Background: an optimization exercise with open tools, aiming at small area. Do not read the settings as production practice.
RTL that was checked went through simulation tests only; none was proved equivalent to the original.
The series may have gaps, and a smaller design here may also do less where the tests do not look.
No functional check of the RTL was part of runs 3 to 12.

<file path="config.mk">
export PLATFORM = sky130hd
export DESIGN_NAME = StepCalculatorDataflow
export DESIGN_NICKNAME = StepCalculatorDataflow
export VERILOG_FILES = /design/flow/design.v
export SDC_FILE = /design/flow/constraint.sdc
export NUM_CORES = 4
export LEC_CHECK = 0
export CAP_MARGIN = 20
export CORE_MARGIN = 2
export CORE_UTILIZATION = 40
export SLEW_MARGIN = 20
</file>
<file path="constraint.sdc">
create_clock -name core_clock -period 90.0 [get_ports {clk}]
set_input_delay 18.0000 -clock core_clock [delete_from_list [all_inputs] [get_ports {clk}]]
set_output_delay 18.0000 -clock core_clock [all_outputs]
set_load 0.01 [all_outputs]
</file>
<file path="design.v">
module HeartRateComparatorDataflow (
    input [7:0] hr_input,
    output [1:0] hr_classification
);
    assign hr_classification = (hr_input <= 150) ? 2'b00 : 
                               (hr_input <= 180) ? 2'b01 : 2'b10;   
endmodule
module WorkoutIntensityComparatorDataflow (
    input [31:0] avg_heart_rate,
    output [1:0] workout_intensity
);
    assign workout_intensity = (avg_heart_rate < 120) ? 2'b00 :    
                               (avg_heart_rate <= 160) ? 2'b01 :   
                               2'b10;   
endmodule
module StepCalculatorDataflow (
    input wire clk,
    input wire rst,
    input wire [7:0] hr_input,
    input wire [2:0] steps_per_second,
    input wire [7:0] stride_length,
    input wire valid_input,
    output reg [15:0] total_steps,
    output reg [31:0] total_distance,
    output reg [31:0] distance_per_second,
    output reg [7:0] time_elapsed,
    output wire [1:0] heart_rate_classification,
    output reg [7:0] max_heart_rate,
    output reg [31:0] total_calories,
    output reg [31:0] average_heart_rate,
    output wire [1:0] workout_intensity,
    output reg [15:0] speed
);
    reg [31:0] heart_rate_sum;
    reg [7:0] heart_rate_count;
    reg [7:0] time_counter;
    wire [31:0] distance_this_second;
    wire [31:0] calories_this_second;
    assign distance_this_second = steps_per_second * stride_length;
    assign calories_this_second = (15 * time_elapsed * average_heart_rate) / 8000;   
    HeartRateComparatorDataflow hr_comparator (
        .hr_input(hr_input),
        .hr_classification(heart_rate_classification)
    );
    WorkoutIntensityComparatorDataflow workout_intensity_comparator (
        .avg_heart_rate(average_heart_rate),
        .workout_intensity(workout_intensity)
    );
    always @(posedge clk or posedge rst) begin
        if (rst) begin
            total_steps <= 0;
            total_distance <= 0;
            distance_per_second <= 0;
            time_counter <= 0;
            time_elapsed <= 0;
            max_heart_rate <= 0;
            total_calories <= 0;
            average_heart_rate <= 0;
            heart_rate_sum <= 0;
            heart_rate_count <= 0;
            speed <= 0;
        end else if (valid_input) begin
            total_steps <= total_steps + steps_per_second;   
            total_distance <= total_distance + distance_this_second;   
            total_calories <= calories_this_second;   
            if (hr_input > max_heart_rate)
                max_heart_rate <= hr_input;
            heart_rate_sum <= heart_rate_sum + hr_input;
            heart_rate_count <= heart_rate_count + 1;
            average_heart_rate <= (heart_rate_count == 0) ? 32'd0 : heart_rate_sum / heart_rate_count;
            time_counter <= time_counter + 1;
            time_elapsed <= time_counter;
            if (time_elapsed > 0)
                speed <= total_distance / time_elapsed;
            else
                speed <= 0;
        end
    end
endmodule
</file>
<file path="run.sh">
#!/bin/bash
# synth_recipe.tcl (not shown) runs the flow's synth.tcl, then flattens the netlist and writes it again
# the make line also repeats each setting of config.mk as NAME=value (left out here)
make -C /OpenROAD-flow-scripts/flow DESIGN_CONFIG=/design/flow/config.mk WORK_HOME=/design/flow/orfs CLKGATE_MAP_FILE= SYNTH_SCRIPT=/design/flow/synth_recipe.tcl finish
</file>
run_1/detail.png
Bar = 10 um. Window x 183 to 213, y 104 to 134 um. Cells in grey, sequential cells in the stronger grey; small squares are vias.
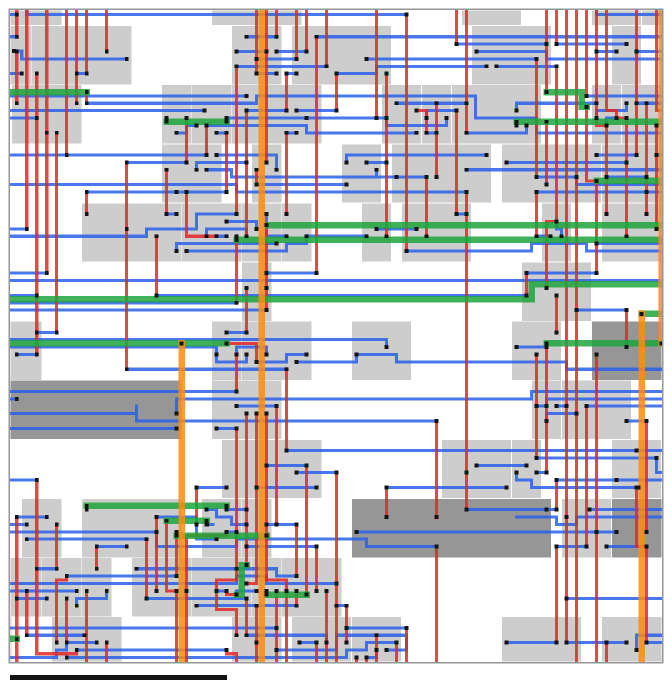
legend:
  metal 4:
    colour: orange
  metal 2:
    colour: red
  metal 3:
    colour: green
  metal 1:
    colour: blue
sequential cells in the window: 2
cells with their middle in the window: 63
most frequent: ha_1 (8), nor2_1 (7), nand2_1 (7)
netlist names of flops here include: `average_heart_rate` (1), `total_distance` (1)

run_1/placement_by_type.png
Bar = 100 um. Fill, decap, tap and diode cells in grey.
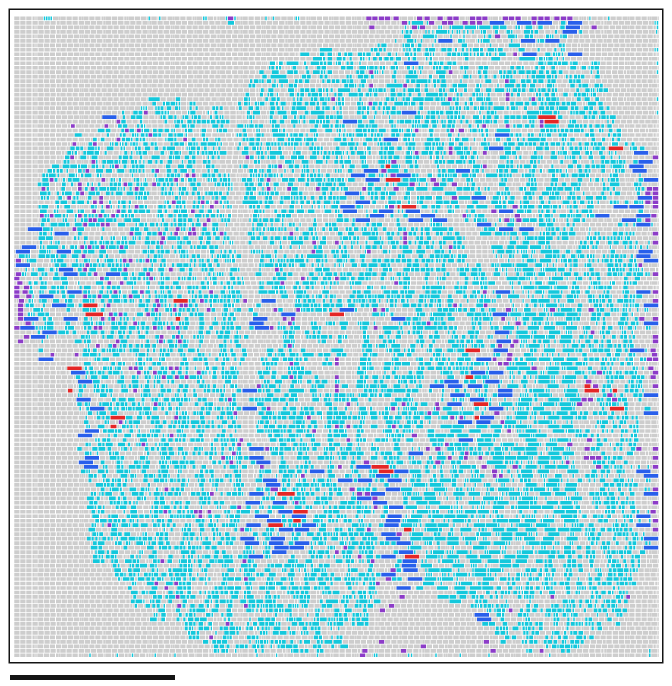
legend:
  clock drivers and dummy loads:
    colour: red
    cells: 32
    share_of_their_area: 1.0%
  combinational and other logic:
    colour: cyan
    cells: 7721
    share_of_their_area: 86%
  remaining buffers and delay cells:
    colour: purple
    cells: 437
    share_of_their_area: 5.7%
  sequential cells:
    colour: blue
    cells: 180
    share_of_their_area: 7.0%
final core occ: 44.22%
Finished Cell Area: 67250 um2
sequential cell area share: 6.702%
num rows: 143
Core Area: 152100 um2

run_1/routing.png
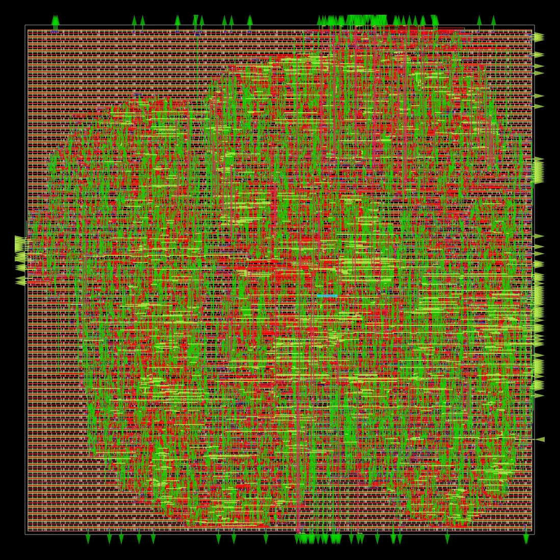
GRT Util Overall: 25.73%
Vias: 63570
met3 wire length: 11660 um
met2 wire len: 95190 um

==> summary.txt, run 1 <==
largest net degree at the start of global routing 67; Die X 395.4 um; Worst path slowest cell or4_4; cell mode on critical path o21a_1; post-synth top area cell ha_1; Clock Tree Root clkbuf_16; fill count 15520; dominant cell by count in the synthesized netlist nand2_1; WL final 207500 um; Async SR Flop Fraction 100.0%; Synth top cells by count nand2_1 (879), nor2_1 (672), ha_1 (566); Seq/Total Area, Yosys 7.351%; Placer Congestion 0.9322; FF+latch area 4507 um2; dpl ws -2084 ps; Setup crit end kind flip-flop; YS warnings 1; proportion of synthesized area in mux cells 3.902%; Fmax achieved 11.86 MHz; crit-path max FO 19; clock tree buffer depth 2; Worst slew margin 16.05%; outcome timing/DRC/antenna clean; fin nets 9214; Setup CP Type flip-flop to flip-flop; Synth cell types 160; DR pass1 iterations 6; Placed Cells incl. Taps 10300; Post-Synth Simple-Gate Area 27.96%; Clock Sink Count 180; Final ANT Viol Nets 0; Crit path arrival time 84730 ps; register clock-pin slew on the reported worst setup and hold paths 80 ps; largest cells by area after synthesis ha_1 (12%), fa_1 (8.8%), dfrtp_1 (7.4%); CTS tree done; startpoint types flip-flop; Port Buffer Count 157; Critical Path Max Stage Delay 670 ps; Main synth FF type dfrtp_1; Max Slew Vio Count 0; Hold Fails Final Rpt 0; Synth Area in Compound Gates 28.15%; DRC 0; die height 395.4 um; Routed wire per std cell 19.95 um; EDFF count, synth 0; clock buffer count from CTS 17; hold depth 1; initial DRC count 4945; Synth Area in XOR/XNOR 6.785%; slew at the pin closest to its max-slew limit 1248 ps; clock skew 20.82 ps; H-tree depth 4; Clock Latency Late Sink 560 ps; initial antenna violation count 5; area delta synth->final 9.741%; Synth Cell Area 61280 um2; vias in the first global route 60500; Die ar. 156300 um2; reg2reg path depth 394; Finished Layout Cells 10400; Synth top area share 11.56%; grt ovf 0; Critical Path RT 90430 ps; Mapped Cells 8215; main combinational cell family by area after synthesis compound AO/OA/AOI/OAI gates; Seq cells post-synth 180; PnR worst setup slack 5703 ps; area taken by multi-input logic gates 54380 um2; initial core utilization 40.29%; Mean Syn Cell Area 7.459 um2; # IOs 202; setup TNS 0 ps; Adder-Cell Fraction of Synth Area 20.52%; Final min period 84300 ps; Hold WC Path Type flip-flop to flip-flop; maximum capacitance violations 0; final setup vio count 0; fin crit share 93.66%; first-pass GRT wire length 330300 um; share of layout cells above drive strength 1 10.61%; hpwl dp 166600 um; vias per cell 6.112
[run 1: cells in the final DEF (no fill, tap or decap), drive strengths merged, types with 63 or more instances in the layout]
master         count
a211oi            86
a21o             140
a21oi            460
a31oi             93
and2             178
and3              89
buf              280
clkdlybuf4s50    156
dfrtp            180
fa               269
ha               566
inv              399
mux2             133
mux2i             87
nand2            885
nand2b            74
nand3            207
nand4            119
nor2             677
nor2b             63
nor3             485
nor4             112
o211ai            85
o21a             352
o21ai            354
o31ai            177
or2              110
or3               81
xnor2            334
xor2             133
[run 1: worst paths after layout]
path                                   start                     to  slack (ps)
min in group asynchronous                rst  average_heart_rate[0]       17950
min                          total_steps[15]        total_steps[15]         470
max reg2reg                total_distance[1]               speed[0]        5700
max                        total_distance[1]               speed[0]        5700
max in group asynchronous                rst     total_calories[13]       70720
min reg2reg                  total_steps[15]        total_steps[15]         470
[run 1: metal layers]
metal	global-route usage [%]	vias up	wire length [um]
li1	-	30740	-
met3	2.575	291	11660
met4	7.985	2	6444
met2	42.55	1824	95190
met1	35.13	30720	94220
met5	0	-	13
[run 1: worst max-delay path, delay by kind of cell (launching register included)]
kind,cells,cell delay (ps)
multiplexers,7,2050
flip-flops,1,470
AO/OA/AOI/OAI,212,41860
adder cells (fa/ha/maj),31,9130
buffers and inverters,17,2250
AND/OR/NAND/NOR,127,28250
[run 1: sequential cells by signal, summed over array words and instances, names as in the netlist]
signal,flops
average_heart_rate,32
heart_rate_sum,32
total_distance,32
total_calories,20
speed,16
total_steps,16
heart_rate_count,8
max_heart_rate,8
time_counter,8
time_elapsed,8
[run 1: what timing repair did]
item                                    4_1_cts  5_1_grt
resized for setup                            13      153
pin swaps                                     1       28
setup buffers                                 1       68
hold buffers                                  0        0
endpoints found under the setup margin        1        6
[run 1: cell families after synthesis]
logic type / after synthesis
DFF: 180
xor gates and xnor gates: 467
adders and majority gates: 846
and+or+nand+nor: 3335
buffers and inverters: 751
other: 1
AOI/OAI and AO/OA: 2415
muxes: 220
[run 1: through the flow]
step / cell area [um2] / hold slack, ps
global placement: 65430 / 460.1
detailed placement: 65430 / 462.7
CTS: 66150 / 478.3
floorplan: 61440 / 445.8
finish: 67250 / 469.1
global route: 67250 / 484.4
[run 1: final cells by class]
| type | count | share of cell area [%] |
|---|---|---|
| flip-flops and latches | 180 | 6.702 |
| clock buffers | 21 | 0.6996 |
| diodes | 1 | 0.003721 |
| repair buffers | 437 | 5.468 |
| inverters | 394 | 2.210 |
| well taps | 2030 | 3.777 |
| clock inverters | 11 | 0.2772 |
| multi-input cells | 7327 | 80.86 |
==> run 2: a larger rewrite; changed files in full <==
==> design.v <==
module StepCalculatorDataflow (
    input wire clk,
    input wire rst,
    input wire [7:0] hr_input,
    input wire [2:0] steps_per_second,
    input wire [7:0] stride_length,
    input wire valid_input,
    output wire [15:0] total_steps,
    output wire [31:0] total_distance,
    output wire [31:0] distance_per_second,
    output wire [7:0] time_elapsed,
    output wire [1:0] heart_rate_classification,
    output wire [7:0] max_heart_rate,
    output wire [31:0] total_calories,
    output wire [31:0] average_heart_rate,
    output wire [1:0] workout_intensity,
    output wire [15:0] speed
);
    reg [6:0] k;         
    reg z;               
    reg flag;            
    reg clr;             
    wire start = valid_input | z;
    always @(posedge clk or posedge rst) begin
        if (rst) begin
            k <= 7'd0;
            z <= 1'b1;
            flag <= 1'b0;
        end else begin
            if (start) begin
                k <= 7'd1;
                z <= 1'b0;
            end else if (k != 7'd0) begin
                k <= (k == 7'd122) ? 7'd0 : k + 7'd1;
                if (k == 7'd122 && !clr)
                    flag <= 1'b1;
            end
        end
    end
    always @(posedge clk)
        if (start) clr <= ~valid_input;
    wire ph_a  = (k >= 7'd1)  && (k <= 7'd32);
    wire ph_ts = (k >= 7'd1)  && (k <= 7'd16);
    wire ph_b  = (k >= 7'd33) && (k <= 7'd64);
    wire ph_b6 = (k >= 7'd33) && (k <= 7'd58);
    wire ph_c  = (k >= 7'd59) && (k <= 7'd90);
    wire ph_d  = (k >= 7'd91) && (k <= 7'd122);
    wire ph_te = (k >= 7'd91) && (k <= 7'd98);
    wire [6:0] ka = k - 7'd1;     
    wire [6:0] kb = k - 7'd33;    
    wire [6:0] kc = k - 7'd59;    
    wire [6:0] kd = k - 7'd91;    
    reg [7:0] h;         
    reg [7:0] w;         
    reg [2:0] s;         
    always @(posedge clk) begin
        if (valid_input) begin
            h <= hr_input;
            w <= stride_length;
        end else begin
            h <= {h[0], h[7:1]};
            w <= {w[0], w[7:1]};
        end
        if (valid_input) s <= steps_per_second;
    end
    wire [2:0] s_e = clr ? 3'd0 : s;
    reg [7:0] mx;
    always @(posedge clk or posedge rst) begin
        if (rst) mx <= 8'd0;
        else if (valid_input && hr_input > mx) mx <= hr_input;
    end
    reg [15:0] ts;
    reg [31:0] td;
    reg [31:0] sum;
    reg [31:0] avg;
    reg [19:0] cal;
    reg [15:0] spd;
    reg [7:0] te;
    reg [7:0] r;
    wire div_first = (k == 7'd1) || (k == 7'd33) || (k == 7'd59);
    wire td_rd  = td[{~ka[3:0], 1'b1}];
    wire sum_rd = sum[{~kc[3:0], 1'b1}];
    wire n_in = ph_a ? td_rd : (ph_c ? sum_rd : avg[31]);
    wire [7:0] dv = ph_b6 ? 8'd125 : te;
    wire [8:0] x9 = {(div_first ? 8'd0 : r), n_in};
    wire [9:0] df = {1'b0, x9} - {2'b0, dv} - {9'd0, ph_c};
    wire q = ~df[9];
    always @(posedge clk)
        r <= q ? df[7:0] : x9[7:0];
    wire spd_ok = flag & (te != 8'd0);
    wire avg_ok = flag & (te != 8'd255);
    reg [7:0] acc;
    reg [3:0] xd;
    reg pb;
    wire a_in = avg[0] & flag;
    wire [8:0] msum = {1'b0, (ka == 7'd0) ? 8'd0 : acc} + {1'b0, a_in ? te : 8'd0};
    wire x_t = msum[0];
    wire x_d = (ka >= 7'd4) ? xd[3] : 1'b0;
    wire b_e = (ka == 7'd0) ? 1'b0 : pb;
    wire p_t = x_d ^ x_t ^ b_e;
    wire b_n = (~x_d & (x_t | b_e)) | (x_t & b_e);
    always @(posedge clk) begin
        if (ph_a) begin
            acc <= msum[8:1];
            xd <= {xd[2:0], x_t};
            pb <= b_n;
        end
    end
    reg cts;
    wire s_bit = (ka == 7'd0) ? s_e[0] : (ka == 7'd1) ? s_e[1] : (ka == 7'd2) ? s_e[2] : 1'b0;
    wire cts_e = (ka == 7'd0) ? 1'b0 : cts;
    wire [1:0] ts_add = (ts[0] & flag) + s_bit + cts_e;
    always @(posedge clk) begin
        if (ph_ts) begin
            ts <= {ts_add[0], ts[15:1]};
            cts <= ts_add[1];
        end
    end
    reg [1:0] ctd;
    wire a0 = s_e[0] & w[0] & (kb < 7'd8);
    wire a1 = s_e[1] & w[7] & (kb >= 7'd1) & (kb <= 7'd8);
    wire a2 = s_e[2] & w[6] & (kb >= 7'd2) & (kb <= 7'd9);
    wire [1:0] ctd_e = (kb == 7'd0) ? 2'd0 : ctd;
    wire [2:0] td_add = (td[0] & flag) + a0 + a1 + a2 + ctd_e;
    always @(posedge clk) begin
        if (ph_a)
            td <= {td[0], td[31:1]};
        else if (ph_b)
            td <= {td_add[0], td[31:1]};
        if (ph_b) ctd <= td_add[2:1];
    end
    always @(posedge clk)
        if (ph_a) spd <= {spd[14:0], q & spd_ok};
    always @(posedge clk) begin
        if (ph_a)
            avg <= {p_t, avg[31:1]};
        else if (ph_b6 || ph_c)
            avg <= {avg[30:0], q & avg_ok};
    end
    always @(posedge clk)
        if (ph_b6) cal <= {cal[18:0], q};
    reg csum;
    wire h_bit = h[6] & (kd < 7'd8) & ~clr;
    wire csum_e = (kd == 7'd0) ? 1'b0 : csum;
    wire [1:0] sum_add = (sum[0] & flag) + h_bit + csum_e;
    always @(posedge clk) begin
        if (ph_c)
            sum <= {sum[0], sum[31:1]};
        else if (ph_d)
            sum <= {sum_add[0], sum[31:1]};
        if (ph_d) csum <= sum_add[1];
    end
    reg cte;
    wire cte_e = (kd == 7'd0) ? 1'b1 : cte;
    always @(posedge clk) begin
        if (ph_te) begin
            te <= {flag & (te[0] ^ cte_e), te[7:1]};
            cte <= te[0] & cte_e;
        end
    end
    assign total_steps = ts;
    assign total_distance = td;
    assign distance_per_second = 32'd0;
    assign time_elapsed = te;
    assign max_heart_rate = mx;
    assign total_calories = {12'd0, cal};
    assign average_heart_rate = avg;
    assign speed = spd;
    assign heart_rate_classification = (hr_input <= 8'd150) ? 2'b00 :
                                       (hr_input <= 8'd180) ? 2'b01 : 2'b10;
    assign workout_intensity = (avg < 32'd120) ? 2'b00 :
                               (avg <= 32'd160) ? 2'b01 : 2'b10;
endmodule
run_2/routing.png
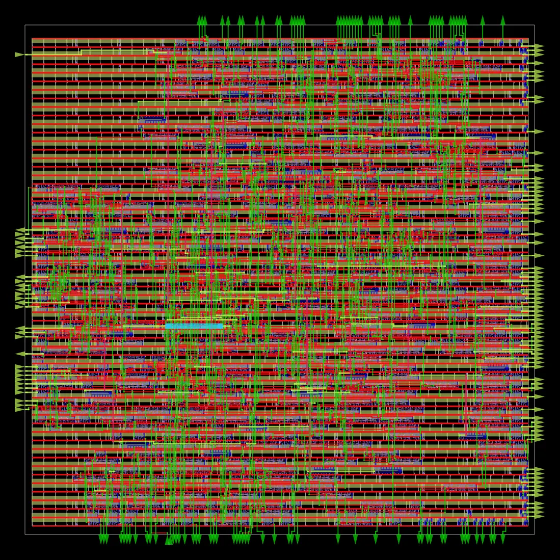
WL final: 19810 um
M1 WL: 8907 um
GRT Util Overall: 15.00%
Max Used Layer: met5
met3 wire length: 1097 um

==> summary.txt, run 2 <==
Die ar. 26270 um2; vias in the first global route 5735; register clock-pin slew on the reported worst setup and hold paths 60 ps; most common cell after layout, fill and taps aside edfxtp_1; Hold Fails Final Rpt 0; maximum capacitance violations 0; Clock Sink Count 219; Die X 162.1 um; startpoint types primary input; cell mode on critical path clkdlybuf4s50_1; n_diodes 0; Synth cell types 68; Setup crit end kind output pin; Final min period 37970 ps; H-tree depth 1; DRC 0; Routed wire per std cell 16.29 um; Core Area 24460 um2; Worst path slowest cell clkdlybuf4s50_1; Clock Tree Root clkbuf_16; Mean Syn Cell Area 14.20 um2; Synth top area share 53.47%; grt ovf 0; clock skew 17.35 ps; CTS tree done; Synth top cells by count edfxtp_1 (178), mux2_2 (55), buf_4 (45); Mapped Cells 704; Post-CTS Resized 0; largest cells by area after synthesis edfxtp_1 (53%), mux2_2 (6.2%), dfxtp_1 (4.8%); YS warnings 1; post-CTS setup buffer count 0; largest net degree at the start of global routing 38; outcome timing/DRC/antenna clean; DR pass1 iterations 4; Worst slew margin 45.08%; Async SR Flop Fraction 7.763%; Vias 6017; area delta synth->final 25.37%; slew at the pin closest to its max-slew limit 823.9 ps; crit-path max FO 6; EDFF count, synth 178; Placer Congestion 0.7584; Critical Path Max Stage Delay 560 ps; die height 162.1 um; clock tree buffer depth 3; Setup CP Type primary input to output pin; first-pass GRT wire length 31570 um; fin nets 940; fin crit share 42.19%; Critical Path RT 72000 ps; Main synth FF type edfxtp_1; initial DRC count 365; Seq cells post-synth 219; initial core utilization 40.87%; Fmax achieved 26.33 MHz; clock buffer count from CTS 25; dominant cell by count in the synthesized netlist edfxtp_1; post-synth top area cell edfxtp_1; commonest non-fill, non-tap cells in the layout edfxtp_1 (178), clkdlybuf4s50_1 (157), mux2_2 (55); Port Buffer Count 157; Synth Cell Area 9997 um2; Seq/Total Area, Yosys 62.54%; hold buffer count at cts 0; num rows 57; # IOs 202; final setup vio count 0; setup TNS 0 ps; share of layout cells above drive strength 1 13.34%; Clock Latency Late Sink 510 ps; Crit path arrival time 19970 ps; Max Slew Vio Count 0; hpwl dp 13470 um; vias per cell 4.948; initial antenna violation count 1; fill count 2124; Final ANT Viol Nets 0; largest registers avg: 32 flops, sum: 32 flops, td: 32 flops
run_2/detail.png
Bar = 10 um. Window x 66 to 96, y 34 to 64 um. Cells in grey, sequential cells in the stronger grey; small squares are vias.
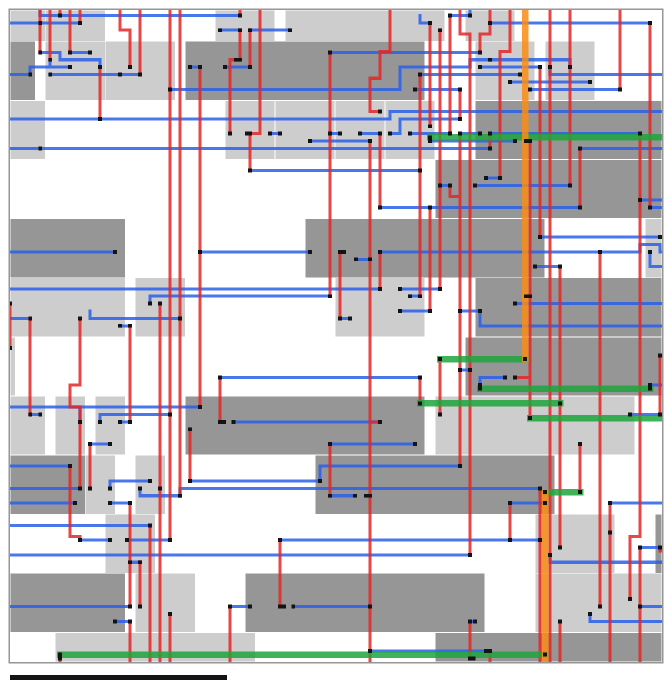

-- run 2: cell count changes after synthesis, sizes merged, moves of 337 or more --
cell	previous run	this run
o21a	352	9
nand2	885	34
inv	394	35
nor3	485	6
a21oi	460	21
ha	566	36
o21ai	354	17
nor2	677	23
-- run 2: path summary, 6_finish.rpt --
kind                              from                           end  slack, ps  depth (start not counted)
min reg2reg                    sum[28]                       sum[27]        420                          0
min in group asynchronous          rst                         mx[5]      17920                          2
max reg2reg                       k[0]                        avg[0]      85000                         14
max in group asynchronous          rst                         mx[7]      71590                          2
max                        hr_input[7]  heart_rate_classification[0]      52030                          6
min                            sum[28]                       sum[27]        420                          0
-- run 2: kinds of logic (layout without fill, tap and decap cells) --
logic type                 Yosys count  count (layout)  synth area share [%]
AOI/OAI and AO/OA                   84              84                 5.882
xor gates and xnor gates            19              19                 1.665
adders and majority gates           45              45                 6.308
buffers and inverters              102             246                 5.695
DFF                                219             219                 62.54
muxes                               71              71                 8.798
other                                1              45               0.03751
and+or+nand+nor                    163             163                 9.074
-- run 2: stage by stage --
step	utilization (%)	setup slack (ps)	area [um2]	instances	hold slack (ps)
6_report	51.24	52030	12530	1216	418.7
5_1_grt	51.24	51870	12530	1216	423.7
4_1_cts	51.24	52010	12530	1216	420.2
3_5_place_dp	48.11	52030	11770	1170	405.2
3_3_place_gp	48.11	52130	11770	1170	400.1
2_1_floorplan	-	53210	10160	748	400.3
-- run 2: cell type report --
| type | count | area, um2 | area share, % |
|---|---|---|---|
| timing repair buffer | 165 | 1632 | 13.02 |
| inverter | 35 | 131.4 | 1.048 |
| sequential | 219 | 6252 | 49.89 |
| multi-input combinational | 427 | 3347 | 26.70 |
| clock buffer | 35 | 663.1 | 5.291 |
| clock inverter | 11 | 102.6 | 0.8186 |
| tap | 324 | 405.4 | 3.234 |
-- run 2: routing by layer --
| layer | routed length (um) | part of all wire, % | vias to the layer above | GRT usage, % |
|---|---|---|---|---|
| met2 | 9377 | 47 | 176 | 24.18 |
| li1 | - | - | 2846 | - |
| met3 | 1097 | 5.5 | 31 | 2.860 |
| met5 | 16 | 0.081 | - | 0 |
| met1 | 8907 | 45 | 2962 | 20.65 |
| met4 | 408 | 2.1 | 2 | 4.747 |
-- run 2: critical path: cells and delay by family --
kind	cells	cell delay, ps
buffers and inverters	2	1090
and+or+nand+nor	2	590
AOI/OAI and AO/OA	2	290
==> run 3: a larger rewrite; changed files in full <==
removed: run.sh
==> design.v <==
module StepCalculatorDataflow (
    input wire clk,
    input wire rst,
    input wire [7:0] hr_input,
    input wire [2:0] steps_per_second,
    input wire [7:0] stride_length,
    input wire valid_input,
    output wire [15:0] total_steps,
    output wire [31:0] total_distance,
    output wire [31:0] distance_per_second,
    output wire [7:0] time_elapsed,
    output wire [1:0] heart_rate_classification,
    output wire [7:0] max_heart_rate,
    output wire [31:0] total_calories,
    output wire [31:0] average_heart_rate,
    output wire [1:0] workout_intensity,
    output wire [15:0] speed
);
    reg [6:0] k;         
    reg z;               
    reg flag;            
    reg clr;             
    wire start = valid_input | z;
    always @(posedge clk or posedge rst) begin
        if (rst) begin
            k <= 7'd127;
            z <= 1'b1;
            flag <= 1'b0;
        end else begin
            if (start) begin
                k <= 7'd0;
                z <= 1'b0;
            end else if (k != 7'd127) begin
                k <= k + 7'd1;
            end
            if (k == 7'd122 && !clr)
                flag <= 1'b1;
        end
    end
    always @(posedge clk)
        if (start) clr <= ~valid_input;
    localparam [127:0] M_A  = 128'h000000000000000000000000ffffffff;
    localparam [127:0] M_TS = 128'h0000000000000000000000000000ffff;
    localparam [127:0] M_B  = 128'h0000000000000000ffffffff00000000;
    localparam [127:0] M_B6 = 128'h000000000000000003ffffff00000000;
    localparam [127:0] M_C  = 128'h0000000003fffffffc00000000000000;
    localparam [127:0] M_D  = 128'h03fffffffc0000000000000000000000;
    localparam [127:0] M_TE = 128'h00000003fc0000000000000000000000;
    localparam [127:0] M_W0 = 128'h0000000000000000000000ff00000000;
    localparam [127:0] M_W1 = 128'h0000000000000000000001fe00000000;
    localparam [127:0] M_W2 = 128'h0000000000000000000003fc00000000;
    wire ph_a  = M_A[k];
    wire ph_ts = M_TS[k];
    wire ph_b  = M_B[k];
    wire ph_b6 = M_B6[k];
    wire ph_c  = M_C[k];
    wire ph_d  = M_D[k];
    wire ph_te = M_TE[k];
    wire k0  = (k == 7'd0);
    wire k32 = (k == 7'd32);
    wire k58 = (k == 7'd58);
    wire k90 = (k == 7'd90);
    reg [7:0] h;         
    reg [7:0] w;         
    reg [2:0] s;         
    always @(posedge clk) begin
        if (valid_input) begin
            h <= hr_input;
            w <= stride_length;
        end else begin
            h <= {h[0], h[7:1]};
            w <= {w[0], w[7:1]};
        end
        if (valid_input) s <= steps_per_second;
    end
    wire [2:0] s_e = clr ? 3'd0 : s;
    reg [7:0] mx;
    reg hr_gt;
    integer gi;
    always @(*) begin
        hr_gt = 1'b0;
        for (gi = 0; gi < 8; gi = gi + 1)
            hr_gt = (hr_input[gi] & ~mx[gi]) | (~(hr_input[gi] ^ mx[gi]) & hr_gt);
    end
    always @(posedge clk or posedge rst) begin
        if (rst) mx <= 8'd0;
        else if (valid_input && hr_gt) mx <= hr_input;
    end
    reg [15:0] ts;
    reg [31:0] td;
    reg [31:0] sum;
    reg [31:0] avg;
    reg [19:0] cal;
    reg [15:0] spd;
    reg [7:0] te;
    reg [7:0] r;
    wire div_first = k0 | k32 | k58;
    wire td_rd = td[{~k[3:0], 1'b1}];
    reg sum_rd;
    always @(*) begin
        case (k[3:0])
            4'd0: sum_rd = sum[19];
            4'd1: sum_rd = sum[17];
            4'd2: sum_rd = sum[15];
            4'd3: sum_rd = sum[13];
            4'd4: sum_rd = sum[11];
            4'd5: sum_rd = sum[9];
            4'd6: sum_rd = sum[7];
            4'd7: sum_rd = sum[5];
            4'd8: sum_rd = sum[3];
            4'd9: sum_rd = sum[1];
            4'd10: sum_rd = sum[31];
            4'd11: sum_rd = sum[29];
            4'd12: sum_rd = sum[27];
            4'd13: sum_rd = sum[25];
            4'd14: sum_rd = sum[23];
            4'd15: sum_rd = sum[21];
        endcase
    end
    wire n_in = ph_a ? td_rd : (ph_c ? sum_rd : avg[31]);
    wire [7:0] dv = ph_b6 ? 8'd125 : te;
    wire [8:0] x9 = {(div_first ? 8'd0 : r), n_in};
    wire [10:0] df = {1'b0, x9, 1'b1} + {1'b0, 1'b1, ~dv, ~ph_c};
    wire q = df[10];
    always @(posedge clk)
        r <= q ? df[8:1] : x9[7:0];
    wire spd_ok = flag & (te != 8'd0);
    wire avg_ok = flag & (te != 8'd255);
    reg [7:0] acc;
    reg [3:0] xd;
    reg pb;
    wire a_in = avg[0] & flag;
    wire [8:0] msum = {1'b0, k0 ? 8'd0 : acc} + {1'b0, a_in ? te : 8'd0};
    wire x_t = msum[0];
    wire x_d = (k[6:2] != 5'd0) & xd[3];
    wire b_e = ~k0 & pb;
    wire p_t = x_d ^ x_t ^ b_e;
    wire b_n = (~x_d & (x_t | b_e)) | (x_t & b_e);
    always @(posedge clk) begin
        acc <= msum[8:1];
        xd <= {xd[2:0], x_t};
        pb <= b_n;
    end
    reg cts;
    wire s_bit = (k == 7'd0) ? s_e[0] : (k == 7'd1) ? s_e[1] : (k == 7'd2) ? s_e[2] : 1'b0;
    wire [1:0] ts_add = (ts[0] & flag) + s_bit + (~k0 & cts);
    always @(posedge clk) begin
        if (ph_ts) ts <= {ts_add[0], ts[15:1]};
        cts <= ts_add[1];
    end
    reg [1:0] ctd;
    wire a0 = s_e[0] & w[0] & M_W0[k];
    wire a1 = s_e[1] & w[7] & M_W1[k];
    wire a2 = s_e[2] & w[6] & M_W2[k];
    wire [2:0] td_add = (td[0] & flag) + a0 + a1 + a2 + (k32 ? 2'd0 : ctd);
    always @(posedge clk) begin
        if (ph_a)
            td <= {td[0], td[31:1]};
        else if (ph_b)
            td <= {td_add[0], td[31:1]};
        ctd <= td_add[2:1];
    end
    always @(posedge clk)
        if (ph_a) spd <= {spd[14:0], q & spd_ok};
    always @(posedge clk) begin
        if (ph_a)
            avg <= {p_t, avg[31:1]};
        else if (ph_b6 || ph_c)
            avg <= {avg[30:0], q & avg_ok};
    end
    always @(posedge clk)
        if (ph_b6) cal <= {cal[18:0], q};
    reg csum;
    wire h_bit = h[6] & ph_te & ~clr;
    wire [1:0] sum_add = (sum[0] & flag) + h_bit + (~k90 & csum);
    always @(posedge clk) begin
        if (ph_c)
            sum <= {sum[0], sum[31:1]};
        else if (ph_d)
            sum <= {sum_add[0], sum[31:1]};
        csum <= sum_add[1];
    end
    reg cte;
    wire cte_e = k90 | cte;
    always @(posedge clk) begin
        if (ph_te) te <= {flag & (te[0] ^ cte_e), te[7:1]};
        cte <= te[0] & cte_e;
    end
    assign total_steps = ts;
    assign total_distance = td;
    assign distance_per_second = 32'd0;
    assign time_elapsed = te;
    assign max_heart_rate = mx;
    assign total_calories = {12'd0, cal};
    assign average_heart_rate = avg;
    assign speed = spd;
    localparam [255:0] M_HR1 = 256'hffffffffffffffffffffffffff80000000000000000000000000000000000000;    
    localparam [255:0] M_HR2 = 256'hffffffffffffffffffe000000000000000000000000000000000000000000000;    
    localparam [255:0] M_AV1 = 256'hffffffffffffffffffffffffffffffffff000000000000000000000000000000;    
    localparam [255:0] M_AV2 = 256'hfffffffffffffffffffffffe0000000000000000000000000000000000000000;    
    wire hr1 = M_HR1[hr_input];
    wire hr2 = M_HR2[hr_input];
    assign heart_rate_classification = {hr2, hr1 & ~hr2};
    wire av_hi = |avg[31:8];
    wire av1 = av_hi | M_AV1[avg[7:0]];
    wire av2 = av_hi | M_AV2[avg[7:0]];
    assign workout_intensity = {av2, av1 & ~av2};
endmodule
==> flow/run.sh <==
#!/bin/bash
# Standard ORFS layout (standard.sh) with a few extra ORFS settings
# from flow/extra.mk: smaller port buffers, no CTS dummy loads.
set -euo pipefail
HERE=$(pwd)
{ echo "include $HERE/config.mk"; cat "$HERE/flow/extra.mk"; } > "$HERE/my_config.mk"
sed "s#DESIGN_CONFIG=[^ ]*#DESIGN_CONFIG=$HERE/my_config.mk#" standard.sh > my_standard.sh
bash my_standard.sh > standard.log 2>&1
==> flow/extra.mk <==
export BUFFER_PORTS_ARGS = -buffer_cell sky130_fd_sc_hd__buf_1
export CTS_ARGS = -sink_clustering_enable -repair_clock_nets -dont_use_dummy_load -buf_list sky130_fd_sc_hd__clkbuf_4
==> standard.sh <==
#!/bin/bash
# synth_recipe.tcl (not shown) runs the flow's synth.tcl, then flattens the netlist and writes it again
# the make line also repeats each setting of config.mk as NAME=value (left out here)
make -C /OpenROAD-flow-scripts/flow DESIGN_CONFIG=/design/flow/config.mk WORK_HOME=/design/flow/orfs CLKGATE_MAP_FILE= SYNTH_SCRIPT=/design/flow/synth_recipe.tcl "${@:-finish}"
run_3/placement_by_type.png
Bar = 50 um. Fill, decap, tap and diode cells in grey.
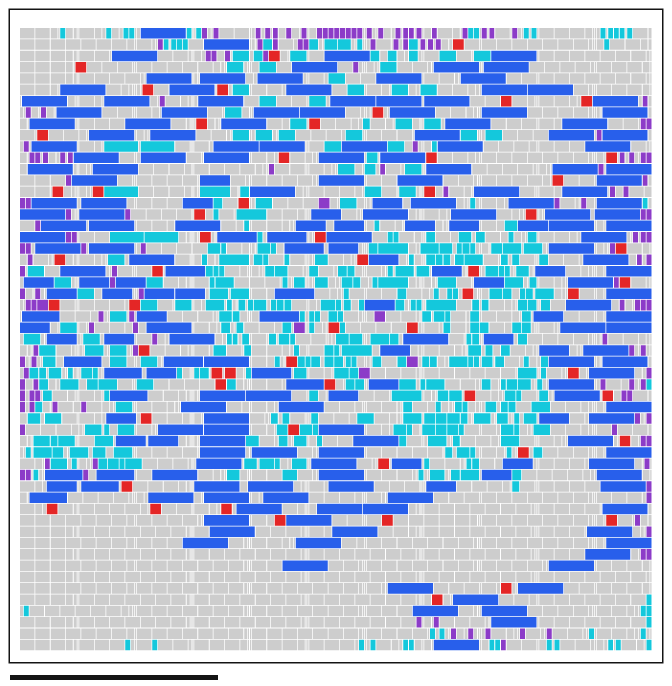
legend:
  remaining buffers and delay cells:
    colour: purple
    cells: 163
    share_of_their_area: 6.3%
  combinational and other logic:
    colour: cyan
    cells: 406
    share_of_their_area: 29%
  sequential cells:
    colour: blue
    cells: 219
    share_of_their_area: 60%
  clock drivers:
    colour: red
    cells: 58
    share_of_their_area: 4.3%
final core occ: 46.13%
sequential cell area share: 58.04%

==> summary.txt, run 3 <==
Critical Path Max Stage Delay 210 ps; slew at the pin closest to its max-slew limit 804.6 ps; hold depth 0; Setup CP Type primary input to output pin; largest net degree at the start of global routing 34; outcome timing/DRC/antenna clean; Synth Area in Compound Gates 5.727%; R2R Setup Slk 85530 ps; vias per cell 5.016; largest registers avg: 32 flops, sum: 32 flops, td: 32 flops; clock buffer count from CTS 58; Port Buffer Count 157; proportion of synthesized area in mux cells 8.563%; Fmax achieved 27.10 MHz; Final min period 36910 ps; WP buf/inv 2; area delta synth->final 12.56%; Vias 5678; Clock Latency Late Sink 660 ps; Mapped Cells 649; Setup crit end kind output pin; hold buffer count at cts 0; Core Area 22710 um2; Worst slew margin 46.16%; share of layout cells above drive strength 1 17.14%; EDFF count, synth 160; Hold Fails Final Rpt 0; Top Family by Delay on Critical Path compound AO/OA/AOI/OAI gates; largest cells by area after synthesis edfxtp_1 (52%), dfxtp_1 (9.0%), mux2_2 (7.0%); H-tree depth 2; initial DRC count 291; Synth cell types 60; CP endpoint heart_rate_classification[0]; GRT Util Overall 14.93%; Die X 156.5 um; most common cell after layout, fill and taps aside edfxtp_1; dpl ws 53100 ps; PnR worst setup slack 53090 ps; Critical Path RT 72000 ps; fin nets 906; CP Depth 6; Main synth FF type edfxtp_1; Max Slew Vio Count 0; Clock Sink Count 219; area taken by multi-input logic gates 2865 um2; Clock Tree Root clkbuf_4; Final ANT Viol Nets 0; post-CTS setup buffer count 0; cell mode on critical path buf_1; initial antenna violation count 1; Mean Syn Cell Area 14.34 um2
run_3/routing.png
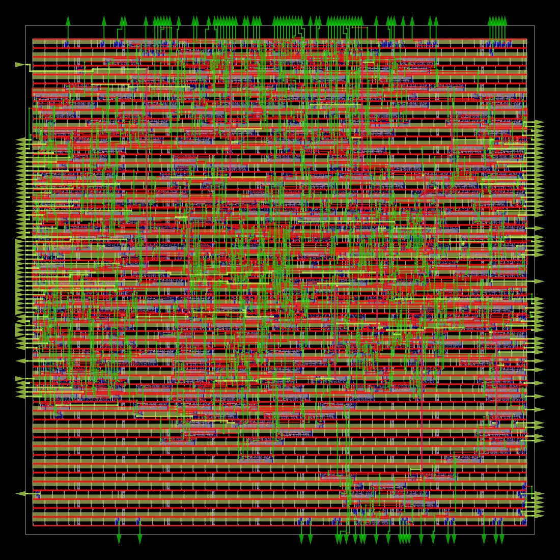
WL final: 18450 um
Routed wire per std cell: 16.30 um

run 3: final cells by class:
class	count	area share [%]
Antenna cell	1	0.02389
Clock buffer	58	4.156
Inverter	27	0.9674
Multi-Input combinational cell	379	27.35
Sequential cell	219	58.04
Tap cell	285	3.404
Timing Repair Buffer	163	6.055
run 3: metal layers:
layer / track usage [%] / up-vias / routed length, um
met5: 0 / - / 0
met1: 20.48 / 2760 / 8572
met2: 22.13 / 185 / 8150
li1: - / 2701 / -
met4: 5.330 / 0 / 362
met3: 5.068 / 32 / 1366
run 3: worst min-delay path by stage:
stage	start	end	slack [ps]
floorplan	xd[0]	xd[1]	310
finish	xd[2]	xd[3]	310
detailed placement	xd[0]	xd[1]	320
global placement	xd[1]	xd[2]	310
CTS	xd[2]	xd[3]	300
global route	xd[2]	xd[3]	290
run 3: logic make-up after synthesis:
| logic type | count (synthesis) |
|---|---|
| flops | 219 |
| simple gates | 135 |
| buf+inv | 95 |
| compound gates | 80 |
| mux | 66 |
| fa+ha+maj | 36 |
| xor+xnor | 17 |
| other cells | 1 |
run 3: worst register-to-register path: stages, from the launching register on:
cell	delay, ps
dfstp_2	660
inv_1	110
ha_1	310
a222oi_1	370
nand2_1	90
o311a_1	150
o31a_1	330
o22a_1	270
fa_1	480
a211oi_1	260
nor2_1	120
o221a_2	270
a211o_1	470
nand2_1	170
o21ai_0	120
run 3: per-stage QoR:
step | hold WS (ps) | std cells | cell area, um2
floorplan | 309.6 | 693 | 9473
global placement | 311.9 | 1073 | 10040
detailed placement | 320.7 | 1073 | 10040
CTS | 296.0 | 1131 | 10470
global route | 291.7 | 1132 | 10480
finish | 310.0 | 1132 | 10480
==> run 3 -> run 4 <==
--- a/flow/extra.mk
+++ b/flow/extra.mk
@@ -2 +2,2 @@
 export CTS_ARGS = -sink_clustering_enable -repair_clock_nets -dont_use_dummy_load -buf_list sky130_fd_sc_hd__clkbuf_4
+export SKIP_REPAIR_TIE_FANOUT = 1
run_4/routing.png
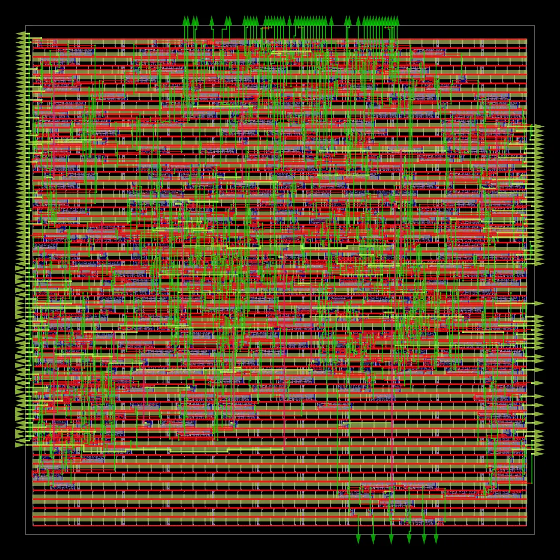
Max Used Layer: met4
met2 wire len: 8218 um
GRT Util Overall: 15.19%
M1 WL: 8465 um

==> summary.txt, run 4 <==
most common cell after layout, fill and taps aside edfxtp_1; Worst path slowest cell a31oi_1; Port Buffer Count 157; clock skew 72.36 ps; startpoint types primary input; Setup CP Type primary input to output pin; Routed wire per std cell 17.01 um; Die X 156.5 um; largest registers avg: 32 flops, sum: 32 flops, td: 32 flops; cell mode on critical path buf_1; hpwl dp 12490 um; outcome timing/DRC/antenna clean; crit-path max FO 5; first-pass GRT wire length 29460 um; dominant cell by count in the synthesized netlist edfxtp_1; R2R Setup Slk 85610 ps; Die ar. 24500 um2; final core occ 45.42%; commonest non-fill, non-tap cells in the layout edfxtp_1 (160), buf_1 (157), mux2_2 (58), clkbuf_4 (58), dfxtp_1 (42); RSZ-0062 raised after global routing no; EDFF count, synth 160; YS warnings 1; vias per cell 5.130; Mean Syn Cell Area 14.34 um2; share of layout cells above drive strength 1 18.08%; Clock Latency Late Sink 670 ps; Synth Cell Area 9308 um2; CTS tree done; Worst slew margin 39.10%; end of the worst hold path xd[1]; area taken by multi-input logic gates 2700 um2; fin crit share 41.05%; num rows 55; clock buffer count from CTS 58; maximum capacitance violations 0; Post-CTS Resized 0; Seq cells post-synth 219; largest net degree at the start of global routing 46; H-tree depth 2; Placer Congestion 0.7692; slew at the pin closest to its max-slew limit 910.1 ps; critical path cell sequence buf_1, o21ai_0, nand2b_1, a31oi_1, and3b_1, buf_1; # IOs 202; worst r2r dst r[5]; post-synth top area cell edfxtp_1; hold buffer count at cts 0; Core Area 22710 um2; initial core utilization 40.99%; Max Slew Vio Count 0; reg2reg path depth 13; Seq/Total Area, Yosys 65.33%; Final ANT Viol Nets 0; Vias 5587; WL final 18530 um; initial antenna violation count 1; DR pass1 iterations 4; vias in the first global route 5622; final setup vio count 0; Async SR Flop Fraction 7.763%; hold depth 0; DRC 0; Hold Fails Final Rpt 0; clock tree buffer depth 3; Fmax achieved 27.07 MHz; Setup crit end kind output pin; Synth top cells by count edfxtp_1 (160), mux2_2 (58), buf_4 (46); Synth top area share 51.62%; setup TNS 0 ps; FF+latch area 6081 um2; min-delay src xd[0]; Hold WC Path Type flip-flop to flip-flop; fill count 2105; Final min period 36940 ps; Mapped Cells 649; grt ovf 0; Area after DPL 9873 um2; Crit path arrival time 18940 ps; Clock Tree Root clkbuf_4; worst r2r src k[1]; fin nets 862; largest cells by area after synthesis edfxtp_1 (52%), dfxtp_1 (9.0%), mux2_2 (7.0%); WHS 328.3 ps; Critical Path RT 72000 ps; Finished Cell Area 10310 um2; post-CTS setup buffer count 0; Clock Sink Count 219; Synth cell types 60; initial DRC count 306; Critical Path Max Stage Delay 220 ps; area delta synth->final 10.81%; die height 156.5 um; Main synth FF type edfxtp_1; register clock-pin slew on the reported worst setup and hold paths 60 ps
run_4/placement_by_type.png
Bar = 50 um. Fill, decap, tap and diode cells in grey.
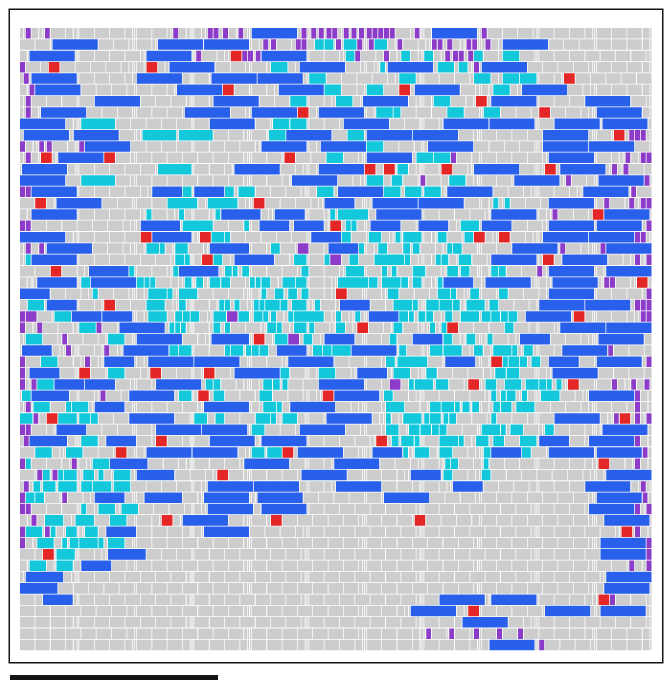
legend:
  sequential cells:
    colour: blue
    cells: 219
    share_of_their_area: 61%
  combinational and other logic:
    colour: cyan
    cells: 362
    share_of_their_area: 28%
  remaining buffers and delay cells:
    colour: purple
    cells: 163
    share_of_their_area: 6.4%
  clock drivers:
    colour: red
    cells: 58
    share_of_their_area: 4.4%

==> run 4: worst max-delay path by stage <==
stage                            from                      endpoint  slack [ps]  cells past startpoint
final                     hr_input[1]  heart_rate_classification[0]       53060                      6
after global placement    hr_input[1]  heart_rate_classification[0]       53060                      6
after detailed placement  hr_input[0]  heart_rate_classification[0]       53040                      6
after global routing      hr_input[1]  heart_rate_classification[0]       52950                      6
after CTS                 hr_input[1]  heart_rate_classification[0]       53030                      6
after floorplan           hr_input[0]  heart_rate_classification[0]       53410                      4
==> run 4: layout make-up <==
cell class	count	share of cell area, %
diodes	2	0.04853
well taps	285	3.457
inverters	27	0.9827
flip-flops and latches	219	58.96
multi-input cells	335	26.18
repair buffers	163	6.151
clock buffers	58	4.222
==> run 4: routing by layer <==
| metal | track usage (%) | up-vias | routed length, um |
|---|---|---|---|
| li1 | - | 2654 | - |
| met1 | 20.52 | 2666 | 8465 |
| met2 | 23.54 | 226 | 8218 |
| met3 | 3.932 | 41 | 1425 |
| met4 | 5.941 | 0 | 418 |
| met5 | 0 | - | 0 |
==> run 4: cells by family after synthesis <==
logic type | after synthesis | synth area share [%]
AND/OR/NAND/NOR | 135 | 7.487
flip-flops | 219 | 65.33
AO/OA/AOI/OAI | 80 | 5.727
adder cells (fa/ha/maj) | 36 | 5.485
buffers and inverters | 95 | 5.767
other | 1 | 0.04029
XOR/XNOR | 17 | 1.600
multiplexers | 66 | 8.563
==> run 4: through the flow <==
stage          instances  setup slack (ps)
6_report            1089             53060
3_5_place_dp        1029             53040
3_3_place_gp        1029             53060
4_1_cts             1087             53030
2_1_floorplan        649             53410
5_1_grt             1088             52950
==> run 4: critical path, delay by kind of cell <==
kind / cells / cell delay (ps)
compound gates: 2 / 400
buf+inv: 2 / 280
simple gates: 2 / 250
==> run 4 -> run 5 <==
==> flow/extra.mk (replaced) <==
export BUFFER_PORTS_ARGS = -buffer_cell sky130_fd_sc_hd__buf_1
export CTS_ARGS = -sink_clustering_enable -repair_clock_nets -dont_use_dummy_load -buf_list sky130_fd_sc_hd__clkbuf_16 -sink_clustering_size 20 -sink_clustering_max_diameter 60
export SKIP_REPAIR_TIE_FANOUT = 1
run_5/routing.png
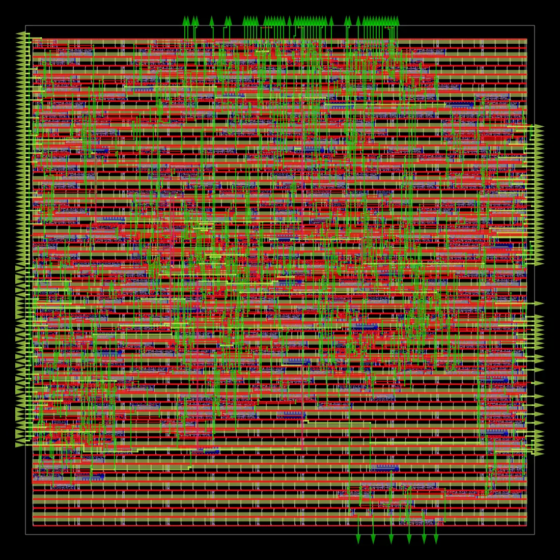
GRT Util Overall: 14.71%
met3 wire length: 1252 um
Routed wire per std cell: 17.21 um
M1 WL: 8564 um
met2 wire len: 8057 um

==> summary.txt, run 5 <==
outcome timing/DRC/antenna clean; Die X 156.5 um; clock buffer count from CTS 21; CTS tree done; first-pass GRT wire length 28620 um; Synth cell types 60; clock skew 48.31 ps; hold buffer count at cts 0; fin crit share 41.04%; RSZ-0062 raised after global routing no; largest registers avg: 32 flops, sum: 32 flops, td: 32 flops; Clock Tree Root clkbuf_16; maximum capacitance violations 0; num rows 55; cell mode on critical path buf_1; Synth top cells by count edfxtp_1 (160), mux2_2 (58), buf_4 (46); Setup CP Type primary input to output pin; Synth Area in XOR/XNOR 1.600%; area delta synth->final 11.75%; Clock Sink Count 219; clock tree buffer depth 3; H-tree depth 1; most common cell after layout, fill and taps aside edfxtp_1; Critical Path Max Stage Delay 220 ps; crit-path max FO 5; # IOs 202; Main synth FF type edfxtp_1; Worst path slowest cell a31oi_1; Final min period 36940 ps; Vias 5391; proportion of synthesized area in mux cells 8.563%; critical path cell sequence buf_1, o21ai_0, nand2b_1, a31oi_1, and3b_1, buf_1; commonest non-fill, non-tap cells in the layout edfxtp_1 (160), buf_1 (157), mux2_2 (58); die height 156.5 um; Post-Synth Simple-Gate Area 7.488%; Port Buffer Count 157; largest net degree at the start of global routing 46; largest cells by area after synthesis edfxtp_1 (52%), dfxtp_1 (9.0%), mux2_2 (7.0%); DR pass1 iterations 4; hpwl dp 12490 um; dominant cell by count in the synthesized netlist edfxtp_1; Synth Cell Area 9308 um2; initial DRC count 344; startpoint types primary input; Placer Congestion 0.7692; Max Slew Vio Count 0; vias in the first global route 5283; Clock Latency Late Sink 510 ps; Mapped Cells 649; main combinational cell family by area after synthesis multiplexers; register clock-pin slew on the reported worst setup and hold paths 60 ps; Hold Fails Final Rpt 0; YS warnings 1; Top Family by Delay on Critical Path compound AO/OA/AOI/OAI gates; Synth Area in Compound Gates 5.727%; Core Area 22710 um2; Synth top area share 51.62%; setup TNS 0 ps; Final ANT Viol Nets 0; share of layout cells above drive strength 1 14.12%; Mean Syn Cell Area 14.34 um2; WL final 18080 um; WP buf/inv 2; slew at the pin closest to its max-slew limit 903.2 ps; final setup vio count 0; fin nets 825; initial antenna violation count 0; Async SR Flop Fraction 7.763%; Adder-Cell Fraction of Synth Area 5.485%; EDFF count, synth 160; Die ar. 24500 um2; Setup crit end kind output pin; grt ovf 0; Hold WC Path Type flip-flop to flip-flop; Worst slew margin 39.57%; Post-CTS Resized 0; Fmax achieved 27.07 MHz; DRC 0; post-CTS setup buffer count 0; Seq/Total Area, Yosys 65.33%; R2R Setup Slk 85590 ps; Critical Path RT 72000 ps; Seq cells post-synth 219; Crit path arrival time 18940 ps; vias per cell 5.129
run_5/flops_by_reg.png
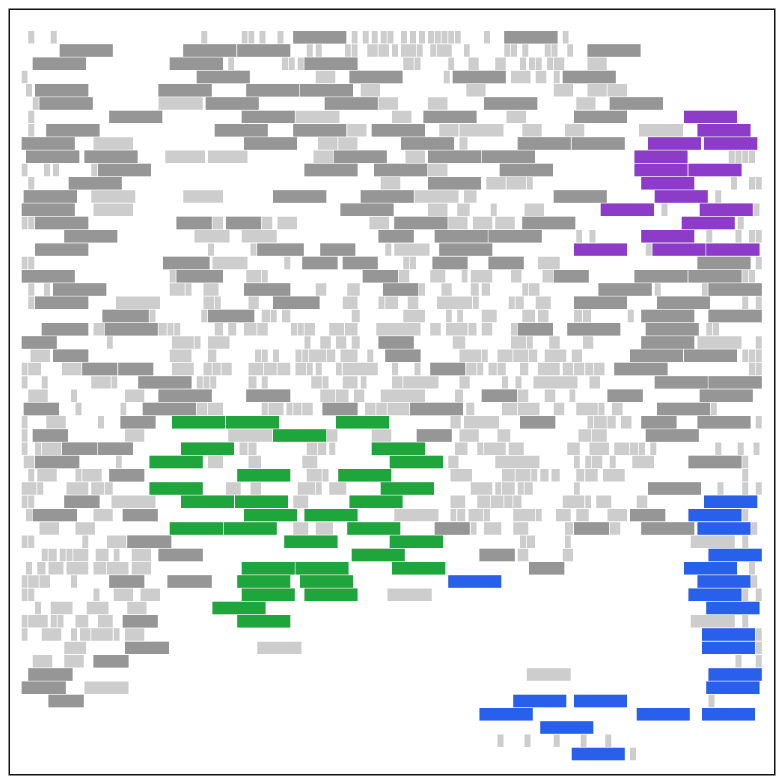
legend:
  `sum`:
    colour: green
    flops: 32
  `cal`:
    colour: blue
    flops: 20
    where: bottom right
  `spd`:
    colour: purple
    flops: 16
    where: top right
sequential cell area share: 58.46%
FF+latch area: 6081 um2
final core occ: 45.80%

## run 5: cell counts after synthesis
No cell type changed its count.
## run 5: metrics by stage
stage / area (um2) / setup WS, ps / hold WS [ps] / std cells
floorplan: 9308 / 53410 / 309.6 / 649
global placement: 9873 / 53060 / 312.2 / 1029
detailed placement: 9873 / 53040 / 314.6 / 1029
CTS: 10400 / 53030 / 329.6 / 1050
global route: 10400 / 52950 / 333.6 / 1050
finish: 10400 / 53060 / 327.3 / 1051
## run 5: cells by family (layout without fill, tap and decap cells)
logic type / count (synthesis) / in the layout
AOI/OAI and AO/OA: 80 / 80
xor gates and xnor gates: 17 / 17
adders and majority gates: 36 / 36
buffers and inverters: 95 / 211
DFF: 219 / 219
muxes: 66 / 66
other: 1 / 2
and+or+nand+nor: 135 / 135
## run 5: layout make-up
| cell class | count | area [um2] |
|---|---|---|
| timing repair buffer | 163 | 634.4 |
| inverter | 27 | 101.3 |
| fill | 2075 | 12310 |
| sequential | 219 | 6081 |
| tap | 285 | 356.6 |
| multi-input combinational | 335 | 2700 |
| clock buffer | 21 | 525.5 |
| antenna | 1 | 2.502 |
## run 5: worst paths after layout
path                                                 to  cells past startpoint        start
setup / recovery           heart_rate_classification[0]                      6  hr_input[1]
setup reg to reg                                 avg[0]                     14         k[1]
min in group asynchronous                         mx[0]                      2          rst
max in group asynchronous                         mx[4]                      2          rst
hold reg to reg                                   xd[1]                      0        xd[0]
hold / removal                                    xd[1]                      0        xd[0]
## run 5: per-layer routing
layer  vias up  GRT usage (%)  share of wire, %
met5         -              0                 0
met4         0          3.320               1.2
met3        17          3.295               6.9
met2       192          23.10                45
met1      2620          20.95                47
li1       2562              -                 -
==> run 5 -> run 6 <==
==> flow/extra.mk (replaced) <==
export BUFFER_PORTS_ARGS = -buffer_cell sky130_fd_sc_hd__buf_1
export CTS_ARGS = -sink_clustering_enable -repair_clock_nets -dont_use_dummy_load -buf_list sky130_fd_sc_hd__clkbuf_8 -sink_clustering_size 10 -sink_clustering_max_diameter 50
export SKIP_REPAIR_TIE_FANOUT = 1
run_6/metal_density.png
Bar = 50 um. The die is cut into 31 by 31 equal tiles; black is low, pale yellow is high, scaled to the fullest tile. Values are wire area over tile area, all layers added.
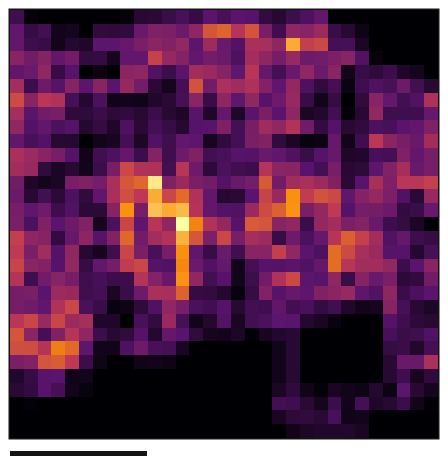
emptiest ninth of the die: bottom middle
fullest tile: 0.54
nearly empty tiles: 19%
mean over tiles: 0.12
densest ninth of the die: middle
tiles over half the peak: 7.2%

==> summary.txt, run 6 <==
outcome timing/DRC/antenna clean; largest net degree at the start of global routing 46; Final min period 36940 ps; Die ar. 24500 um2; Setup crit end kind output pin; dpl ws 53040 ps; worst r2r src k[1]; Port Buffer Count 157; first-pass GRT wire length 28760 um; WL final 18290 um; commonest non-fill, non-tap cells in the layout edfxtp_1 (160), buf_1 (157), mux2_2 (58); post-synth top area cell edfxtp_1; initial antenna violation count 0; GRT Util Overall 14.72%; vias per cell 5.151; H-tree depth 1; Synth top cells by count edfxtp_1 (160), mux2_2 (58), buf_4 (46); initial core utilization 40.99%; Die X 156.5 um; WHS 327.3 ps; startpoint types primary input; Seq/Total Area, Yosys 65.33%; hpwl dp 12490 um; Crit path arrival time 18940 ps; most common cell after layout, fill and taps aside edfxtp_1; setup TNS 0 ps; DR pass1 iterations 4; Finished Layout Cells 1060; RSZ-0062 raised after global routing no; Fmax achieved 27.07 MHz; Synth top area share 51.62%; Max Slew Vio Count 0; crit-path max FO 5; area delta synth->final 10.54%; register clock-pin slew on the reported worst setup and hold paths 60 ps; fin crit share 41.04%; largest cells by area after synthesis edfxtp_1 (52%), dfxtp_1 (9.0%), mux2_2 (7.0%); Hold WC Path Type flip-flop to flip-flop; Routed wire per std cell 17.25 um; hold buffer count at cts 0; Synth cell types 60; die height 156.5 um; Synth Cell Area 9308 um2; Clock Tree Root clkbuf_8; # IOs 202; Hold Fails Final Rpt 0; PnR worst setup slack 53060 ps; area taken by multi-input logic gates 2700 um2; R2R Setup Slk 85640 ps; largest registers avg: 32 flops, sum: 32 flops, td: 32 flops; Placer Congestion 0.7692; Vias 5460; EDFF count, synth 160; maximum capacitance violations 0; min-delay src xd[2]; Worst slew margin 38.96%; slew at the pin closest to its max-slew limit 912.2 ps; Mean Syn Cell Area 14.34 um2; grt ovf 0; DRC 0; Clock Sink Count 219; Setup CP Type primary input to output pin; Critical Path RT 72000 ps; Main synth FF type edfxtp_1; clock skew 32.63 ps; Post-CTS Resized 0; share of layout cells above drive strength 1 15.12%; Core Area 22710 um2; Mapped Cells 649; Seq cells post-synth 219; Final ANT Viol Nets 0; clock tree buffer depth 3; fill count 2084; FF+latch area 6081 um2; YS warnings 1; CTS tree done; clock buffer count from CTS 30; dominant cell by count in the synthesized netlist edfxtp_1; Placed Cells incl. Taps 1029; Async SR Flop Fraction 7.763%; final setup vio count 0; num rows 55; fin nets 834; Worst setup startpoint hr_input[1]; initial DRC count 307; Clock Latency Late Sink 560 ps; post-CTS setup buffer count 0; vias in the first global route 5373
run_6/flops_by_reg.png
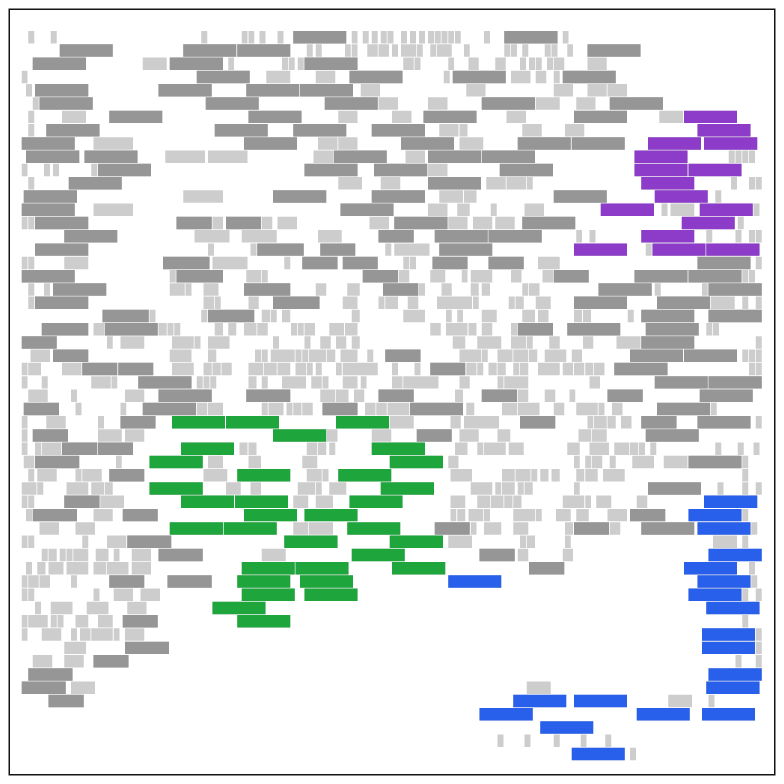
sequential cell area share: 59.10%
final core occ: 45.31%

==> run 6: cell counts after synthesis <==
No cell type changed its count.
==> run 6: cell families (layout without fill, tap and decap cells) <==
family / count (synthesis) / in the layout / synth area share (%)
AO/OA/AOI/OAI: 80 / 80 / 5.727
AND/OR/NAND/NOR: 135 / 135 / 7.487
multiplexers: 66 / 66 / 8.563
buffers and inverters: 95 / 220 / 5.767
XOR/XNOR: 17 / 17 / 1.600
other: 1 / 2 / 0.04029
adder cells (fa/ha/maj): 36 / 36 / 5.485
flip-flops: 219 / 219 / 65.33
==> run 6: per-stage QoR <==
stage	utilization (%)	instance area, um2
2_1_floorplan	-	9308
3_3_place_gp	43.48	9873
3_5_place_dp	43.48	9873
4_1_cts	45.29	10290
5_1_grt	45.29	10290
6_report	45.31	10290
==> run 6: cell type report <==
type | count | area share [%]
multi-input combinational | 335 | 26.24
inverter | 27 | 0.9850
timing repair buffer | 163 | 6.166
antenna | 1 | 0.02432
tap | 285 | 3.466
sequential | 219 | 59.10
clock buffer | 30 | 4.013
==> run 6: worst max-delay path, cell delays in order <==
cell,delay [ps]
buf_1,130
o21ai_0,180
nand2b_1,70
a31oi_1,220
and3b_1,180
buf_1,150
==> run 6: metal layers <==
layer	track usage (%)	share of wire (%)	wire length [um]
met5	0	0	0
met4	4.412	2.7	492
met3	2.880	5.8	1064
met2	22.89	44	8037
met1	20.97	48	8692
==> run 6: worst paths after layout <==
check / to / cells after the start
max: heart_rate_classification[0] / 6
min: xd[3] / 0
max reg2reg: avg[0] / 14
min reg2reg: xd[3] / 0
max in group asynchronous: mx[1] / 2
min in group asynchronous: mx[7] / 2
==> run 6 -> run 7 <==
--- a/design.v
+++ b/design.v
@@ -63,3 +63,2 @@
     reg [7:0] h;         
-    reg [7:0] w;         
     reg [2:0] s;         
@@ -68,6 +67,4 @@
             h <= hr_input;
-            w <= stride_length;
         end else begin
             h <= {h[0], h[7:1]};
-            w <= {w[0], w[7:1]};
         end
@@ -151,5 +148,10 @@
     reg [1:0] ctd;
-    wire a0 = s_e[0] & w[0] & M_W0[k];
-    wire a1 = s_e[1] & w[7] & M_W1[k];
-    wire a2 = s_e[2] & w[6] & M_W2[k];
+    reg w1, w2;
+    always @(posedge clk) begin
+        w1 <= cal[19];
+        w2 <= w1;
+    end
+    wire a0 = s_e[0] & cal[19] & M_W0[k];
+    wire a1 = s_e[1] & w1 & M_W1[k];
+    wire a2 = s_e[2] & w2 & M_W2[k];
     wire [2:0] td_add = (td[0] & flag) + a0 + a1 + a2 + (k32 ? 2'd0 : ctd);
@@ -171,3 +173,7 @@
     always @(posedge clk)
-        if (ph_b6) cal <= {cal[18:0], q};
+        if (valid_input)
+            cal[19:12] <= {stride_length[0], stride_length[1], stride_length[2], stride_length[3],
+                           stride_length[4], stride_length[5], stride_length[6], stride_length[7]};
+        else if (ph_b6)
+            cal <= {cal[18:0], q};
     reg csum;
==> flow/extra.mk (replaced) <==
export BUFFER_PORTS_ARGS = -buffer_cell sky130_fd_sc_hd__buf_1
export CTS_ARGS = -sink_clustering_enable -repair_clock_nets -dont_use_dummy_load -buf_list sky130_fd_sc_hd__clkbuf_8 -sink_clustering_size 16 -sink_clustering_max_diameter 80
export SKIP_REPAIR_TIE_FANOUT = 1
run_7/flops_by_reg.png
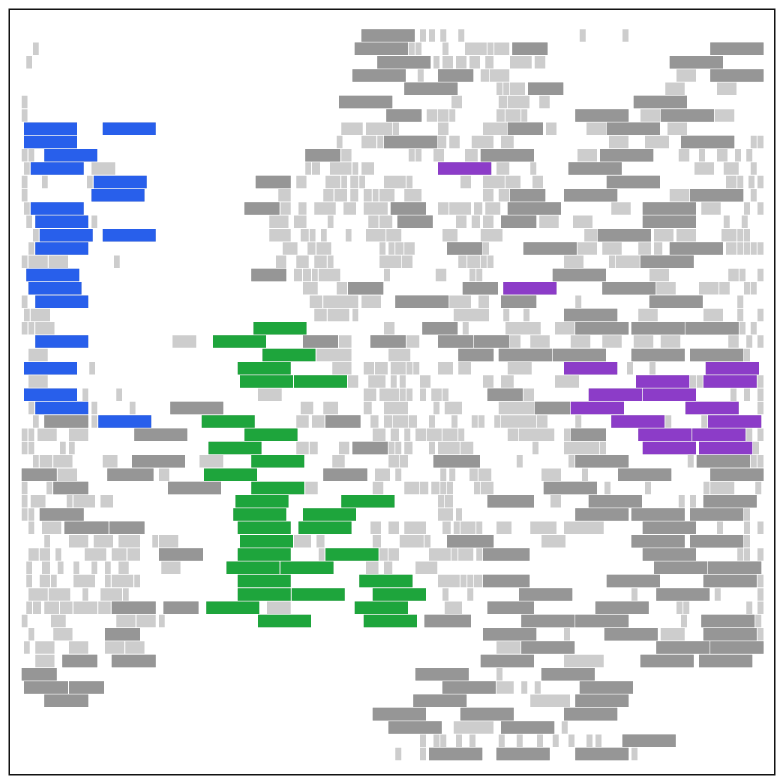
final core occ: 44.21%
sequential cell area share: 59.37%
FF+latch area: 5961 um2

==> summary.txt, run 7 <==
first-pass GRT wire length 28490 um; Worst slew margin 39.16%; clock tree buffer depth 3; hold depth 0; hold buffer count at cts 0; Clock Sink Count 213; Setup crit end kind output pin; Fmax achieved 27.12 MHz; dominant cell by count in the synthesized netlist edfxtp_1; clock skew 50.31 ps; slew at the pin closest to its max-slew limit 909.2 ps; Hold Fails Final Rpt 0; Async SR Flop Fraction 7.981%; Synth top area share 51.86%; vias in the first global route 5221; Main synth FF type edfxtp_1; R2R Setup Slk 85670 ps; Mean Syn Cell Area 14.32 um2; Crit path arrival time 18870 ps; EDFF count, synth 160; Max Slew Vio Count 0; initial DRC count 316; largest net degree at the start of global routing 46; commonest non-fill, non-tap cells in the layout edfxtp_1 (160), buf_1 (157), mux2_1 (49); hpwl dp 12490 um; Clock Tree Root clkbuf_8; CTS tree done; clock buffer count from CTS 17; Synth top cells by count edfxtp_1 (160), mux2_1 (49), buf_4 (47); # IOs 202; initial antenna violation count 1; YS warnings 1; final setup vio count 0; fill count 2107; outcome timing/DRC/antenna clean; Critical Path RT 72000 ps; Worst setup startpoint hr_input[1]; Final ANT Viol Nets 0; area delta synth->final 8.374%; Placed Cells incl. Taps 1028
run_7/metal_density.png
Bar = 50 um. The die is cut into 31 by 31 equal tiles; black is low, pale yellow is high, scaled to the fullest tile. Values are wire area over tile area, all layers added.
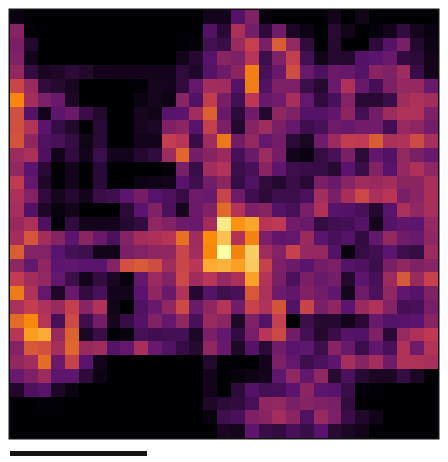
Vias: 5332
Routed wire per std cell: 17.25 um
WL final: 18050 um

-- run 7: cell types whose count changed after synthesis, sizes merged, moves of 3 or more --
cell,change
nor2,+7
a22oi,+4
a21oi,-4
clkbuf,-3
o21a,+3
o21ai,-7
a211oi,+5
dfxtp,-6
nand3,+5
-- run 7: worst min path at each step --
stage	start	to	slack, ps
3_5_place_dp	xd[1]	xd[2]	320
2_1_floorplan	xd[0]	xd[1]	310
6_report	xd[1]	xd[2]	320
3_3_place_gp	xd[2]	xd[3]	310
5_1_grt	xd[1]	xd[2]	350
4_1_cts	xd[1]	xd[2]	320
-- run 7: critical path, cell delays in order --
cell and delay [ps]:
buf_1 130, o21ai_1 140, nand2b_1 70, a31oi_1 200, and3b_1 180, buf_1 140
-- run 7: cell type report --
cell class	count	area, um2	area share (%)
clock buffers	17	234.0	2.331
well taps	285	356.6	3.552
inverters	25	93.84	0.9347
diodes	1	2.502	0.02493
flip-flops and latches	213	5961	59.37
repair buffers	161	619.3	6.169
multi-input cells	344	2773	27.62
-- run 7: metal layers --
metal	vias up	share of wire (%)	GRT usage, %
met5	-	0	0
met4	0	1.6	3.014
met3	21	8.3	3.278
met2	213	44	23.24
met1	2561	46	21.00
li1	2537	-	-
-- run 7: per-stage QoR --
stage | hold WS (ps) | util [%] | cell area (um2) | setup WS (ps)
6_report | 324.2 | 44.21 | 10040 | 53130
5_1_grt | 347.4 | 44.21 | 10040 | 52960
4_1_cts | 323.0 | 44.20 | 10040 | 53120
3_5_place_dp | 316.4 | 43.17 | 9803 | 53130
3_3_place_gp | 312.2 | 43.16 | 9801 | 53150
2_1_floorplan | 309.6 | - | 9264 | 53440
-- run 7: cells by family after synthesis --
logic type / count (synthesis) / synth area share, %
XOR/XNOR: 16 / 1.513
flip-flops: 213 / 64.34
AO/OA/AOI/OAI: 71 / 5.389
other: 1 / 0.04048
buffers and inverters: 90 / 5.835
AND/OR/NAND/NOR: 152 / 8.631
multiplexers: 68 / 8.739
adder cells (fa/ha/maj): 36 / 5.511
--- run 8 (changed files replaced; the others as in run 7) ---
==> design.v <==
module StepCalculatorDataflow (
    input wire clk,
    input wire rst,
    input wire [7:0] hr_input,
    input wire [2:0] steps_per_second,
    input wire [7:0] stride_length,
    input wire valid_input,
    output wire [15:0] total_steps,
    output wire [31:0] total_distance,
    output wire [31:0] distance_per_second,
    output wire [7:0] time_elapsed,
    output wire [1:0] heart_rate_classification,
    output wire [7:0] max_heart_rate,
    output wire [31:0] total_calories,
    output wire [31:0] average_heart_rate,
    output wire [1:0] workout_intensity,
    output wire [15:0] speed
);
    reg [6:0] k;         
    reg z;               
    reg flag;            
    reg clr;             
    wire start = valid_input | z;    
    wire busy = (k != 7'd0);
    always @(posedge clk or posedge rst) begin
        if (rst) begin
            k <= 7'd0;
            z <= 1'b1;
            flag <= 1'b0;
        end else begin
            if (start) begin
                k <= 7'd1;
                z <= 1'b0;
            end else if (busy) begin
                k <= k + 7'd1;
            end
            if (k == 7'd127 && !clr)
                flag <= 1'b1;
        end
    end
    always @(posedge clk)
        if (start) clr <= ~valid_input;
    wire ph_a  = start | (busy && k[6:5] == 2'd0);
    wire ph_b  = (k[6:5] == 2'd1);
    wire ph_b6 = ph_b && !(k[4:3] == 2'b11 && k[2:1] != 2'b00);    
    wire ph_c  = (k[6:5] == 2'd2);
    wire ph_ts = ph_c && !k[4];
    wire ph_d  = (k[6:5] == 2'd3);
    wire ph_te = ph_d && (k[4:3] == 2'd0);
    wire [4:0] ki = k[4:0];                  
    wire ix0 = (ki == 5'd0);
    reg [7:0] h;         
    reg [2:0] s;         
    always @(posedge clk) begin
        if (valid_input)
            h <= hr_input;
        else
            h <= {h[0], h[7:1]};
        if (valid_input) s <= steps_per_second;
    end
    wire [2:0] s_e = clr ? 3'd0 : s;
    reg [7:0] mx;
    reg hr_gt;
    integer gi;
    always @(*) begin
        hr_gt = 1'b0;
        for (gi = 0; gi < 8; gi = gi + 1)
            hr_gt = (hr_input[gi] & ~mx[gi]) | (~(hr_input[gi] ^ mx[gi]) & hr_gt);
    end
    always @(posedge clk or posedge rst) begin
        if (rst) mx <= 8'd0;
        else if (valid_input && hr_gt) mx <= hr_input;
    end
    reg [15:0] ts;
    reg [31:0] td;
    reg [31:0] sum;
    reg [31:0] avg;
    reg [19:0] cal;
    reg [15:0] spd;
    reg [7:0] te;
    reg [7:0] r;
    wire div_first = start | (ph_b & ix0) | (ph_c & ix0);
    wire td_rd  = start ? td[31] : td[{~k[3:0], 1'b1}];
    wire sum_rd = sum[{~k[3:0], 1'b1}];
    wire n_in = ph_a ? td_rd : (ph_c ? sum_rd : avg[31]);
    wire [7:0] dv = ph_b ? 8'd125 : te;
    wire [8:0] x9 = {(div_first ? 8'd0 : r), n_in};
    wire [10:0] df = {1'b0, x9, 1'b1} + {1'b0, 1'b1, ~dv, ~ph_c};
    wire q = df[10];
    always @(posedge clk)
        r <= q ? df[8:1] : x9[7:0];
    wire spd_ok = flag & (te != 8'd0);
    wire avg_ok = flag & (te != 8'd255);
    reg [7:0] acc;
    reg [3:0] xd;
    reg pb;
    wire a_in = avg[0] & flag;
    wire [8:0] msum = {1'b0, start ? 8'd0 : acc} + {1'b0, a_in ? te : 8'd0};
    wire x_t = msum[0];
    wire x_d = ~start & (k[4:2] != 3'd0) & xd[3];
    wire b_e = ~start & pb;
    wire p_t = x_d ^ x_t ^ b_e;
    wire b_n = (~x_d & (x_t | b_e)) | (x_t & b_e);
    always @(posedge clk) begin
        acc <= msum[8:1];
        xd <= {xd[2:0], x_t};
        pb <= b_n;
    end
    reg cts;
    wire s_bit = (ki == 5'd0) ? s_e[0] : (ki == 5'd1) ? s_e[1] : (ki == 5'd2) ? s_e[2] : 1'b0;
    wire [1:0] ts_add = (ts[0] & flag) + s_bit + (~ix0 & cts);
    always @(posedge clk) begin
        if (ph_ts) ts <= {ts_add[0], ts[15:1]};
        cts <= ts_add[1];
    end
    reg w1, w2;
    always @(posedge clk) begin
        w1 <= cal[19];
        w2 <= w1;
    end
    wire a0 = s_e[0] & cal[19] & (ki[4:3] == 2'd0);
    wire a1 = s_e[1] & w1 & (ki >= 5'd1) & (ki <= 5'd8);
    wire a2 = s_e[2] & w2 & (ki >= 5'd2) & (ki <= 5'd9);
    reg [1:0] ctd;
    wire [2:0] td_add = (td[0] & flag) + a0 + a1 + a2 + (ix0 ? 2'd0 : ctd);
    always @(posedge clk) begin
        if (ph_a)
            td <= {td[0], td[31:1]};
        else if (ph_b)
            td <= {td_add[0], td[31:1]};
        ctd <= td_add[2:1];
    end
    always @(posedge clk)
        if (ph_a) spd <= {spd[14:0], q & spd_ok};
    always @(posedge clk) begin
        if (ph_a)
            avg <= {p_t, avg[31:1]};
        else if (ph_b6 || ph_c)
            avg <= {avg[30:0], q & avg_ok};
    end
    always @(posedge clk) begin
        if (valid_input)
            cal[19:12] <= {stride_length[0], stride_length[1], stride_length[2], stride_length[3],
                           stride_length[4], stride_length[5], stride_length[6], stride_length[7]};
        else if (ph_b6)
            cal <= {cal[18:0], q};
    end
    reg csum;
    wire h_bit = h[1] & ph_te & ~clr;
    wire [1:0] sum_add = (sum[0] & flag) + h_bit + (~ix0 & csum);
    always @(posedge clk) begin
        if (ph_c)
            sum <= {sum[0], sum[31:1]};
        else if (ph_d)
            sum <= {sum_add[0], sum[31:1]};
        csum <= sum_add[1];
    end
    reg cte;
    wire cte_e = ix0 | cte;
    always @(posedge clk) begin
        if (ph_te) te <= {flag & (te[0] ^ cte_e), te[7:1]};
        cte <= te[0] & cte_e;
    end
    assign total_steps = ts;
    assign total_distance = td;
    assign distance_per_second = 32'd0;
    assign time_elapsed = te;
    assign max_heart_rate = mx;
    assign total_calories = {12'd0, cal};
    assign average_heart_rate = avg;
    assign speed = spd;
    localparam [255:0] M_HR1 = 256'hffffffffffffffffffffffffff80000000000000000000000000000000000000;    
    localparam [255:0] M_HR2 = 256'hffffffffffffffffffe000000000000000000000000000000000000000000000;    
    localparam [255:0] M_AV1 = 256'hffffffffffffffffffffffffffffffffff000000000000000000000000000000;    
    localparam [255:0] M_AV2 = 256'hfffffffffffffffffffffffe0000000000000000000000000000000000000000;    
    wire hr1 = M_HR1[hr_input];
    wire hr2 = M_HR2[hr_input];
    assign heart_rate_classification = {hr2, hr1 & ~hr2};
    wire av_hi = |avg[31:8];
    wire av1 = av_hi | M_AV1[avg[7:0]];
    wire av2 = av_hi | M_AV2[avg[7:0]];
    assign workout_intensity = {av2, av1 & ~av2};
endmodule
==> flow/extra.mk <==
export BUFFER_PORTS_ARGS = -buffer_cell sky130_fd_sc_hd__buf_1
export CTS_ARGS = -sink_clustering_enable -repair_clock_nets -dont_use_dummy_load -buf_list sky130_fd_sc_hd__clkbuf_16 -sink_clustering_size 24 -sink_clustering_max_diameter 80
export SKIP_REPAIR_TIE_FANOUT = 1
run_8/routing.png
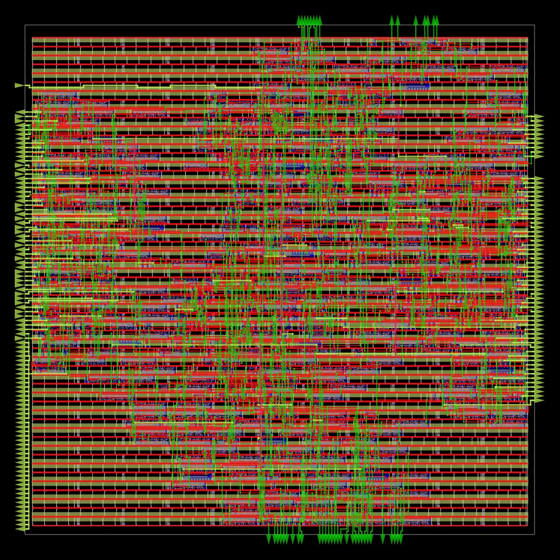
GRT Util Overall: 14.57%
Routed wire per std cell: 16.20 um
M1 WL: 8775 um
Vias: 5567
met3 wire length: 1465 um

==> summary.txt, run 8 <==
cell mode on critical path buf_1; Mapped Cells 719; Synth top area share 51.83%; Seq cells post-synth 213; die height 156.2 um; outcome timing/DRC/antenna clean; most common cell after layout, fill and taps aside edfxtp_1; Seq/Total Area, Yosys 64.21%; initial core utilization 40.82%; post-synth top area cell edfxtp_1; Post-CTS Resized 0; Top Family by Delay on Critical Path compound AO/OA/AOI/OAI gates; fin crit share 40.98%; Synth top cells by count edfxtp_1 (160), nand2_1 (127), buf_4 (46); fin nets 888; largest net degree at the start of global routing 52; WHS 328.6 ps; WL final 18060 um; commonest non-fill, non-tap cells in the layout edfxtp_1 (160), buf_1 (157), nand2_1 (127); DRC 0; vias in the first global route 5248; startpoint types primary input; Final ANT Viol Nets 0; clock buffer count from CTS 14; Critical Path Max Stage Delay 190 ps; Max Slew Vio Count 0; Hold Fails Final Rpt 0; Synth Cell Area 9270 um2; critical path cell sequence buf_1, o21ai_0, nand2b_1, a31oi_1, and3b_1, buf_1; CP Depth 6; dpl ws 53110 ps; Final min period 36890 ps; register clock-pin slew on the reported worst setup and hold paths 100 ps; vias per cell 4.993; Fmax achieved 27.11 MHz; Finished Cell Area 10170 um2; Clock Latency Late Sink 490 ps; slew at the pin closest to its max-slew limit 923.0 ps; grt ovf 0; final setup vio count 0; largest cells by area after synthesis edfxtp_1 (52%), dfxtp_1 (7.8%), nand2_1 (5.1%); Crit path arrival time 18890 ps; Main synth FF type edfxtp_1; Setup CP Type primary input to output pin; CTS tree done; initial DRC count 288; maximum capacitance violations 0; Worst setup startpoint hr_input[1]; RSZ-0062 raised after global routing no; PnR worst setup slack 53110 ps; H-tree depth 1; hold buffer count at cts 0; crit-path max FO 5; setup TNS 0 ps; Worst slew margin 38.24%; WP buf/inv 2; num rows 55; dominant cell by count in the synthesized netlist edfxtp_1; Clock Sink Count 213; worst r2r src k[0]; Worst path slowest cell a31oi_1; first-pass GRT wire length 28380 um; clock tree buffer depth 3; post-CTS setup buffer count 0; Async SR Flop Fraction 7.981%; Mean Syn Cell Area 12.89 um2; Placer Congestion 0.7887; Critical Path RT 72000 ps; R2R Setup Slk 85360 ps; DR pass1 iterations 6; hold depth 0; final core occ 44.78%; YS warnings 1; area delta synth->final 9.691%; hpwl dp 12520 um; EDFF count, synth 160; Hold WC Path Type flip-flop to flip-flop; Core Area 22710 um2; reg2reg path depth 14; clock skew 52.65 ps; Die X 156.2 um; Setup crit end kind output pin; # IOs 202; Port Buffer Count 157; share of layout cells above drive strength 1 7.479%; worst r2r dst avg[0]; Die ar. 24410 um2; end of the worst hold path xd[1]; Synth cell types 55; initial antenna violation count 0; largest registers avg: 32 flops, sum: 32 flops, td: 32 flops; fill count 2129; Area after DPL 9816 um2; min-delay src xd[0]; Clock Tree Root clkbuf_16
run_8/detail.png
Bar = 10 um. Window x 63 to 93, y 32 to 62 um. Cells in grey, sequential cells in the stronger grey; small squares are vias.
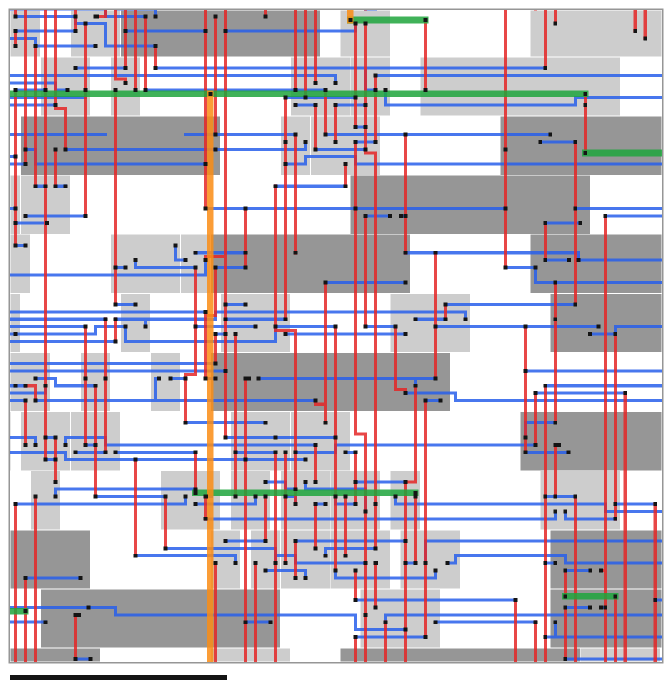
legend:
  metal 4:
    colour: orange
  metal 3:
    colour: green
  metal 2:
    colour: red
  metal 1:
    colour: blue
netlist names of flops here include: `sum` (6), `k` (3)
most frequent: edfxtp_1 (6), nand2_1 (5)
sequential cells in the window: 9
cells with their middle in the window: 46

[run 8: changes by cell type in the layout (fill, tap and decap cells not counted), sizes merged, moves of 5 or more]
| cell | change |
|---|---|
| and3 | +5 |
| dfrtp | +7 |
| nand2b | +5 |
| nor2 | -15 |
| buf | +5 |
| mux2 | -30 |
| nand2 | +103 |
| a211oi | -5 |
| mux2i | +15 |
| dfstp | -7 |
| inv | +8 |
[run 8: how the worst max path moves through the flow]
stage                                    to  slack (ps)
3_3_place_gp   heart_rate_classification[0]       53100
4_1_cts        heart_rate_classification[0]       53100
3_5_place_dp   heart_rate_classification[0]       53110
5_1_grt        heart_rate_classification[0]       52990
2_1_floorplan  heart_rate_classification[0]       53410
6_report       heart_rate_classification[0]       53110
[run 8: per-stage QoR]
stage                     instances
final                          1115
after floorplan                 719
after global placement         1100
after global routing           1114
after detailed placement       1100
after CTS                      1114
[run 8: kinds of logic after synthesis]
logic type / Yosys count / synth area share [%]
adders and majority gates: 35 / 5.372
other: 1 / 0.04045
AOI/OAI and AO/OA: 60 / 4.400
and+or+nand+nor: 243 / 12.28
muxes: 49 / 5.898
xor gates and xnor gates: 15 / 1.417
buffers and inverters: 103 / 6.384
DFF: 213 / 64.21
[run 8: cell type report]
cell class	instances	area (um2)	share of cell area, %
timing repair buffer	166	656.9	6.460
tap	285	356.6	3.507
antenna	1	2.502	0.02461
clock buffer	14	350.3	3.445
sequential	213	5952	58.53
inverter	33	123.9	1.218
multi-input combinational	403	2726	26.81
[run 8: layer usage]
| layer | GRT usage (%) | wire length (um) | share of wire, % |
|---|---|---|---|
| met5 | 0 | 0 | 0 |
| met2 | 21.83 | 7623 | 42 |
| met3 | 3.739 | 1465 | 8.1 |
| met4 | 2.752 | 199 | 1.1 |
| met1 | 21.61 | 8775 | 49 |
==> run 8 -> run 9 <==
==> flow/extra.mk (replaced) <==
export BUFFER_PORTS_ARGS = -buffer_cell sky130_fd_sc_hd__buf_1
export CTS_ARGS = -sink_clustering_enable -repair_clock_nets -dont_use_dummy_load -buf_list sky130_fd_sc_hd__clkbuf_8 -sink_clustering_size 16 -sink_clustering_max_diameter 80
export SKIP_REPAIR_TIE_FANOUT = 1
run_9/metal_density.png
Bar = 50 um. The die is cut into 31 by 31 equal tiles; black is low, pale yellow is high, scaled to the fullest tile. Values are wire area over tile area, all layers added.
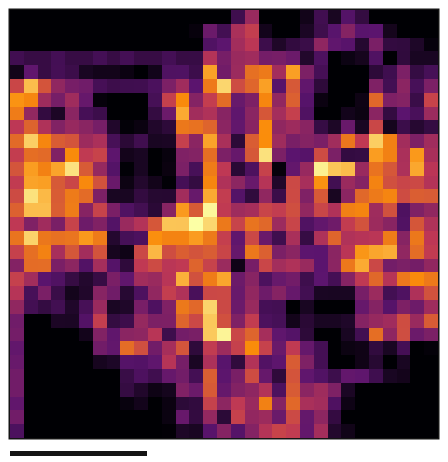
Routed wire per std cell: 16.25 um
WL final: 18170 um

==> summary.txt, run 9 <==
Max Slew Vio Count 0; EDFF count, synth 160; grt ovf 0; clock skew 29.11 ps; commonest non-fill, non-tap cells in the layout edfxtp_1 (160), buf_1 (157), nand2_1 (127); post-synth top area cell edfxtp_1; startpoint types primary input; Synth top area share 51.83%; Die X 156.2 um; Synth Cell Area 9270 um2; first-pass GRT wire length 28610 um; clock buffer count from CTS 17; Die ar. 24410 um2; Vias 5598; H-tree depth 1; Seq/Total Area, Yosys 64.21%; clock tree buffer depth 3; dominant cell by count in the synthesized netlist edfxtp_1; initial core utilization 40.82%; DR pass1 iterations 5; Clock Sink Count 213; DRC 0; Synth top cells by count edfxtp_1 (160), nand2_1 (127), buf_4 (46); hold buffer count at cts 0; most common cell after layout, fill and taps aside edfxtp_1; Setup crit end kind output pin; register clock-pin slew on the reported worst setup and hold paths 100 ps; die height 156.2 um; Setup CP Type primary input to output pin; fill count 2148; Port Buffer Count 157; outcome timing/DRC/antenna clean; post-CTS setup buffer count 0; Main synth FF type edfxtp_1; Worst slew margin 38.04%; crit-path max FO 5; area delta synth->final 8.435%; # IOs 202; YS warnings 1; Clock Latency Late Sink 520 ps; share of layout cells above drive strength 1 7.813%; Async SR Flop Fraction 7.981%; Synth cell types 55; initial DRC count 239; GRT Util Overall 14.71%
run_9/flops_by_reg.png
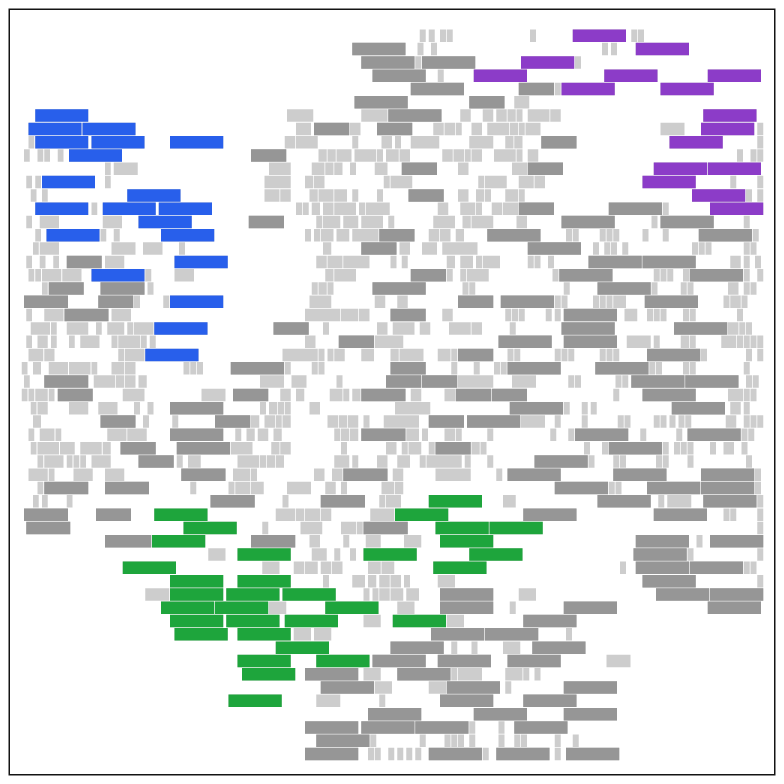
legend:
  `spd`:
    colour: purple
    flops: 16
    where: top right
  `sum`:
    colour: green
    flops: 32
  `cal`:
    colour: blue
    flops: 20
    where: top left
not coloured: 145
final core occ: 44.26%
FF+latch area: 5952 um2
sequential cell area share: 59.21%

## run 9: cell types whose count changed in the layout (fill, tap and decap cells not counted), sizes merged
cell,previous run,this run
clkbuf,14,17
## run 9: final cells by class
cell class	count	area [um2]	area share, %
Sequential cell	213	5952	59.21
Multi-Input combinational cell	403	2726	27.12
Timing Repair Buffer	166	656.9	6.535
Tap cell	285	356.6	3.547
Clock buffer	17	234.0	2.328
Inverter	33	123.9	1.232
Antenna cell	1	2.502	0.02489
## run 9: metrics by stage
step | utilization, % | setup slack, ps | instances | hold WS, ps
after floorplan | - | 53410 | 719 | 309.6
after global placement | 43.22 | 53100 | 1100 | 314.2
after detailed placement | 43.22 | 53110 | 1100 | 315.1
after CTS | 44.25 | 53100 | 1117 | 336.7
after global routing | 44.25 | 52990 | 1117 | 344.4
final | 44.26 | 53110 | 1118 | 336.2
## run 9: worst max-delay path: stages
cell	delay, ps
buf_1	120
o21ai_0	170
nand2b_1	80
a31oi_1	190
and3b_1	180
buf_1	140
## run 9: final timing paths
| kind | start | to | slack [ps] | depth (start not counted) |
|---|---|---|---|---|
| max | hr_input[1] | heart_rate_classification[0] | 53110 | 6 |
| min | xd[2] | xd[3] | 340 | 0 |
| min reg2reg | xd[2] | xd[3] | 340 | 0 |
| min in group asynchronous | rst | k[0] | 17540 | 2 |
| max in group asynchronous | rst | mx[3] | 72020 | 2 |
| max reg2reg | k[0] | avg[0] | 85360 | 14 |
## run 9: layer usage
layer  GRT usage (%)  up-vias  wire, um
met5               0        -         0
met3           3.683       20      1393
li1                -     2705         -
met2           21.98      176      7686
met4           3.408        0       361
met1           21.66     2697      8728
## run 9: cell families after synthesis
kind of cell | synth area share [%]
AND/OR/NAND/NOR | 12.28
flip-flops | 64.21
buffers and inverters | 6.384
AO/OA/AOI/OAI | 4.400
multiplexers | 5.898
adder cells (fa/ha/maj) | 5.372
XOR/XNOR | 1.417
other | 0.04045
==> run 9 -> run 10 <==
--- a/design.v
+++ b/design.v
@@ -62,12 +62,12 @@
     reg [7:0] mx;
-    reg hr_gt;
-    integer gi;
-    always @(*) begin
-        hr_gt = 1'b0;
-        for (gi = 0; gi < 8; gi = gi + 1)
-            hr_gt = (hr_input[gi] & ~mx[gi]) | (~(hr_input[gi] ^ mx[gi]) & hr_gt);
-    end
-    always @(posedge clk or posedge rst) begin
-        if (rst) mx <= 8'd0;
-        else if (valid_input && hr_gt) mx <= hr_input;
+    reg gt;
+    wire ph_mx  = (k[6:4] == 3'b100);
+    wire ph_cmp = (k[6:3] == 4'b1000);
+    wire m_b = mx[0] & flag;
+    wire h_b = h[1] & ~clr;
+    always @(posedge clk) begin
+        if (ph_cmp)
+            gt <= (h_b & ~m_b) | (~(h_b ^ m_b) & ~ix0 & gt);
+        if (ph_mx)
+            mx <= {ph_cmp ? mx[0] : (gt ? h_b : m_b), mx[7:1]};
     end
@@ -148,3 +148,3 @@
     reg csum;
-    wire h_bit = h[1] & ph_te & ~clr;
+    wire h_bit = h_b & ph_te;
     wire [1:0] sum_add = (sum[0] & flag) + h_bit + (~ix0 & csum);
run_10/metal_density.png
Bar = 50 um. The die is cut into 31 by 31 equal tiles; black is low, pale yellow is high, scaled to the fullest tile. Values are wire area over tile area, all layers added.
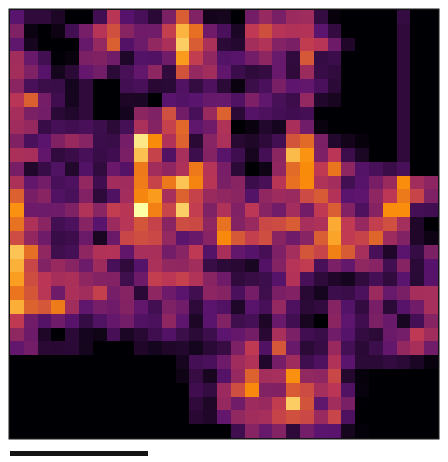
nearly empty tiles: 21%
mean over tiles: 0.12
fullest tile: 0.46
emptiest ninth of the die: top right
tiles over half the peak: 13%
GRT Util Overall: 14.96%
WL final: 18170 um

==> summary.txt, run 10 <==
dominant cell by count in the synthesized netlist edfxtp_1; YS warnings 1; register clock-pin slew on the reported worst setup and hold paths 100 ps; first-pass GRT wire length 28950 um; Mean Syn Cell Area 14.88 um2; Finished Cell Area 9907 um2; Async SR Flop Fraction 4.206%; outcome timing/DRC/antenna clean; Synth cell types 64; startpoint types primary input; Synth top area share 55.74%; Vias 5249; Placer Congestion 0.7900; Hold Fails Final Rpt 0; post-CTS setup buffer count 0; share of layout cells above drive strength 1 7.555%; DRC 0; Mapped Cells 612; area taken by multi-input logic gates 2555 um2; final setup vio count 0; Clock Tree Root clkbuf_8; clock tree buffer depth 3; Port Buffer Count 157; vias per cell 5.177; crit-path max FO 3; Final ANT Viol Nets 0; # IOs 202; fill count 2035; Die X 154.9 um; Seq cells post-synth 214; Clock Latency Late Sink 520 ps; WHS 341.6 ps; CTS tree done; H-tree depth 1; Critical Path RT 72000 ps; hpwl dp 12680 um; Critical Path Max Stage Delay 220 ps; Max Slew Vio Count 0; Crit path arrival time 18910 ps; Hold WC Path Type flip-flop to flip-flop; commonest non-fill, non-tap cells in the layout edfxtp_1 (169), buf_1 (157), mux2_1 (44); Die ar. 23980 um2; slew at the pin closest to its max-slew limit 900.4 ps; Final min period 36910 ps; Worst slew margin 39.75%; cell mode on critical path buf_1; vias in the first global route 5407; DR pass1 iterations 4; Post-CTS Resized 0; Routed wire per std cell 17.92 um; Core Area 22500 um2; Area after DPL 9668 um2; grt ovf 0
run_10/detail.png
Bar = 10 um. Window x 62 to 92, y 31 to 61 um. Cells in grey, sequential cells in the stronger grey; small squares are vias.
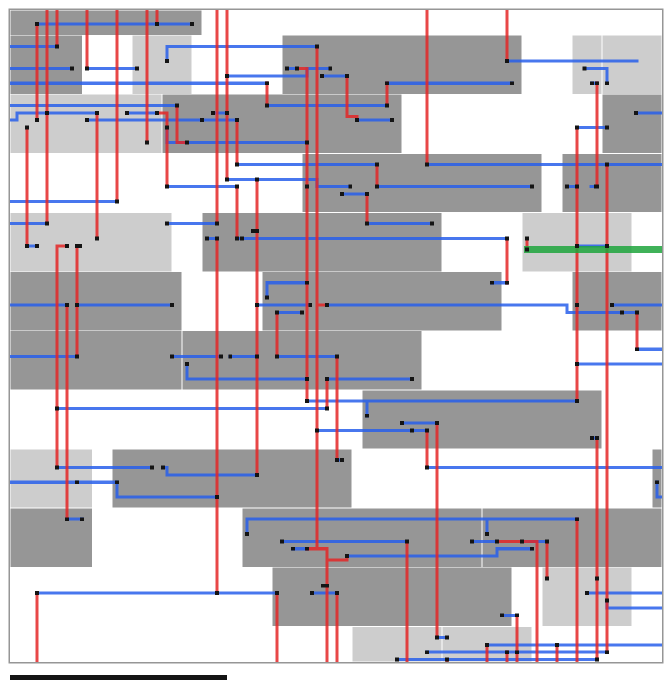

[run 10: cell count changes after synthesis, moves of 5 or more]
cell,previous run,this run
buf_2,8,3
dfrtp_1,16,8
edfxtp_1,160,169
ha_1,27,21
inv_1,32,20
inv_2,1,6
mux2_1,0,44
mux2_2,25,9
mux2_4,5,0
mux2i_1,19,3
nand2_1,127,24
o21ai_0,13,8
o21ai_1,1,10
[run 10: layer usage]
layer,wire length (um),global-route usage (%),vias to the layer above
met5,0,0,-
met4,381,3.748,0
met2,8640,24.89,149
met3,904,2.953,25
li1,-,-,2435
met1,8247,20.30,2640
[run 10: cell type report]
type / count / share of cell area (%)
sequential: 214 / 60.79
multi-input combinational: 307 / 25.79
timing repair buffer: 163 / 6.403
tap: 285 / 3.599
clock buffer: 17 / 2.362
inverter: 27 / 1.036
antenna: 1 / 0.02526
[run 10: per-stage QoR]
stage,utilization [%],std cells
2_1_floorplan,-,612
3_3_place_gp,42.94,996
3_5_place_dp,42.96,996
4_1_cts,44.00,1013
5_1_grt,44.01,1013
6_report,44.03,1014
[run 10: path summary, 6_finish.rpt]
| path | from | end | slack, ps | cells after the start |
|---|---|---|---|---|
| max in group asynchronous | rst | z | 72240 | 2 |
| setup reg to reg | k[0] | avg[0] | 85670 | 12 |
| min in group asynchronous | rst | k[2] | 17420 | 2 |
| hold / removal | xd[0] | xd[1] | 340 | 0 |
| setup / recovery | hr_input[1] | heart_rate_classification[0] | 53090 | 6 |
| hold reg to reg | xd[0] | xd[1] | 340 | 0 |
[run 10: cell families (layout without fill, tap and decap cells)]
group                    after synthesis  in the layout  synth area share, %
AO/OA/AOI/OAI                         63             63                4.920
XOR/XNOR                              14             14                1.347
adder cells (fa/ha/maj)               29             29                4.645
buffers and inverters                 91            207                5.868
flip-flops                           214            214                66.15
multiplexers                          64             64                9.030
other                                  1              2              0.04119
AND/OR/NAND/NOR                      136            136                7.999
[run 10: critical path: cells and delay by family]
kind | cells | cell delay (ps)
AOI/OAI and AO/OA | 2 | 360
and+or+nand+nor | 2 | 280
buffers and inverters | 2 | 270
==> run 10 -> run 11 <==
--- a/design.v
+++ b/design.v
@@ -23,2 +23,8 @@
     wire start = valid_input | z;    
+    wire [6:0] k_inc;
+    assign k_inc[0] = ~k[0];
+    genvar gk;
+    generate for (gk = 1; gk < 7; gk = gk + 1) begin : g_inc
+        assign k_inc[gk] = k[gk] ^ (&k[gk-1:0]);
+    end endgenerate
     wire busy = (k != 7'd0);
@@ -34,3 +40,3 @@
             end else if (busy) begin
-                k <= k + 7'd1;
+                k <= k_inc;
             end
@@ -87,6 +93,14 @@
     wire [8:0] x9 = {(div_first ? 8'd0 : r), n_in};
-    wire [10:0] df = {1'b0, x9, 1'b1} + {1'b0, 1'b1, ~dv, ~ph_c};
-    wire q = df[10];
+    wire [8:0] b9 = {1'b1, ~dv};
+    wire [9:0] dc;
+    wire [8:0] df;
+    assign dc[0] = ~ph_c;
+    genvar gd;
+    generate for (gd = 0; gd < 9; gd = gd + 1) begin : g_div
+        assign df[gd] = x9[gd] ^ b9[gd] ^ dc[gd];
+        assign dc[gd+1] = (x9[gd] & b9[gd]) | (x9[gd] & dc[gd]) | (b9[gd] & dc[gd]);
+    end endgenerate
+    wire q = dc[9];
     always @(posedge clk)
-        r <= q ? df[8:1] : x9[7:0];
+        r <= q ? df[7:0] : x9[7:0];
     wire spd_ok = flag & (te != 8'd0);
@@ -97,3 +111,13 @@
     wire a_in = avg[0] & flag;
-    wire [8:0] msum = {1'b0, start ? 8'd0 : acc} + {1'b0, a_in ? te : 8'd0};
+    wire [7:0] m_pp = te & {8{a_in}};
+    wire [7:0] m_ac = acc & {8{~start}};
+    wire [8:0] mc;
+    wire [7:0] ms;
+    assign mc[0] = 1'b0;
+    genvar gm;
+    generate for (gm = 0; gm < 8; gm = gm + 1) begin : g_mul
+        assign ms[gm] = m_ac[gm] ^ m_pp[gm] ^ mc[gm];
+        assign mc[gm+1] = (m_ac[gm] & m_pp[gm]) | (m_ac[gm] & mc[gm]) | (m_pp[gm] & mc[gm]);
+    end endgenerate
+    wire [8:0] msum = {mc[8], ms};
     wire x_t = msum[0];
@@ -110,3 +134,5 @@
     wire s_bit = (ki == 5'd0) ? s_e[0] : (ki == 5'd1) ? s_e[1] : (ki == 5'd2) ? s_e[2] : 1'b0;
-    wire [1:0] ts_add = (ts[0] & flag) + s_bit + (~ix0 & cts);
+    wire ts_i = ts[0] & flag;
+    wire cts_e = ~ix0 & cts;
+    wire [1:0] ts_add = {(ts_i & s_bit) | (ts_i & cts_e) | (s_bit & cts_e), ts_i ^ s_bit ^ cts_e};
     always @(posedge clk) begin
@@ -124,3 +150,8 @@
     reg [1:0] ctd;
-    wire [2:0] td_add = (td[0] & flag) + a0 + a1 + a2 + (ix0 ? 2'd0 : ctd);
+    wire td_i = td[0] & flag;
+    wire [1:0] ctd_e = ix0 ? 2'd0 : ctd;
+    wire sA = td_i ^ a0 ^ a1;
+    wire cA = (td_i & a0) | (td_i & a1) | (a0 & a1);
+    wire cB = (sA & a2) | (sA & ctd_e[0]) | (a2 & ctd_e[0]);
+    wire [2:0] td_add = {(cA & cB) | (cA & ctd_e[1]) | (cB & ctd_e[1]), cA ^ cB ^ ctd_e[1], sA ^ a2 ^ ctd_e[0]};
     always @(posedge clk) begin
@@ -149,3 +180,5 @@
     wire h_bit = h_b & ph_te;
-    wire [1:0] sum_add = (sum[0] & flag) + h_bit + (~ix0 & csum);
+    wire sm_i = sum[0] & flag;
+    wire csum_e = ~ix0 & csum;
+    wire [1:0] sum_add = {(sm_i & h_bit) | (sm_i & csum_e) | (h_bit & csum_e), sm_i ^ h_bit ^ csum_e};
     always @(posedge clk) begin
run_11/flops_by_reg.png
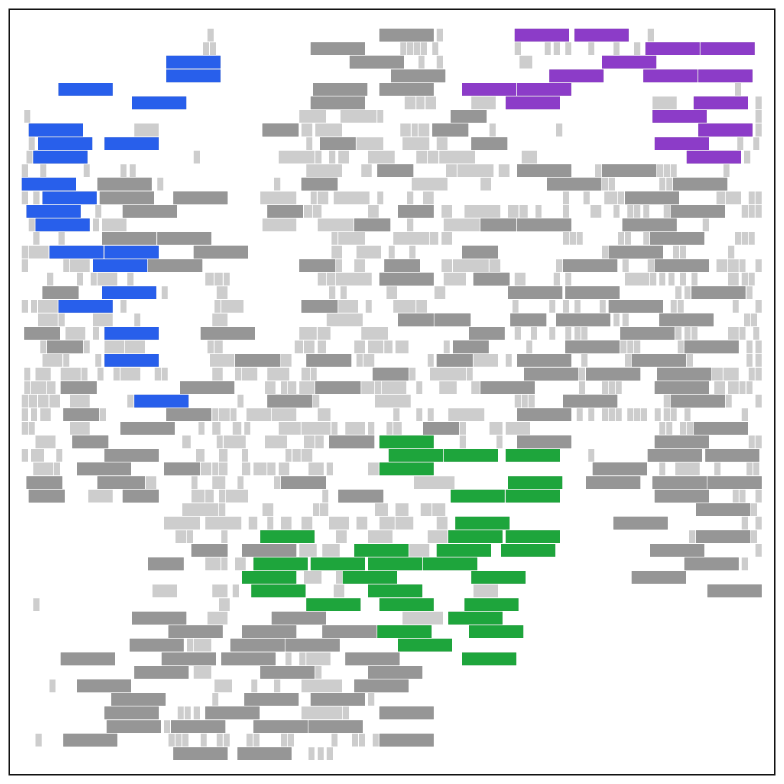
legend:
  `sum`:
    colour: green
    flops: 32
    where: bottom middle
  `spd`:
    colour: purple
    flops: 16
    where: top right
  `cal`:
    colour: blue
    flops: 20
final core occ: 44.35%
FF+latch area: 6022 um2
sequential cell area share: 62.22%

==> summary.txt, run 11 <==
Clock Tree Root clkbuf_8; final setup vio count 0; fin nets 798; Final ANT Viol Nets 0; dominant cell by count in the synthesized netlist edfxtp_1; startpoint types primary input; clock skew 34.81 ps; DR pass1 iterations 4; Setup crit end kind output pin; Adder-Cell Fraction of Synth Area 5.839%; Seq/Total Area, Yosys 67.56%; Top Family by Delay on Critical Path compound AO/OA/AOI/OAI gates; min-delay src w1; YS warnings 1; Die ar. 23490 um2; hold depth 0; Main synth FF type edfxtp_1; largest net degree at the start of global routing 46; hpwl dp 11540 um; largest registers avg: 32 flops, sum: 32 flops, td: 32 flops; Fmax achieved 27.09 MHz; worst r2r dst avg[0]; end of the worst hold path w2; first-pass GRT wire length 27230 um; GRT Util Overall 14.23%; fill count 2023; crit-path max FO 3; main combinational cell family by area after synthesis simple AND/OR/NAND/NOR gates; register clock-pin slew on the reported worst setup and hold paths 110 ps; initial DRC count 292; M1 WL 8107 um; H-tree depth 1; outcome timing/DRC/antenna clean; proportion of synthesized area in mux cells 5.053%; Async SR Flop Fraction 4.206%; post-synth top area cell edfxtp_1; Final min period 36920 ps; commonest non-fill, non-tap cells in the layout edfxtp_1 (169), buf_1 (157), nand2_1 (114); Synth cell types 57; largest cells by area after synthesis edfxtp_1 (57%), dfxtp_1 (8.1%), nand2_1 (4.8%); Placer Congestion 0.7513; clock buffer count from CTS 17; share of layout cells above drive strength 1 9.128%; Crit path arrival time 18920 ps; Routed wire per std cell 16.68 um; Mean Syn Cell Area 14.04 um2; initial core utilization 40.84%; Die X 153.3 um; Synth Area in Compound Gates 3.467%; CTS tree done; Mapped Cells 635; critical path cell sequence buf_1, o21ai_0, nand2b_1, a31oi_1, and3b_1, buf_1; clock tree buffer depth 3; R2R Setup Slk 83510 ps; post-CTS setup buffer count 0; die height 153.3 um; Synth Area in XOR/XNOR 0.2948%; setup TNS 0 ps; Clock Sink Count 214; vias in the first global route 4937; met3 wire length 1295 um; num rows 54; RSZ-0062 raised after global routing no; PnR worst setup slack 53080 ps; hold buffer count at cts 0; fin crit share 41.02%; Worst path slowest cell and3b_1; worst r2r src k[1]; Post-Synth Simple-Gate Area 11.41%; Vias 5058; Synth Cell Area 8914 um2; Critical Path Max Stage Delay 230 ps; Synth top cells by count edfxtp_1 (169), nand2_1 (114), buf_4 (47); vias per cell 4.930; initial antenna violation count 0; slew at the pin closest to its max-slew limit 990.8 ps; Hold Fails Final Rpt 0; area taken by multi-input logic gates 2327 um2; Synth top area share 56.93%; WL final 17110 um; Port Buffer Count 157; Hold WC Path Type flip-flop to flip-flop; met2 wire len 7404 um; EDFF count, synth 169; dpl ws 53080 ps
run_11/detail.png
Bar = 10 um. Window x 62 to 92, y 31 to 61 um. Cells in grey, sequential cells in the stronger grey; small squares are vias.
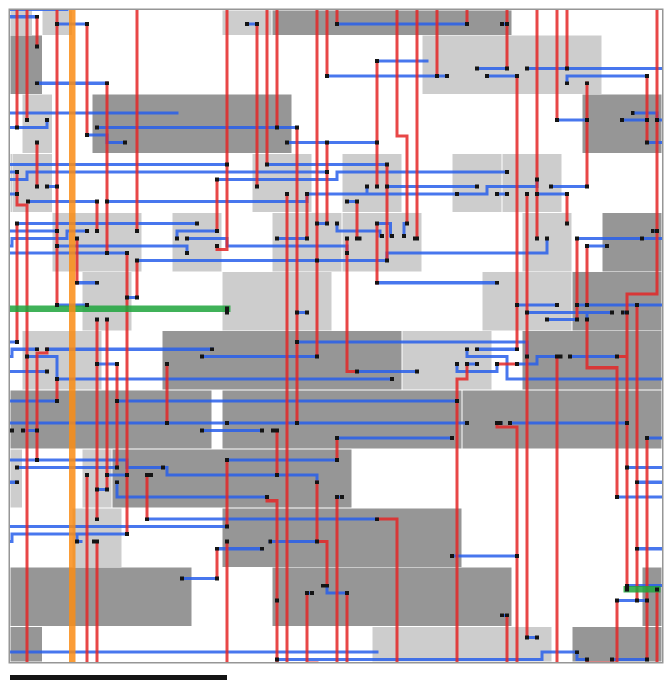

==> run 11: cell count changes after synthesis, moves of 6 or more <==
cell	previous run	this run
mux2_1	44	0
mux2_2	9	20
xnor2_1	10	2
ha_1	21	8
nand2_1	24	114
fa_1	8	21
buf_2	3	10
o21ai_1	10	1
and3_1	16	10
==> run 11: how the worst max path moves through the flow <==
stage,start,end,slack [ps],cells after the start
6_report,hr_input[1],heart_rate_classification[0],53080,6
5_1_grt,hr_input[1],heart_rate_classification[0],52930,6
4_1_cts,hr_input[1],heart_rate_classification[0],53080,6
3_5_place_dp,hr_input[1],heart_rate_classification[0],53080,6
3_3_place_gp,hr_input[1],heart_rate_classification[0],53080,6
2_1_floorplan,hr_input[1],heart_rate_classification[0],53410,4
==> run 11: through the flow <==
stage | area, um2 | hold slack (ps) | std cells | utilization (%)
3_3_place_gp | 9443 | 311.9 | 1008 | 43.27
2_1_floorplan | 8914 | 309.6 | 635 | -
5_1_grt | 9677 | 329.3 | 1025 | 44.34
6_report | 9679 | 316.7 | 1026 | 44.35
3_5_place_dp | 9443 | 317.8 | 1008 | 43.27
4_1_cts | 9677 | 312.1 | 1025 | 44.34
==> run 11: worst reg2reg max path: stages (launching register included) <==
cell,delay (ps)
dfrtp_1,680
inv_1,280
ha_1,210
or4b_4,590
a21oi_4,150
buf_4,390
nand4_1,150
and4_4,200
fa_1,410
inv_1,80
fa_1,150
inv_1,50
fa_1,380
fa_1,410
fa_1,400
fa_1,390
fa_1,360
inv_1,70
fa_1,160
a21boi_4,400
inv_2,140
o2111ai_2,130
o21ai_2,70
==> run 11: final cells by class <==
class / instances / share of cell area, %
Inverter: 23 / 0.8919
Clock buffer: 17 / 2.417
Antenna cell: 1 / 0.02585
Timing Repair Buffer: 166 / 6.786
Multi-Input combinational cell: 325 / 24.04
Sequential cell: 214 / 62.22
Tap cell: 280 / 3.619
==> run 11: logic make-up (layout without fill, tap and decap cells) <==
group,Yosys count,in the layout
flops,214,214
buf+inv,96,206
other cells,1,2
xor+xnor,3,3
fa+ha+maj,29,29
compound gates,41,41
mux,35,35
simple gates,216,216
==> run 11: metal layers <==
metal	GRT usage, %	up-vias
met5	0	-
met4	3.351	0
met3	3.516	20
met2	21.19	171
met1	21.10	2474
li1	-	2393
==> run 11 -> run 12 <==
==> flow/extra.mk (replaced) <==
export BUFFER_PORTS_ARGS = -buffer_cell sky130_fd_sc_hd__buf_1
export CTS_ARGS = -sink_clustering_enable -repair_clock_nets -dont_use_dummy_load -buf_list sky130_fd_sc_hd__clkbuf_8 -sink_clustering_size 20 -sink_clustering_max_diameter 70
export SKIP_REPAIR_TIE_FANOUT = 1
--- a/config.mk
+++ b/config.mk
@@ -9,3 +9,3 @@
 export CORE_MARGIN = 2
-export CORE_UTILIZATION = 40
+export CORE_UTILIZATION = 60
 export SLEW_MARGIN = 20
run_12/metal_density.png
Bar = 50 um. The die is cut into 25 by 25 equal tiles; black is low, pale yellow is high, scaled to the fullest tile. Values are wire area over tile area, all layers added.
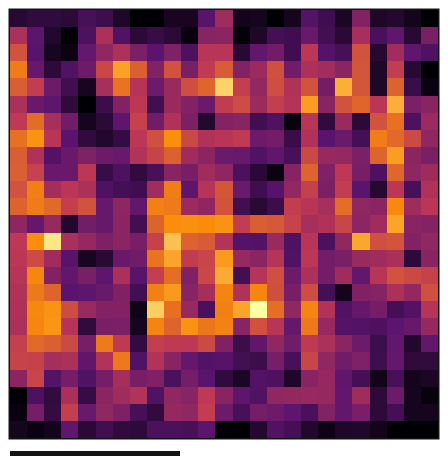
Vias: 5047
GRT Util Overall: 19.83%

==> summary.txt, run 12 <==
outcome timing/DRC/antenna clean; clock skew 32.95 ps; startpoint types primary input; initial core utilization 61.33%; Clock Tree Root clkbuf_8; Critical Path Max Stage Delay 220 ps; final core occ 65.32%; Synth top cells by count edfxtp_1 (169), nand2_1 (114), buf_4 (47); Mean Syn Cell Area 14.04 um2; Main synth FF type edfxtp_1; hold buffer count at cts 0; Async SR Flop Fraction 4.206%; PnR worst setup slack 53080 ps; crit-path max FO 3; area delta synth->final 6.499%; FF+latch area 6022 um2; initial antenna violation count 0; Final min period 36920 ps; register clock-pin slew on the reported worst setup and hold paths 110 ps; area taken by multi-input logic gates 2335 um2; Post-CTS Resized 0; cell mode on critical path buf_1; most common cell after layout, fill and taps aside edfxtp_1; Synth top area share 56.93%; EDFF count, synth 169; post-CTS setup buffer count 0; post-synth top area cell edfxtp_1; WP buf/inv 2; fin crit share 41.02%; Core Area 14530 um2; hpwl dp 11040 um; vias per cell 5.474; Final ANT Viol Nets 0; Clock Latency Late Sink 500 ps; CTS tree done; YS warnings 1; first-pass GRT wire length 25640 um; Mapped Cells 635; Crit path arrival time 18920 ps; H-tree depth 1; # IOs 202; RSZ-0062 raised after global routing no; fill count 1137; largest cells by area after synthesis edfxtp_1 (57%), dfxtp_1 (8.1%), nand2_1 (4.8%); grt ovf 0; Synth cell types 57; Die X 125.9 um; slew at the pin closest to its max-slew limit 1065 ps; commonest non-fill, non-tap cells in the layout edfxtp_1 (169), buf_1 (157), nand2_1 (114); WHS 339.8 ps; maximum capacitance violations 0; Setup CP Type primary input to output pin; largest net degree at the start of global routing 48; clock tree buffer depth 3; die height 125.9 um; Seq cells post-synth 214; fin nets 791; Hold WC Path Type flip-flop to flip-flop; Top Family by Delay on Critical Path compound AO/OA/AOI/OAI gates; final setup vio count 0; clock buffer count from CTS 14; n_diodes 0; Fmax achieved 27.08 MHz; dpl ws 53090 ps; Placer Congestion 0.8433; Max Slew Vio Count 0; Synth Cell Area 8914 um2; Routed wire per std cell 17.45 um; setup TNS 0 ps; Die ar. 15850 um2; critical path cell sequence buf_1, o21ai_0, nand2b_1, a31oi_1, and3b_1, buf_1
run_12/flops_by_reg.png
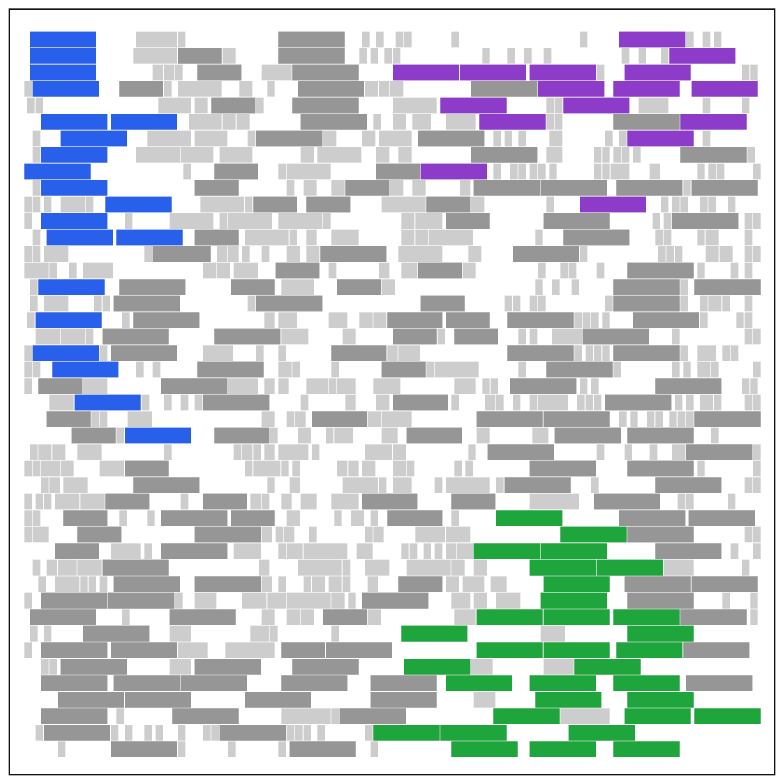
legend:
  `sum`:
    colour: green
    flops: 32
    where: bottom right
  `spd`:
    colour: purple
    flops: 16
    where: top right
  `cal`:
    colour: blue
    flops: 20

==> run 12: worst reg2reg max path: cells and delay by family, from the launching register on <==
family / cells / cell delay, ps
AO/OA/AOI/OAI: 4 / 1450
adder cells (fa/ha/maj): 9 / 2870
buffers and inverters: 5 / 620
flip-flops: 1 / 700
AND/OR/NAND/NOR: 3 / 1060
==> run 12: path summary, 6_finish.rpt <==
kind,from,to,cells past startpoint,slack (ps)
worst max register to register,k[1],avg[0],21,83030
worst min-delay path,xd[1],xd[2],0,340
worst max-delay path,hr_input[1],heart_rate_classification[0],6,53080
worst min register to register,xd[1],xd[2],0,340
min in group asynchronous,rst,k[0],2,17440
max in group asynchronous,rst,z,2,72220
==> run 12: final cells by class <==
type	count	share of cell area, %
repair buffers	162	6.603
well taps	184	2.425
inverters	23	0.9095
multi-input cells	325	24.59
flip-flops and latches	214	63.44
clock buffers	14	2.030
==> run 12: logic make-up (layout without fill, tap and decap cells) <==
group,after synthesis,count (layout),synth area share (%)
buf+inv,96,199,6.331
compound gates,41,41,3.467
flops,214,214,67.56
fa+ha+maj,29,29,5.839
other cells,1,1,0.04207
mux,35,35,5.053
xor+xnor,3,3,0.2948
simple gates,216,216,11.41
==> run 12: metal layers <==
layer / track usage, % / vias to the layer above / share of wire, %
met5: 0 / - / 0
met4: 3.297 / 0 / 1.1
met3: 5.140 / 12 / 7.1
met2: 29.85 / 171 / 45
met1: 30.21 / 2487 / 47
li1: - / 2377 / -
==> run 12: metrics by stage <==
| step | instances | area [um2] |
|---|---|---|
| 6_report | 922 | 9493 |
| 5_1_grt | 922 | 9493 |
| 4_1_cts | 922 | 9490 |
| 3_5_place_dp | 908 | 9298 |
| 3_3_place_gp | 908 | 9293 |
| 2_1_floorplan | 635 | 8914 |

==> gallery <==
Register map, names as in the netlist.
picture 1
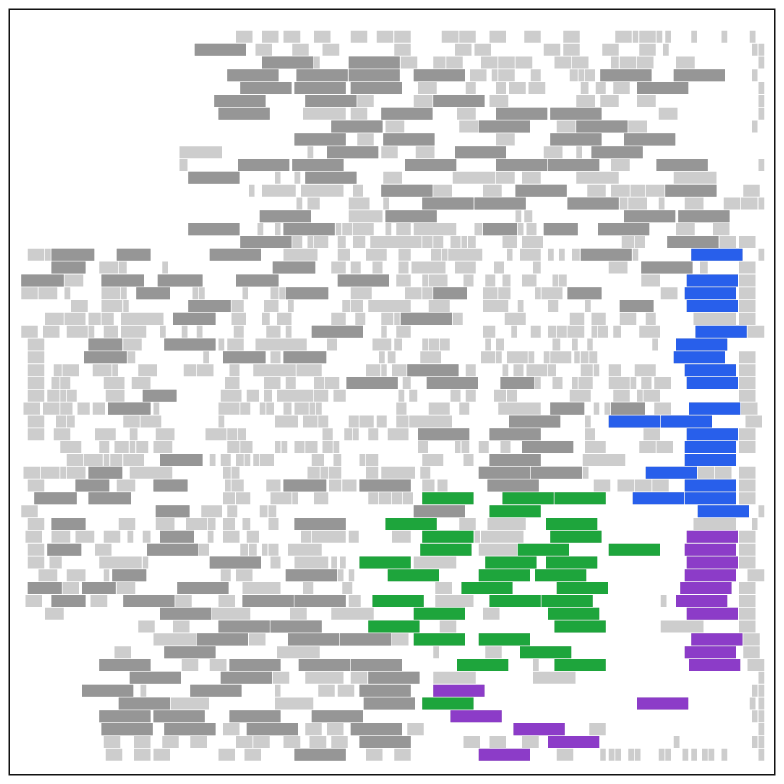
picture 2
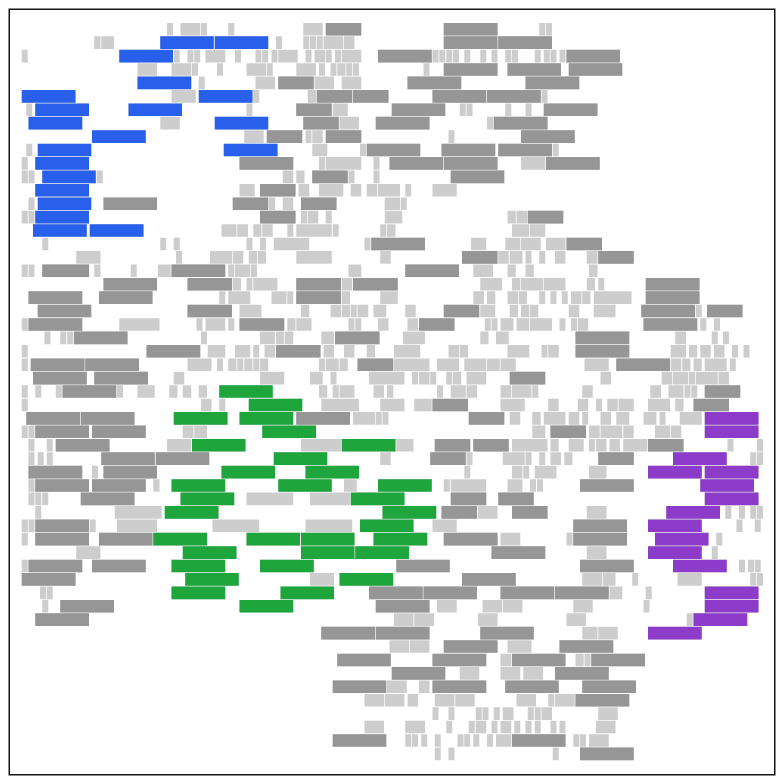
picture 3
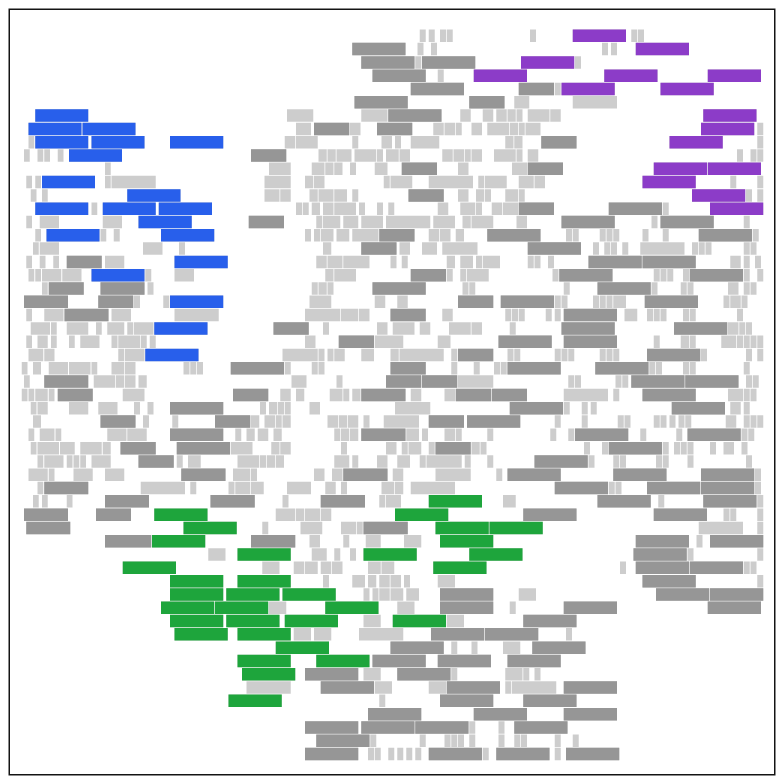
picture 4
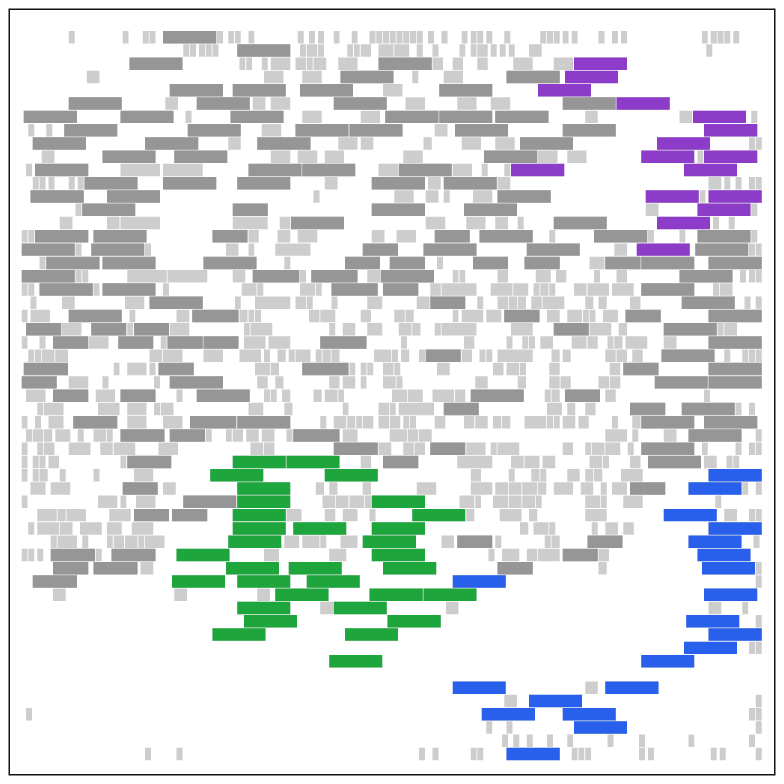
picture 5
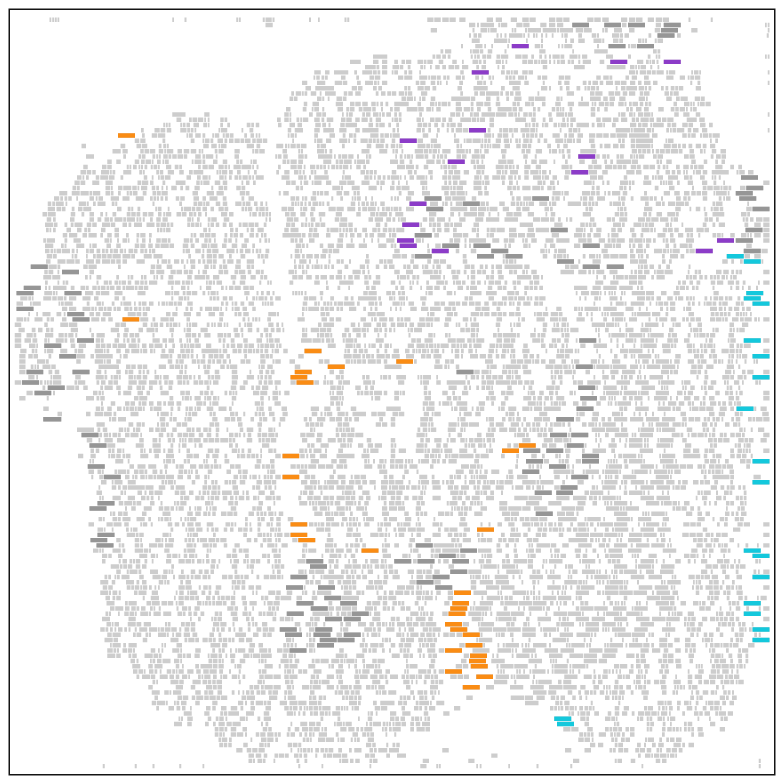
picture 3: run 8
picture 4: run 3
picture 1: run 2
picture 2: run 10
picture 5: run 1

[separate check: timing with driven ports]
The results above use ideal ports. As a check the final layouts listed here were re-extracted and re-timed, cells and wires unchanged. Step 1 assumes that a clkbuf_16 drives the clock port and a buf_2 every other input. Step 2 adds t to the input delays and takes it off the output delays; t is the mean of the earliest and latest rising clock arrival at the registers after step 1. Input paths then give back, and output paths get back, about the clock's delay inside the block. Three values: ideal ports, drivers, drivers and shift; two values: the first two.
run	t (ns)	setup slack, ns	worst setup path at the end	clock arrival spread, ns
run 1	0.631	5.703 / 5.703 / 5.703	register to register	0.021 / 0.021
run 2	0.556	52.026 / 52.002 / 52.002	input to output	0.018 / 0.017
run 3	0.657	53.093 / 53.073 / 53.073	input to output	0.104 / 0.104
run 4	0.670	53.056 / 53.036 / 53.036	input to output	0.073 / 0.073
run 5	0.528	53.061 / 53.041 / 53.041	input to output	0.050 / 0.049
run 6	0.583	53.063 / 53.042 / 53.042	input to output	0.033 / 0.033
run 7	0.536	53.132 / 53.112 / 53.112	input to output	0.050 / 0.050
run 8	0.508	53.114 / 53.094 / 53.094	input to output	0.053 / 0.053
run 9	0.543	53.114 / 53.094 / 53.094	input to output	0.030 / 0.030
run 10	0.542	53.088 / 53.061 / 53.061	input to output	0.046 / 0.046
run 11	0.524	53.079 / 53.059 / 53.059	input to output	0.034 / 0.035
run 12	0.513	53.079 / 53.057 / 53.057	input to output	0.034 / 0.034
After both steps setup and hold are still met in every run listed. The setup slack of run 10, which loses most, moves by -0.027 ns with the drivers and by -0.027 ns with both steps.
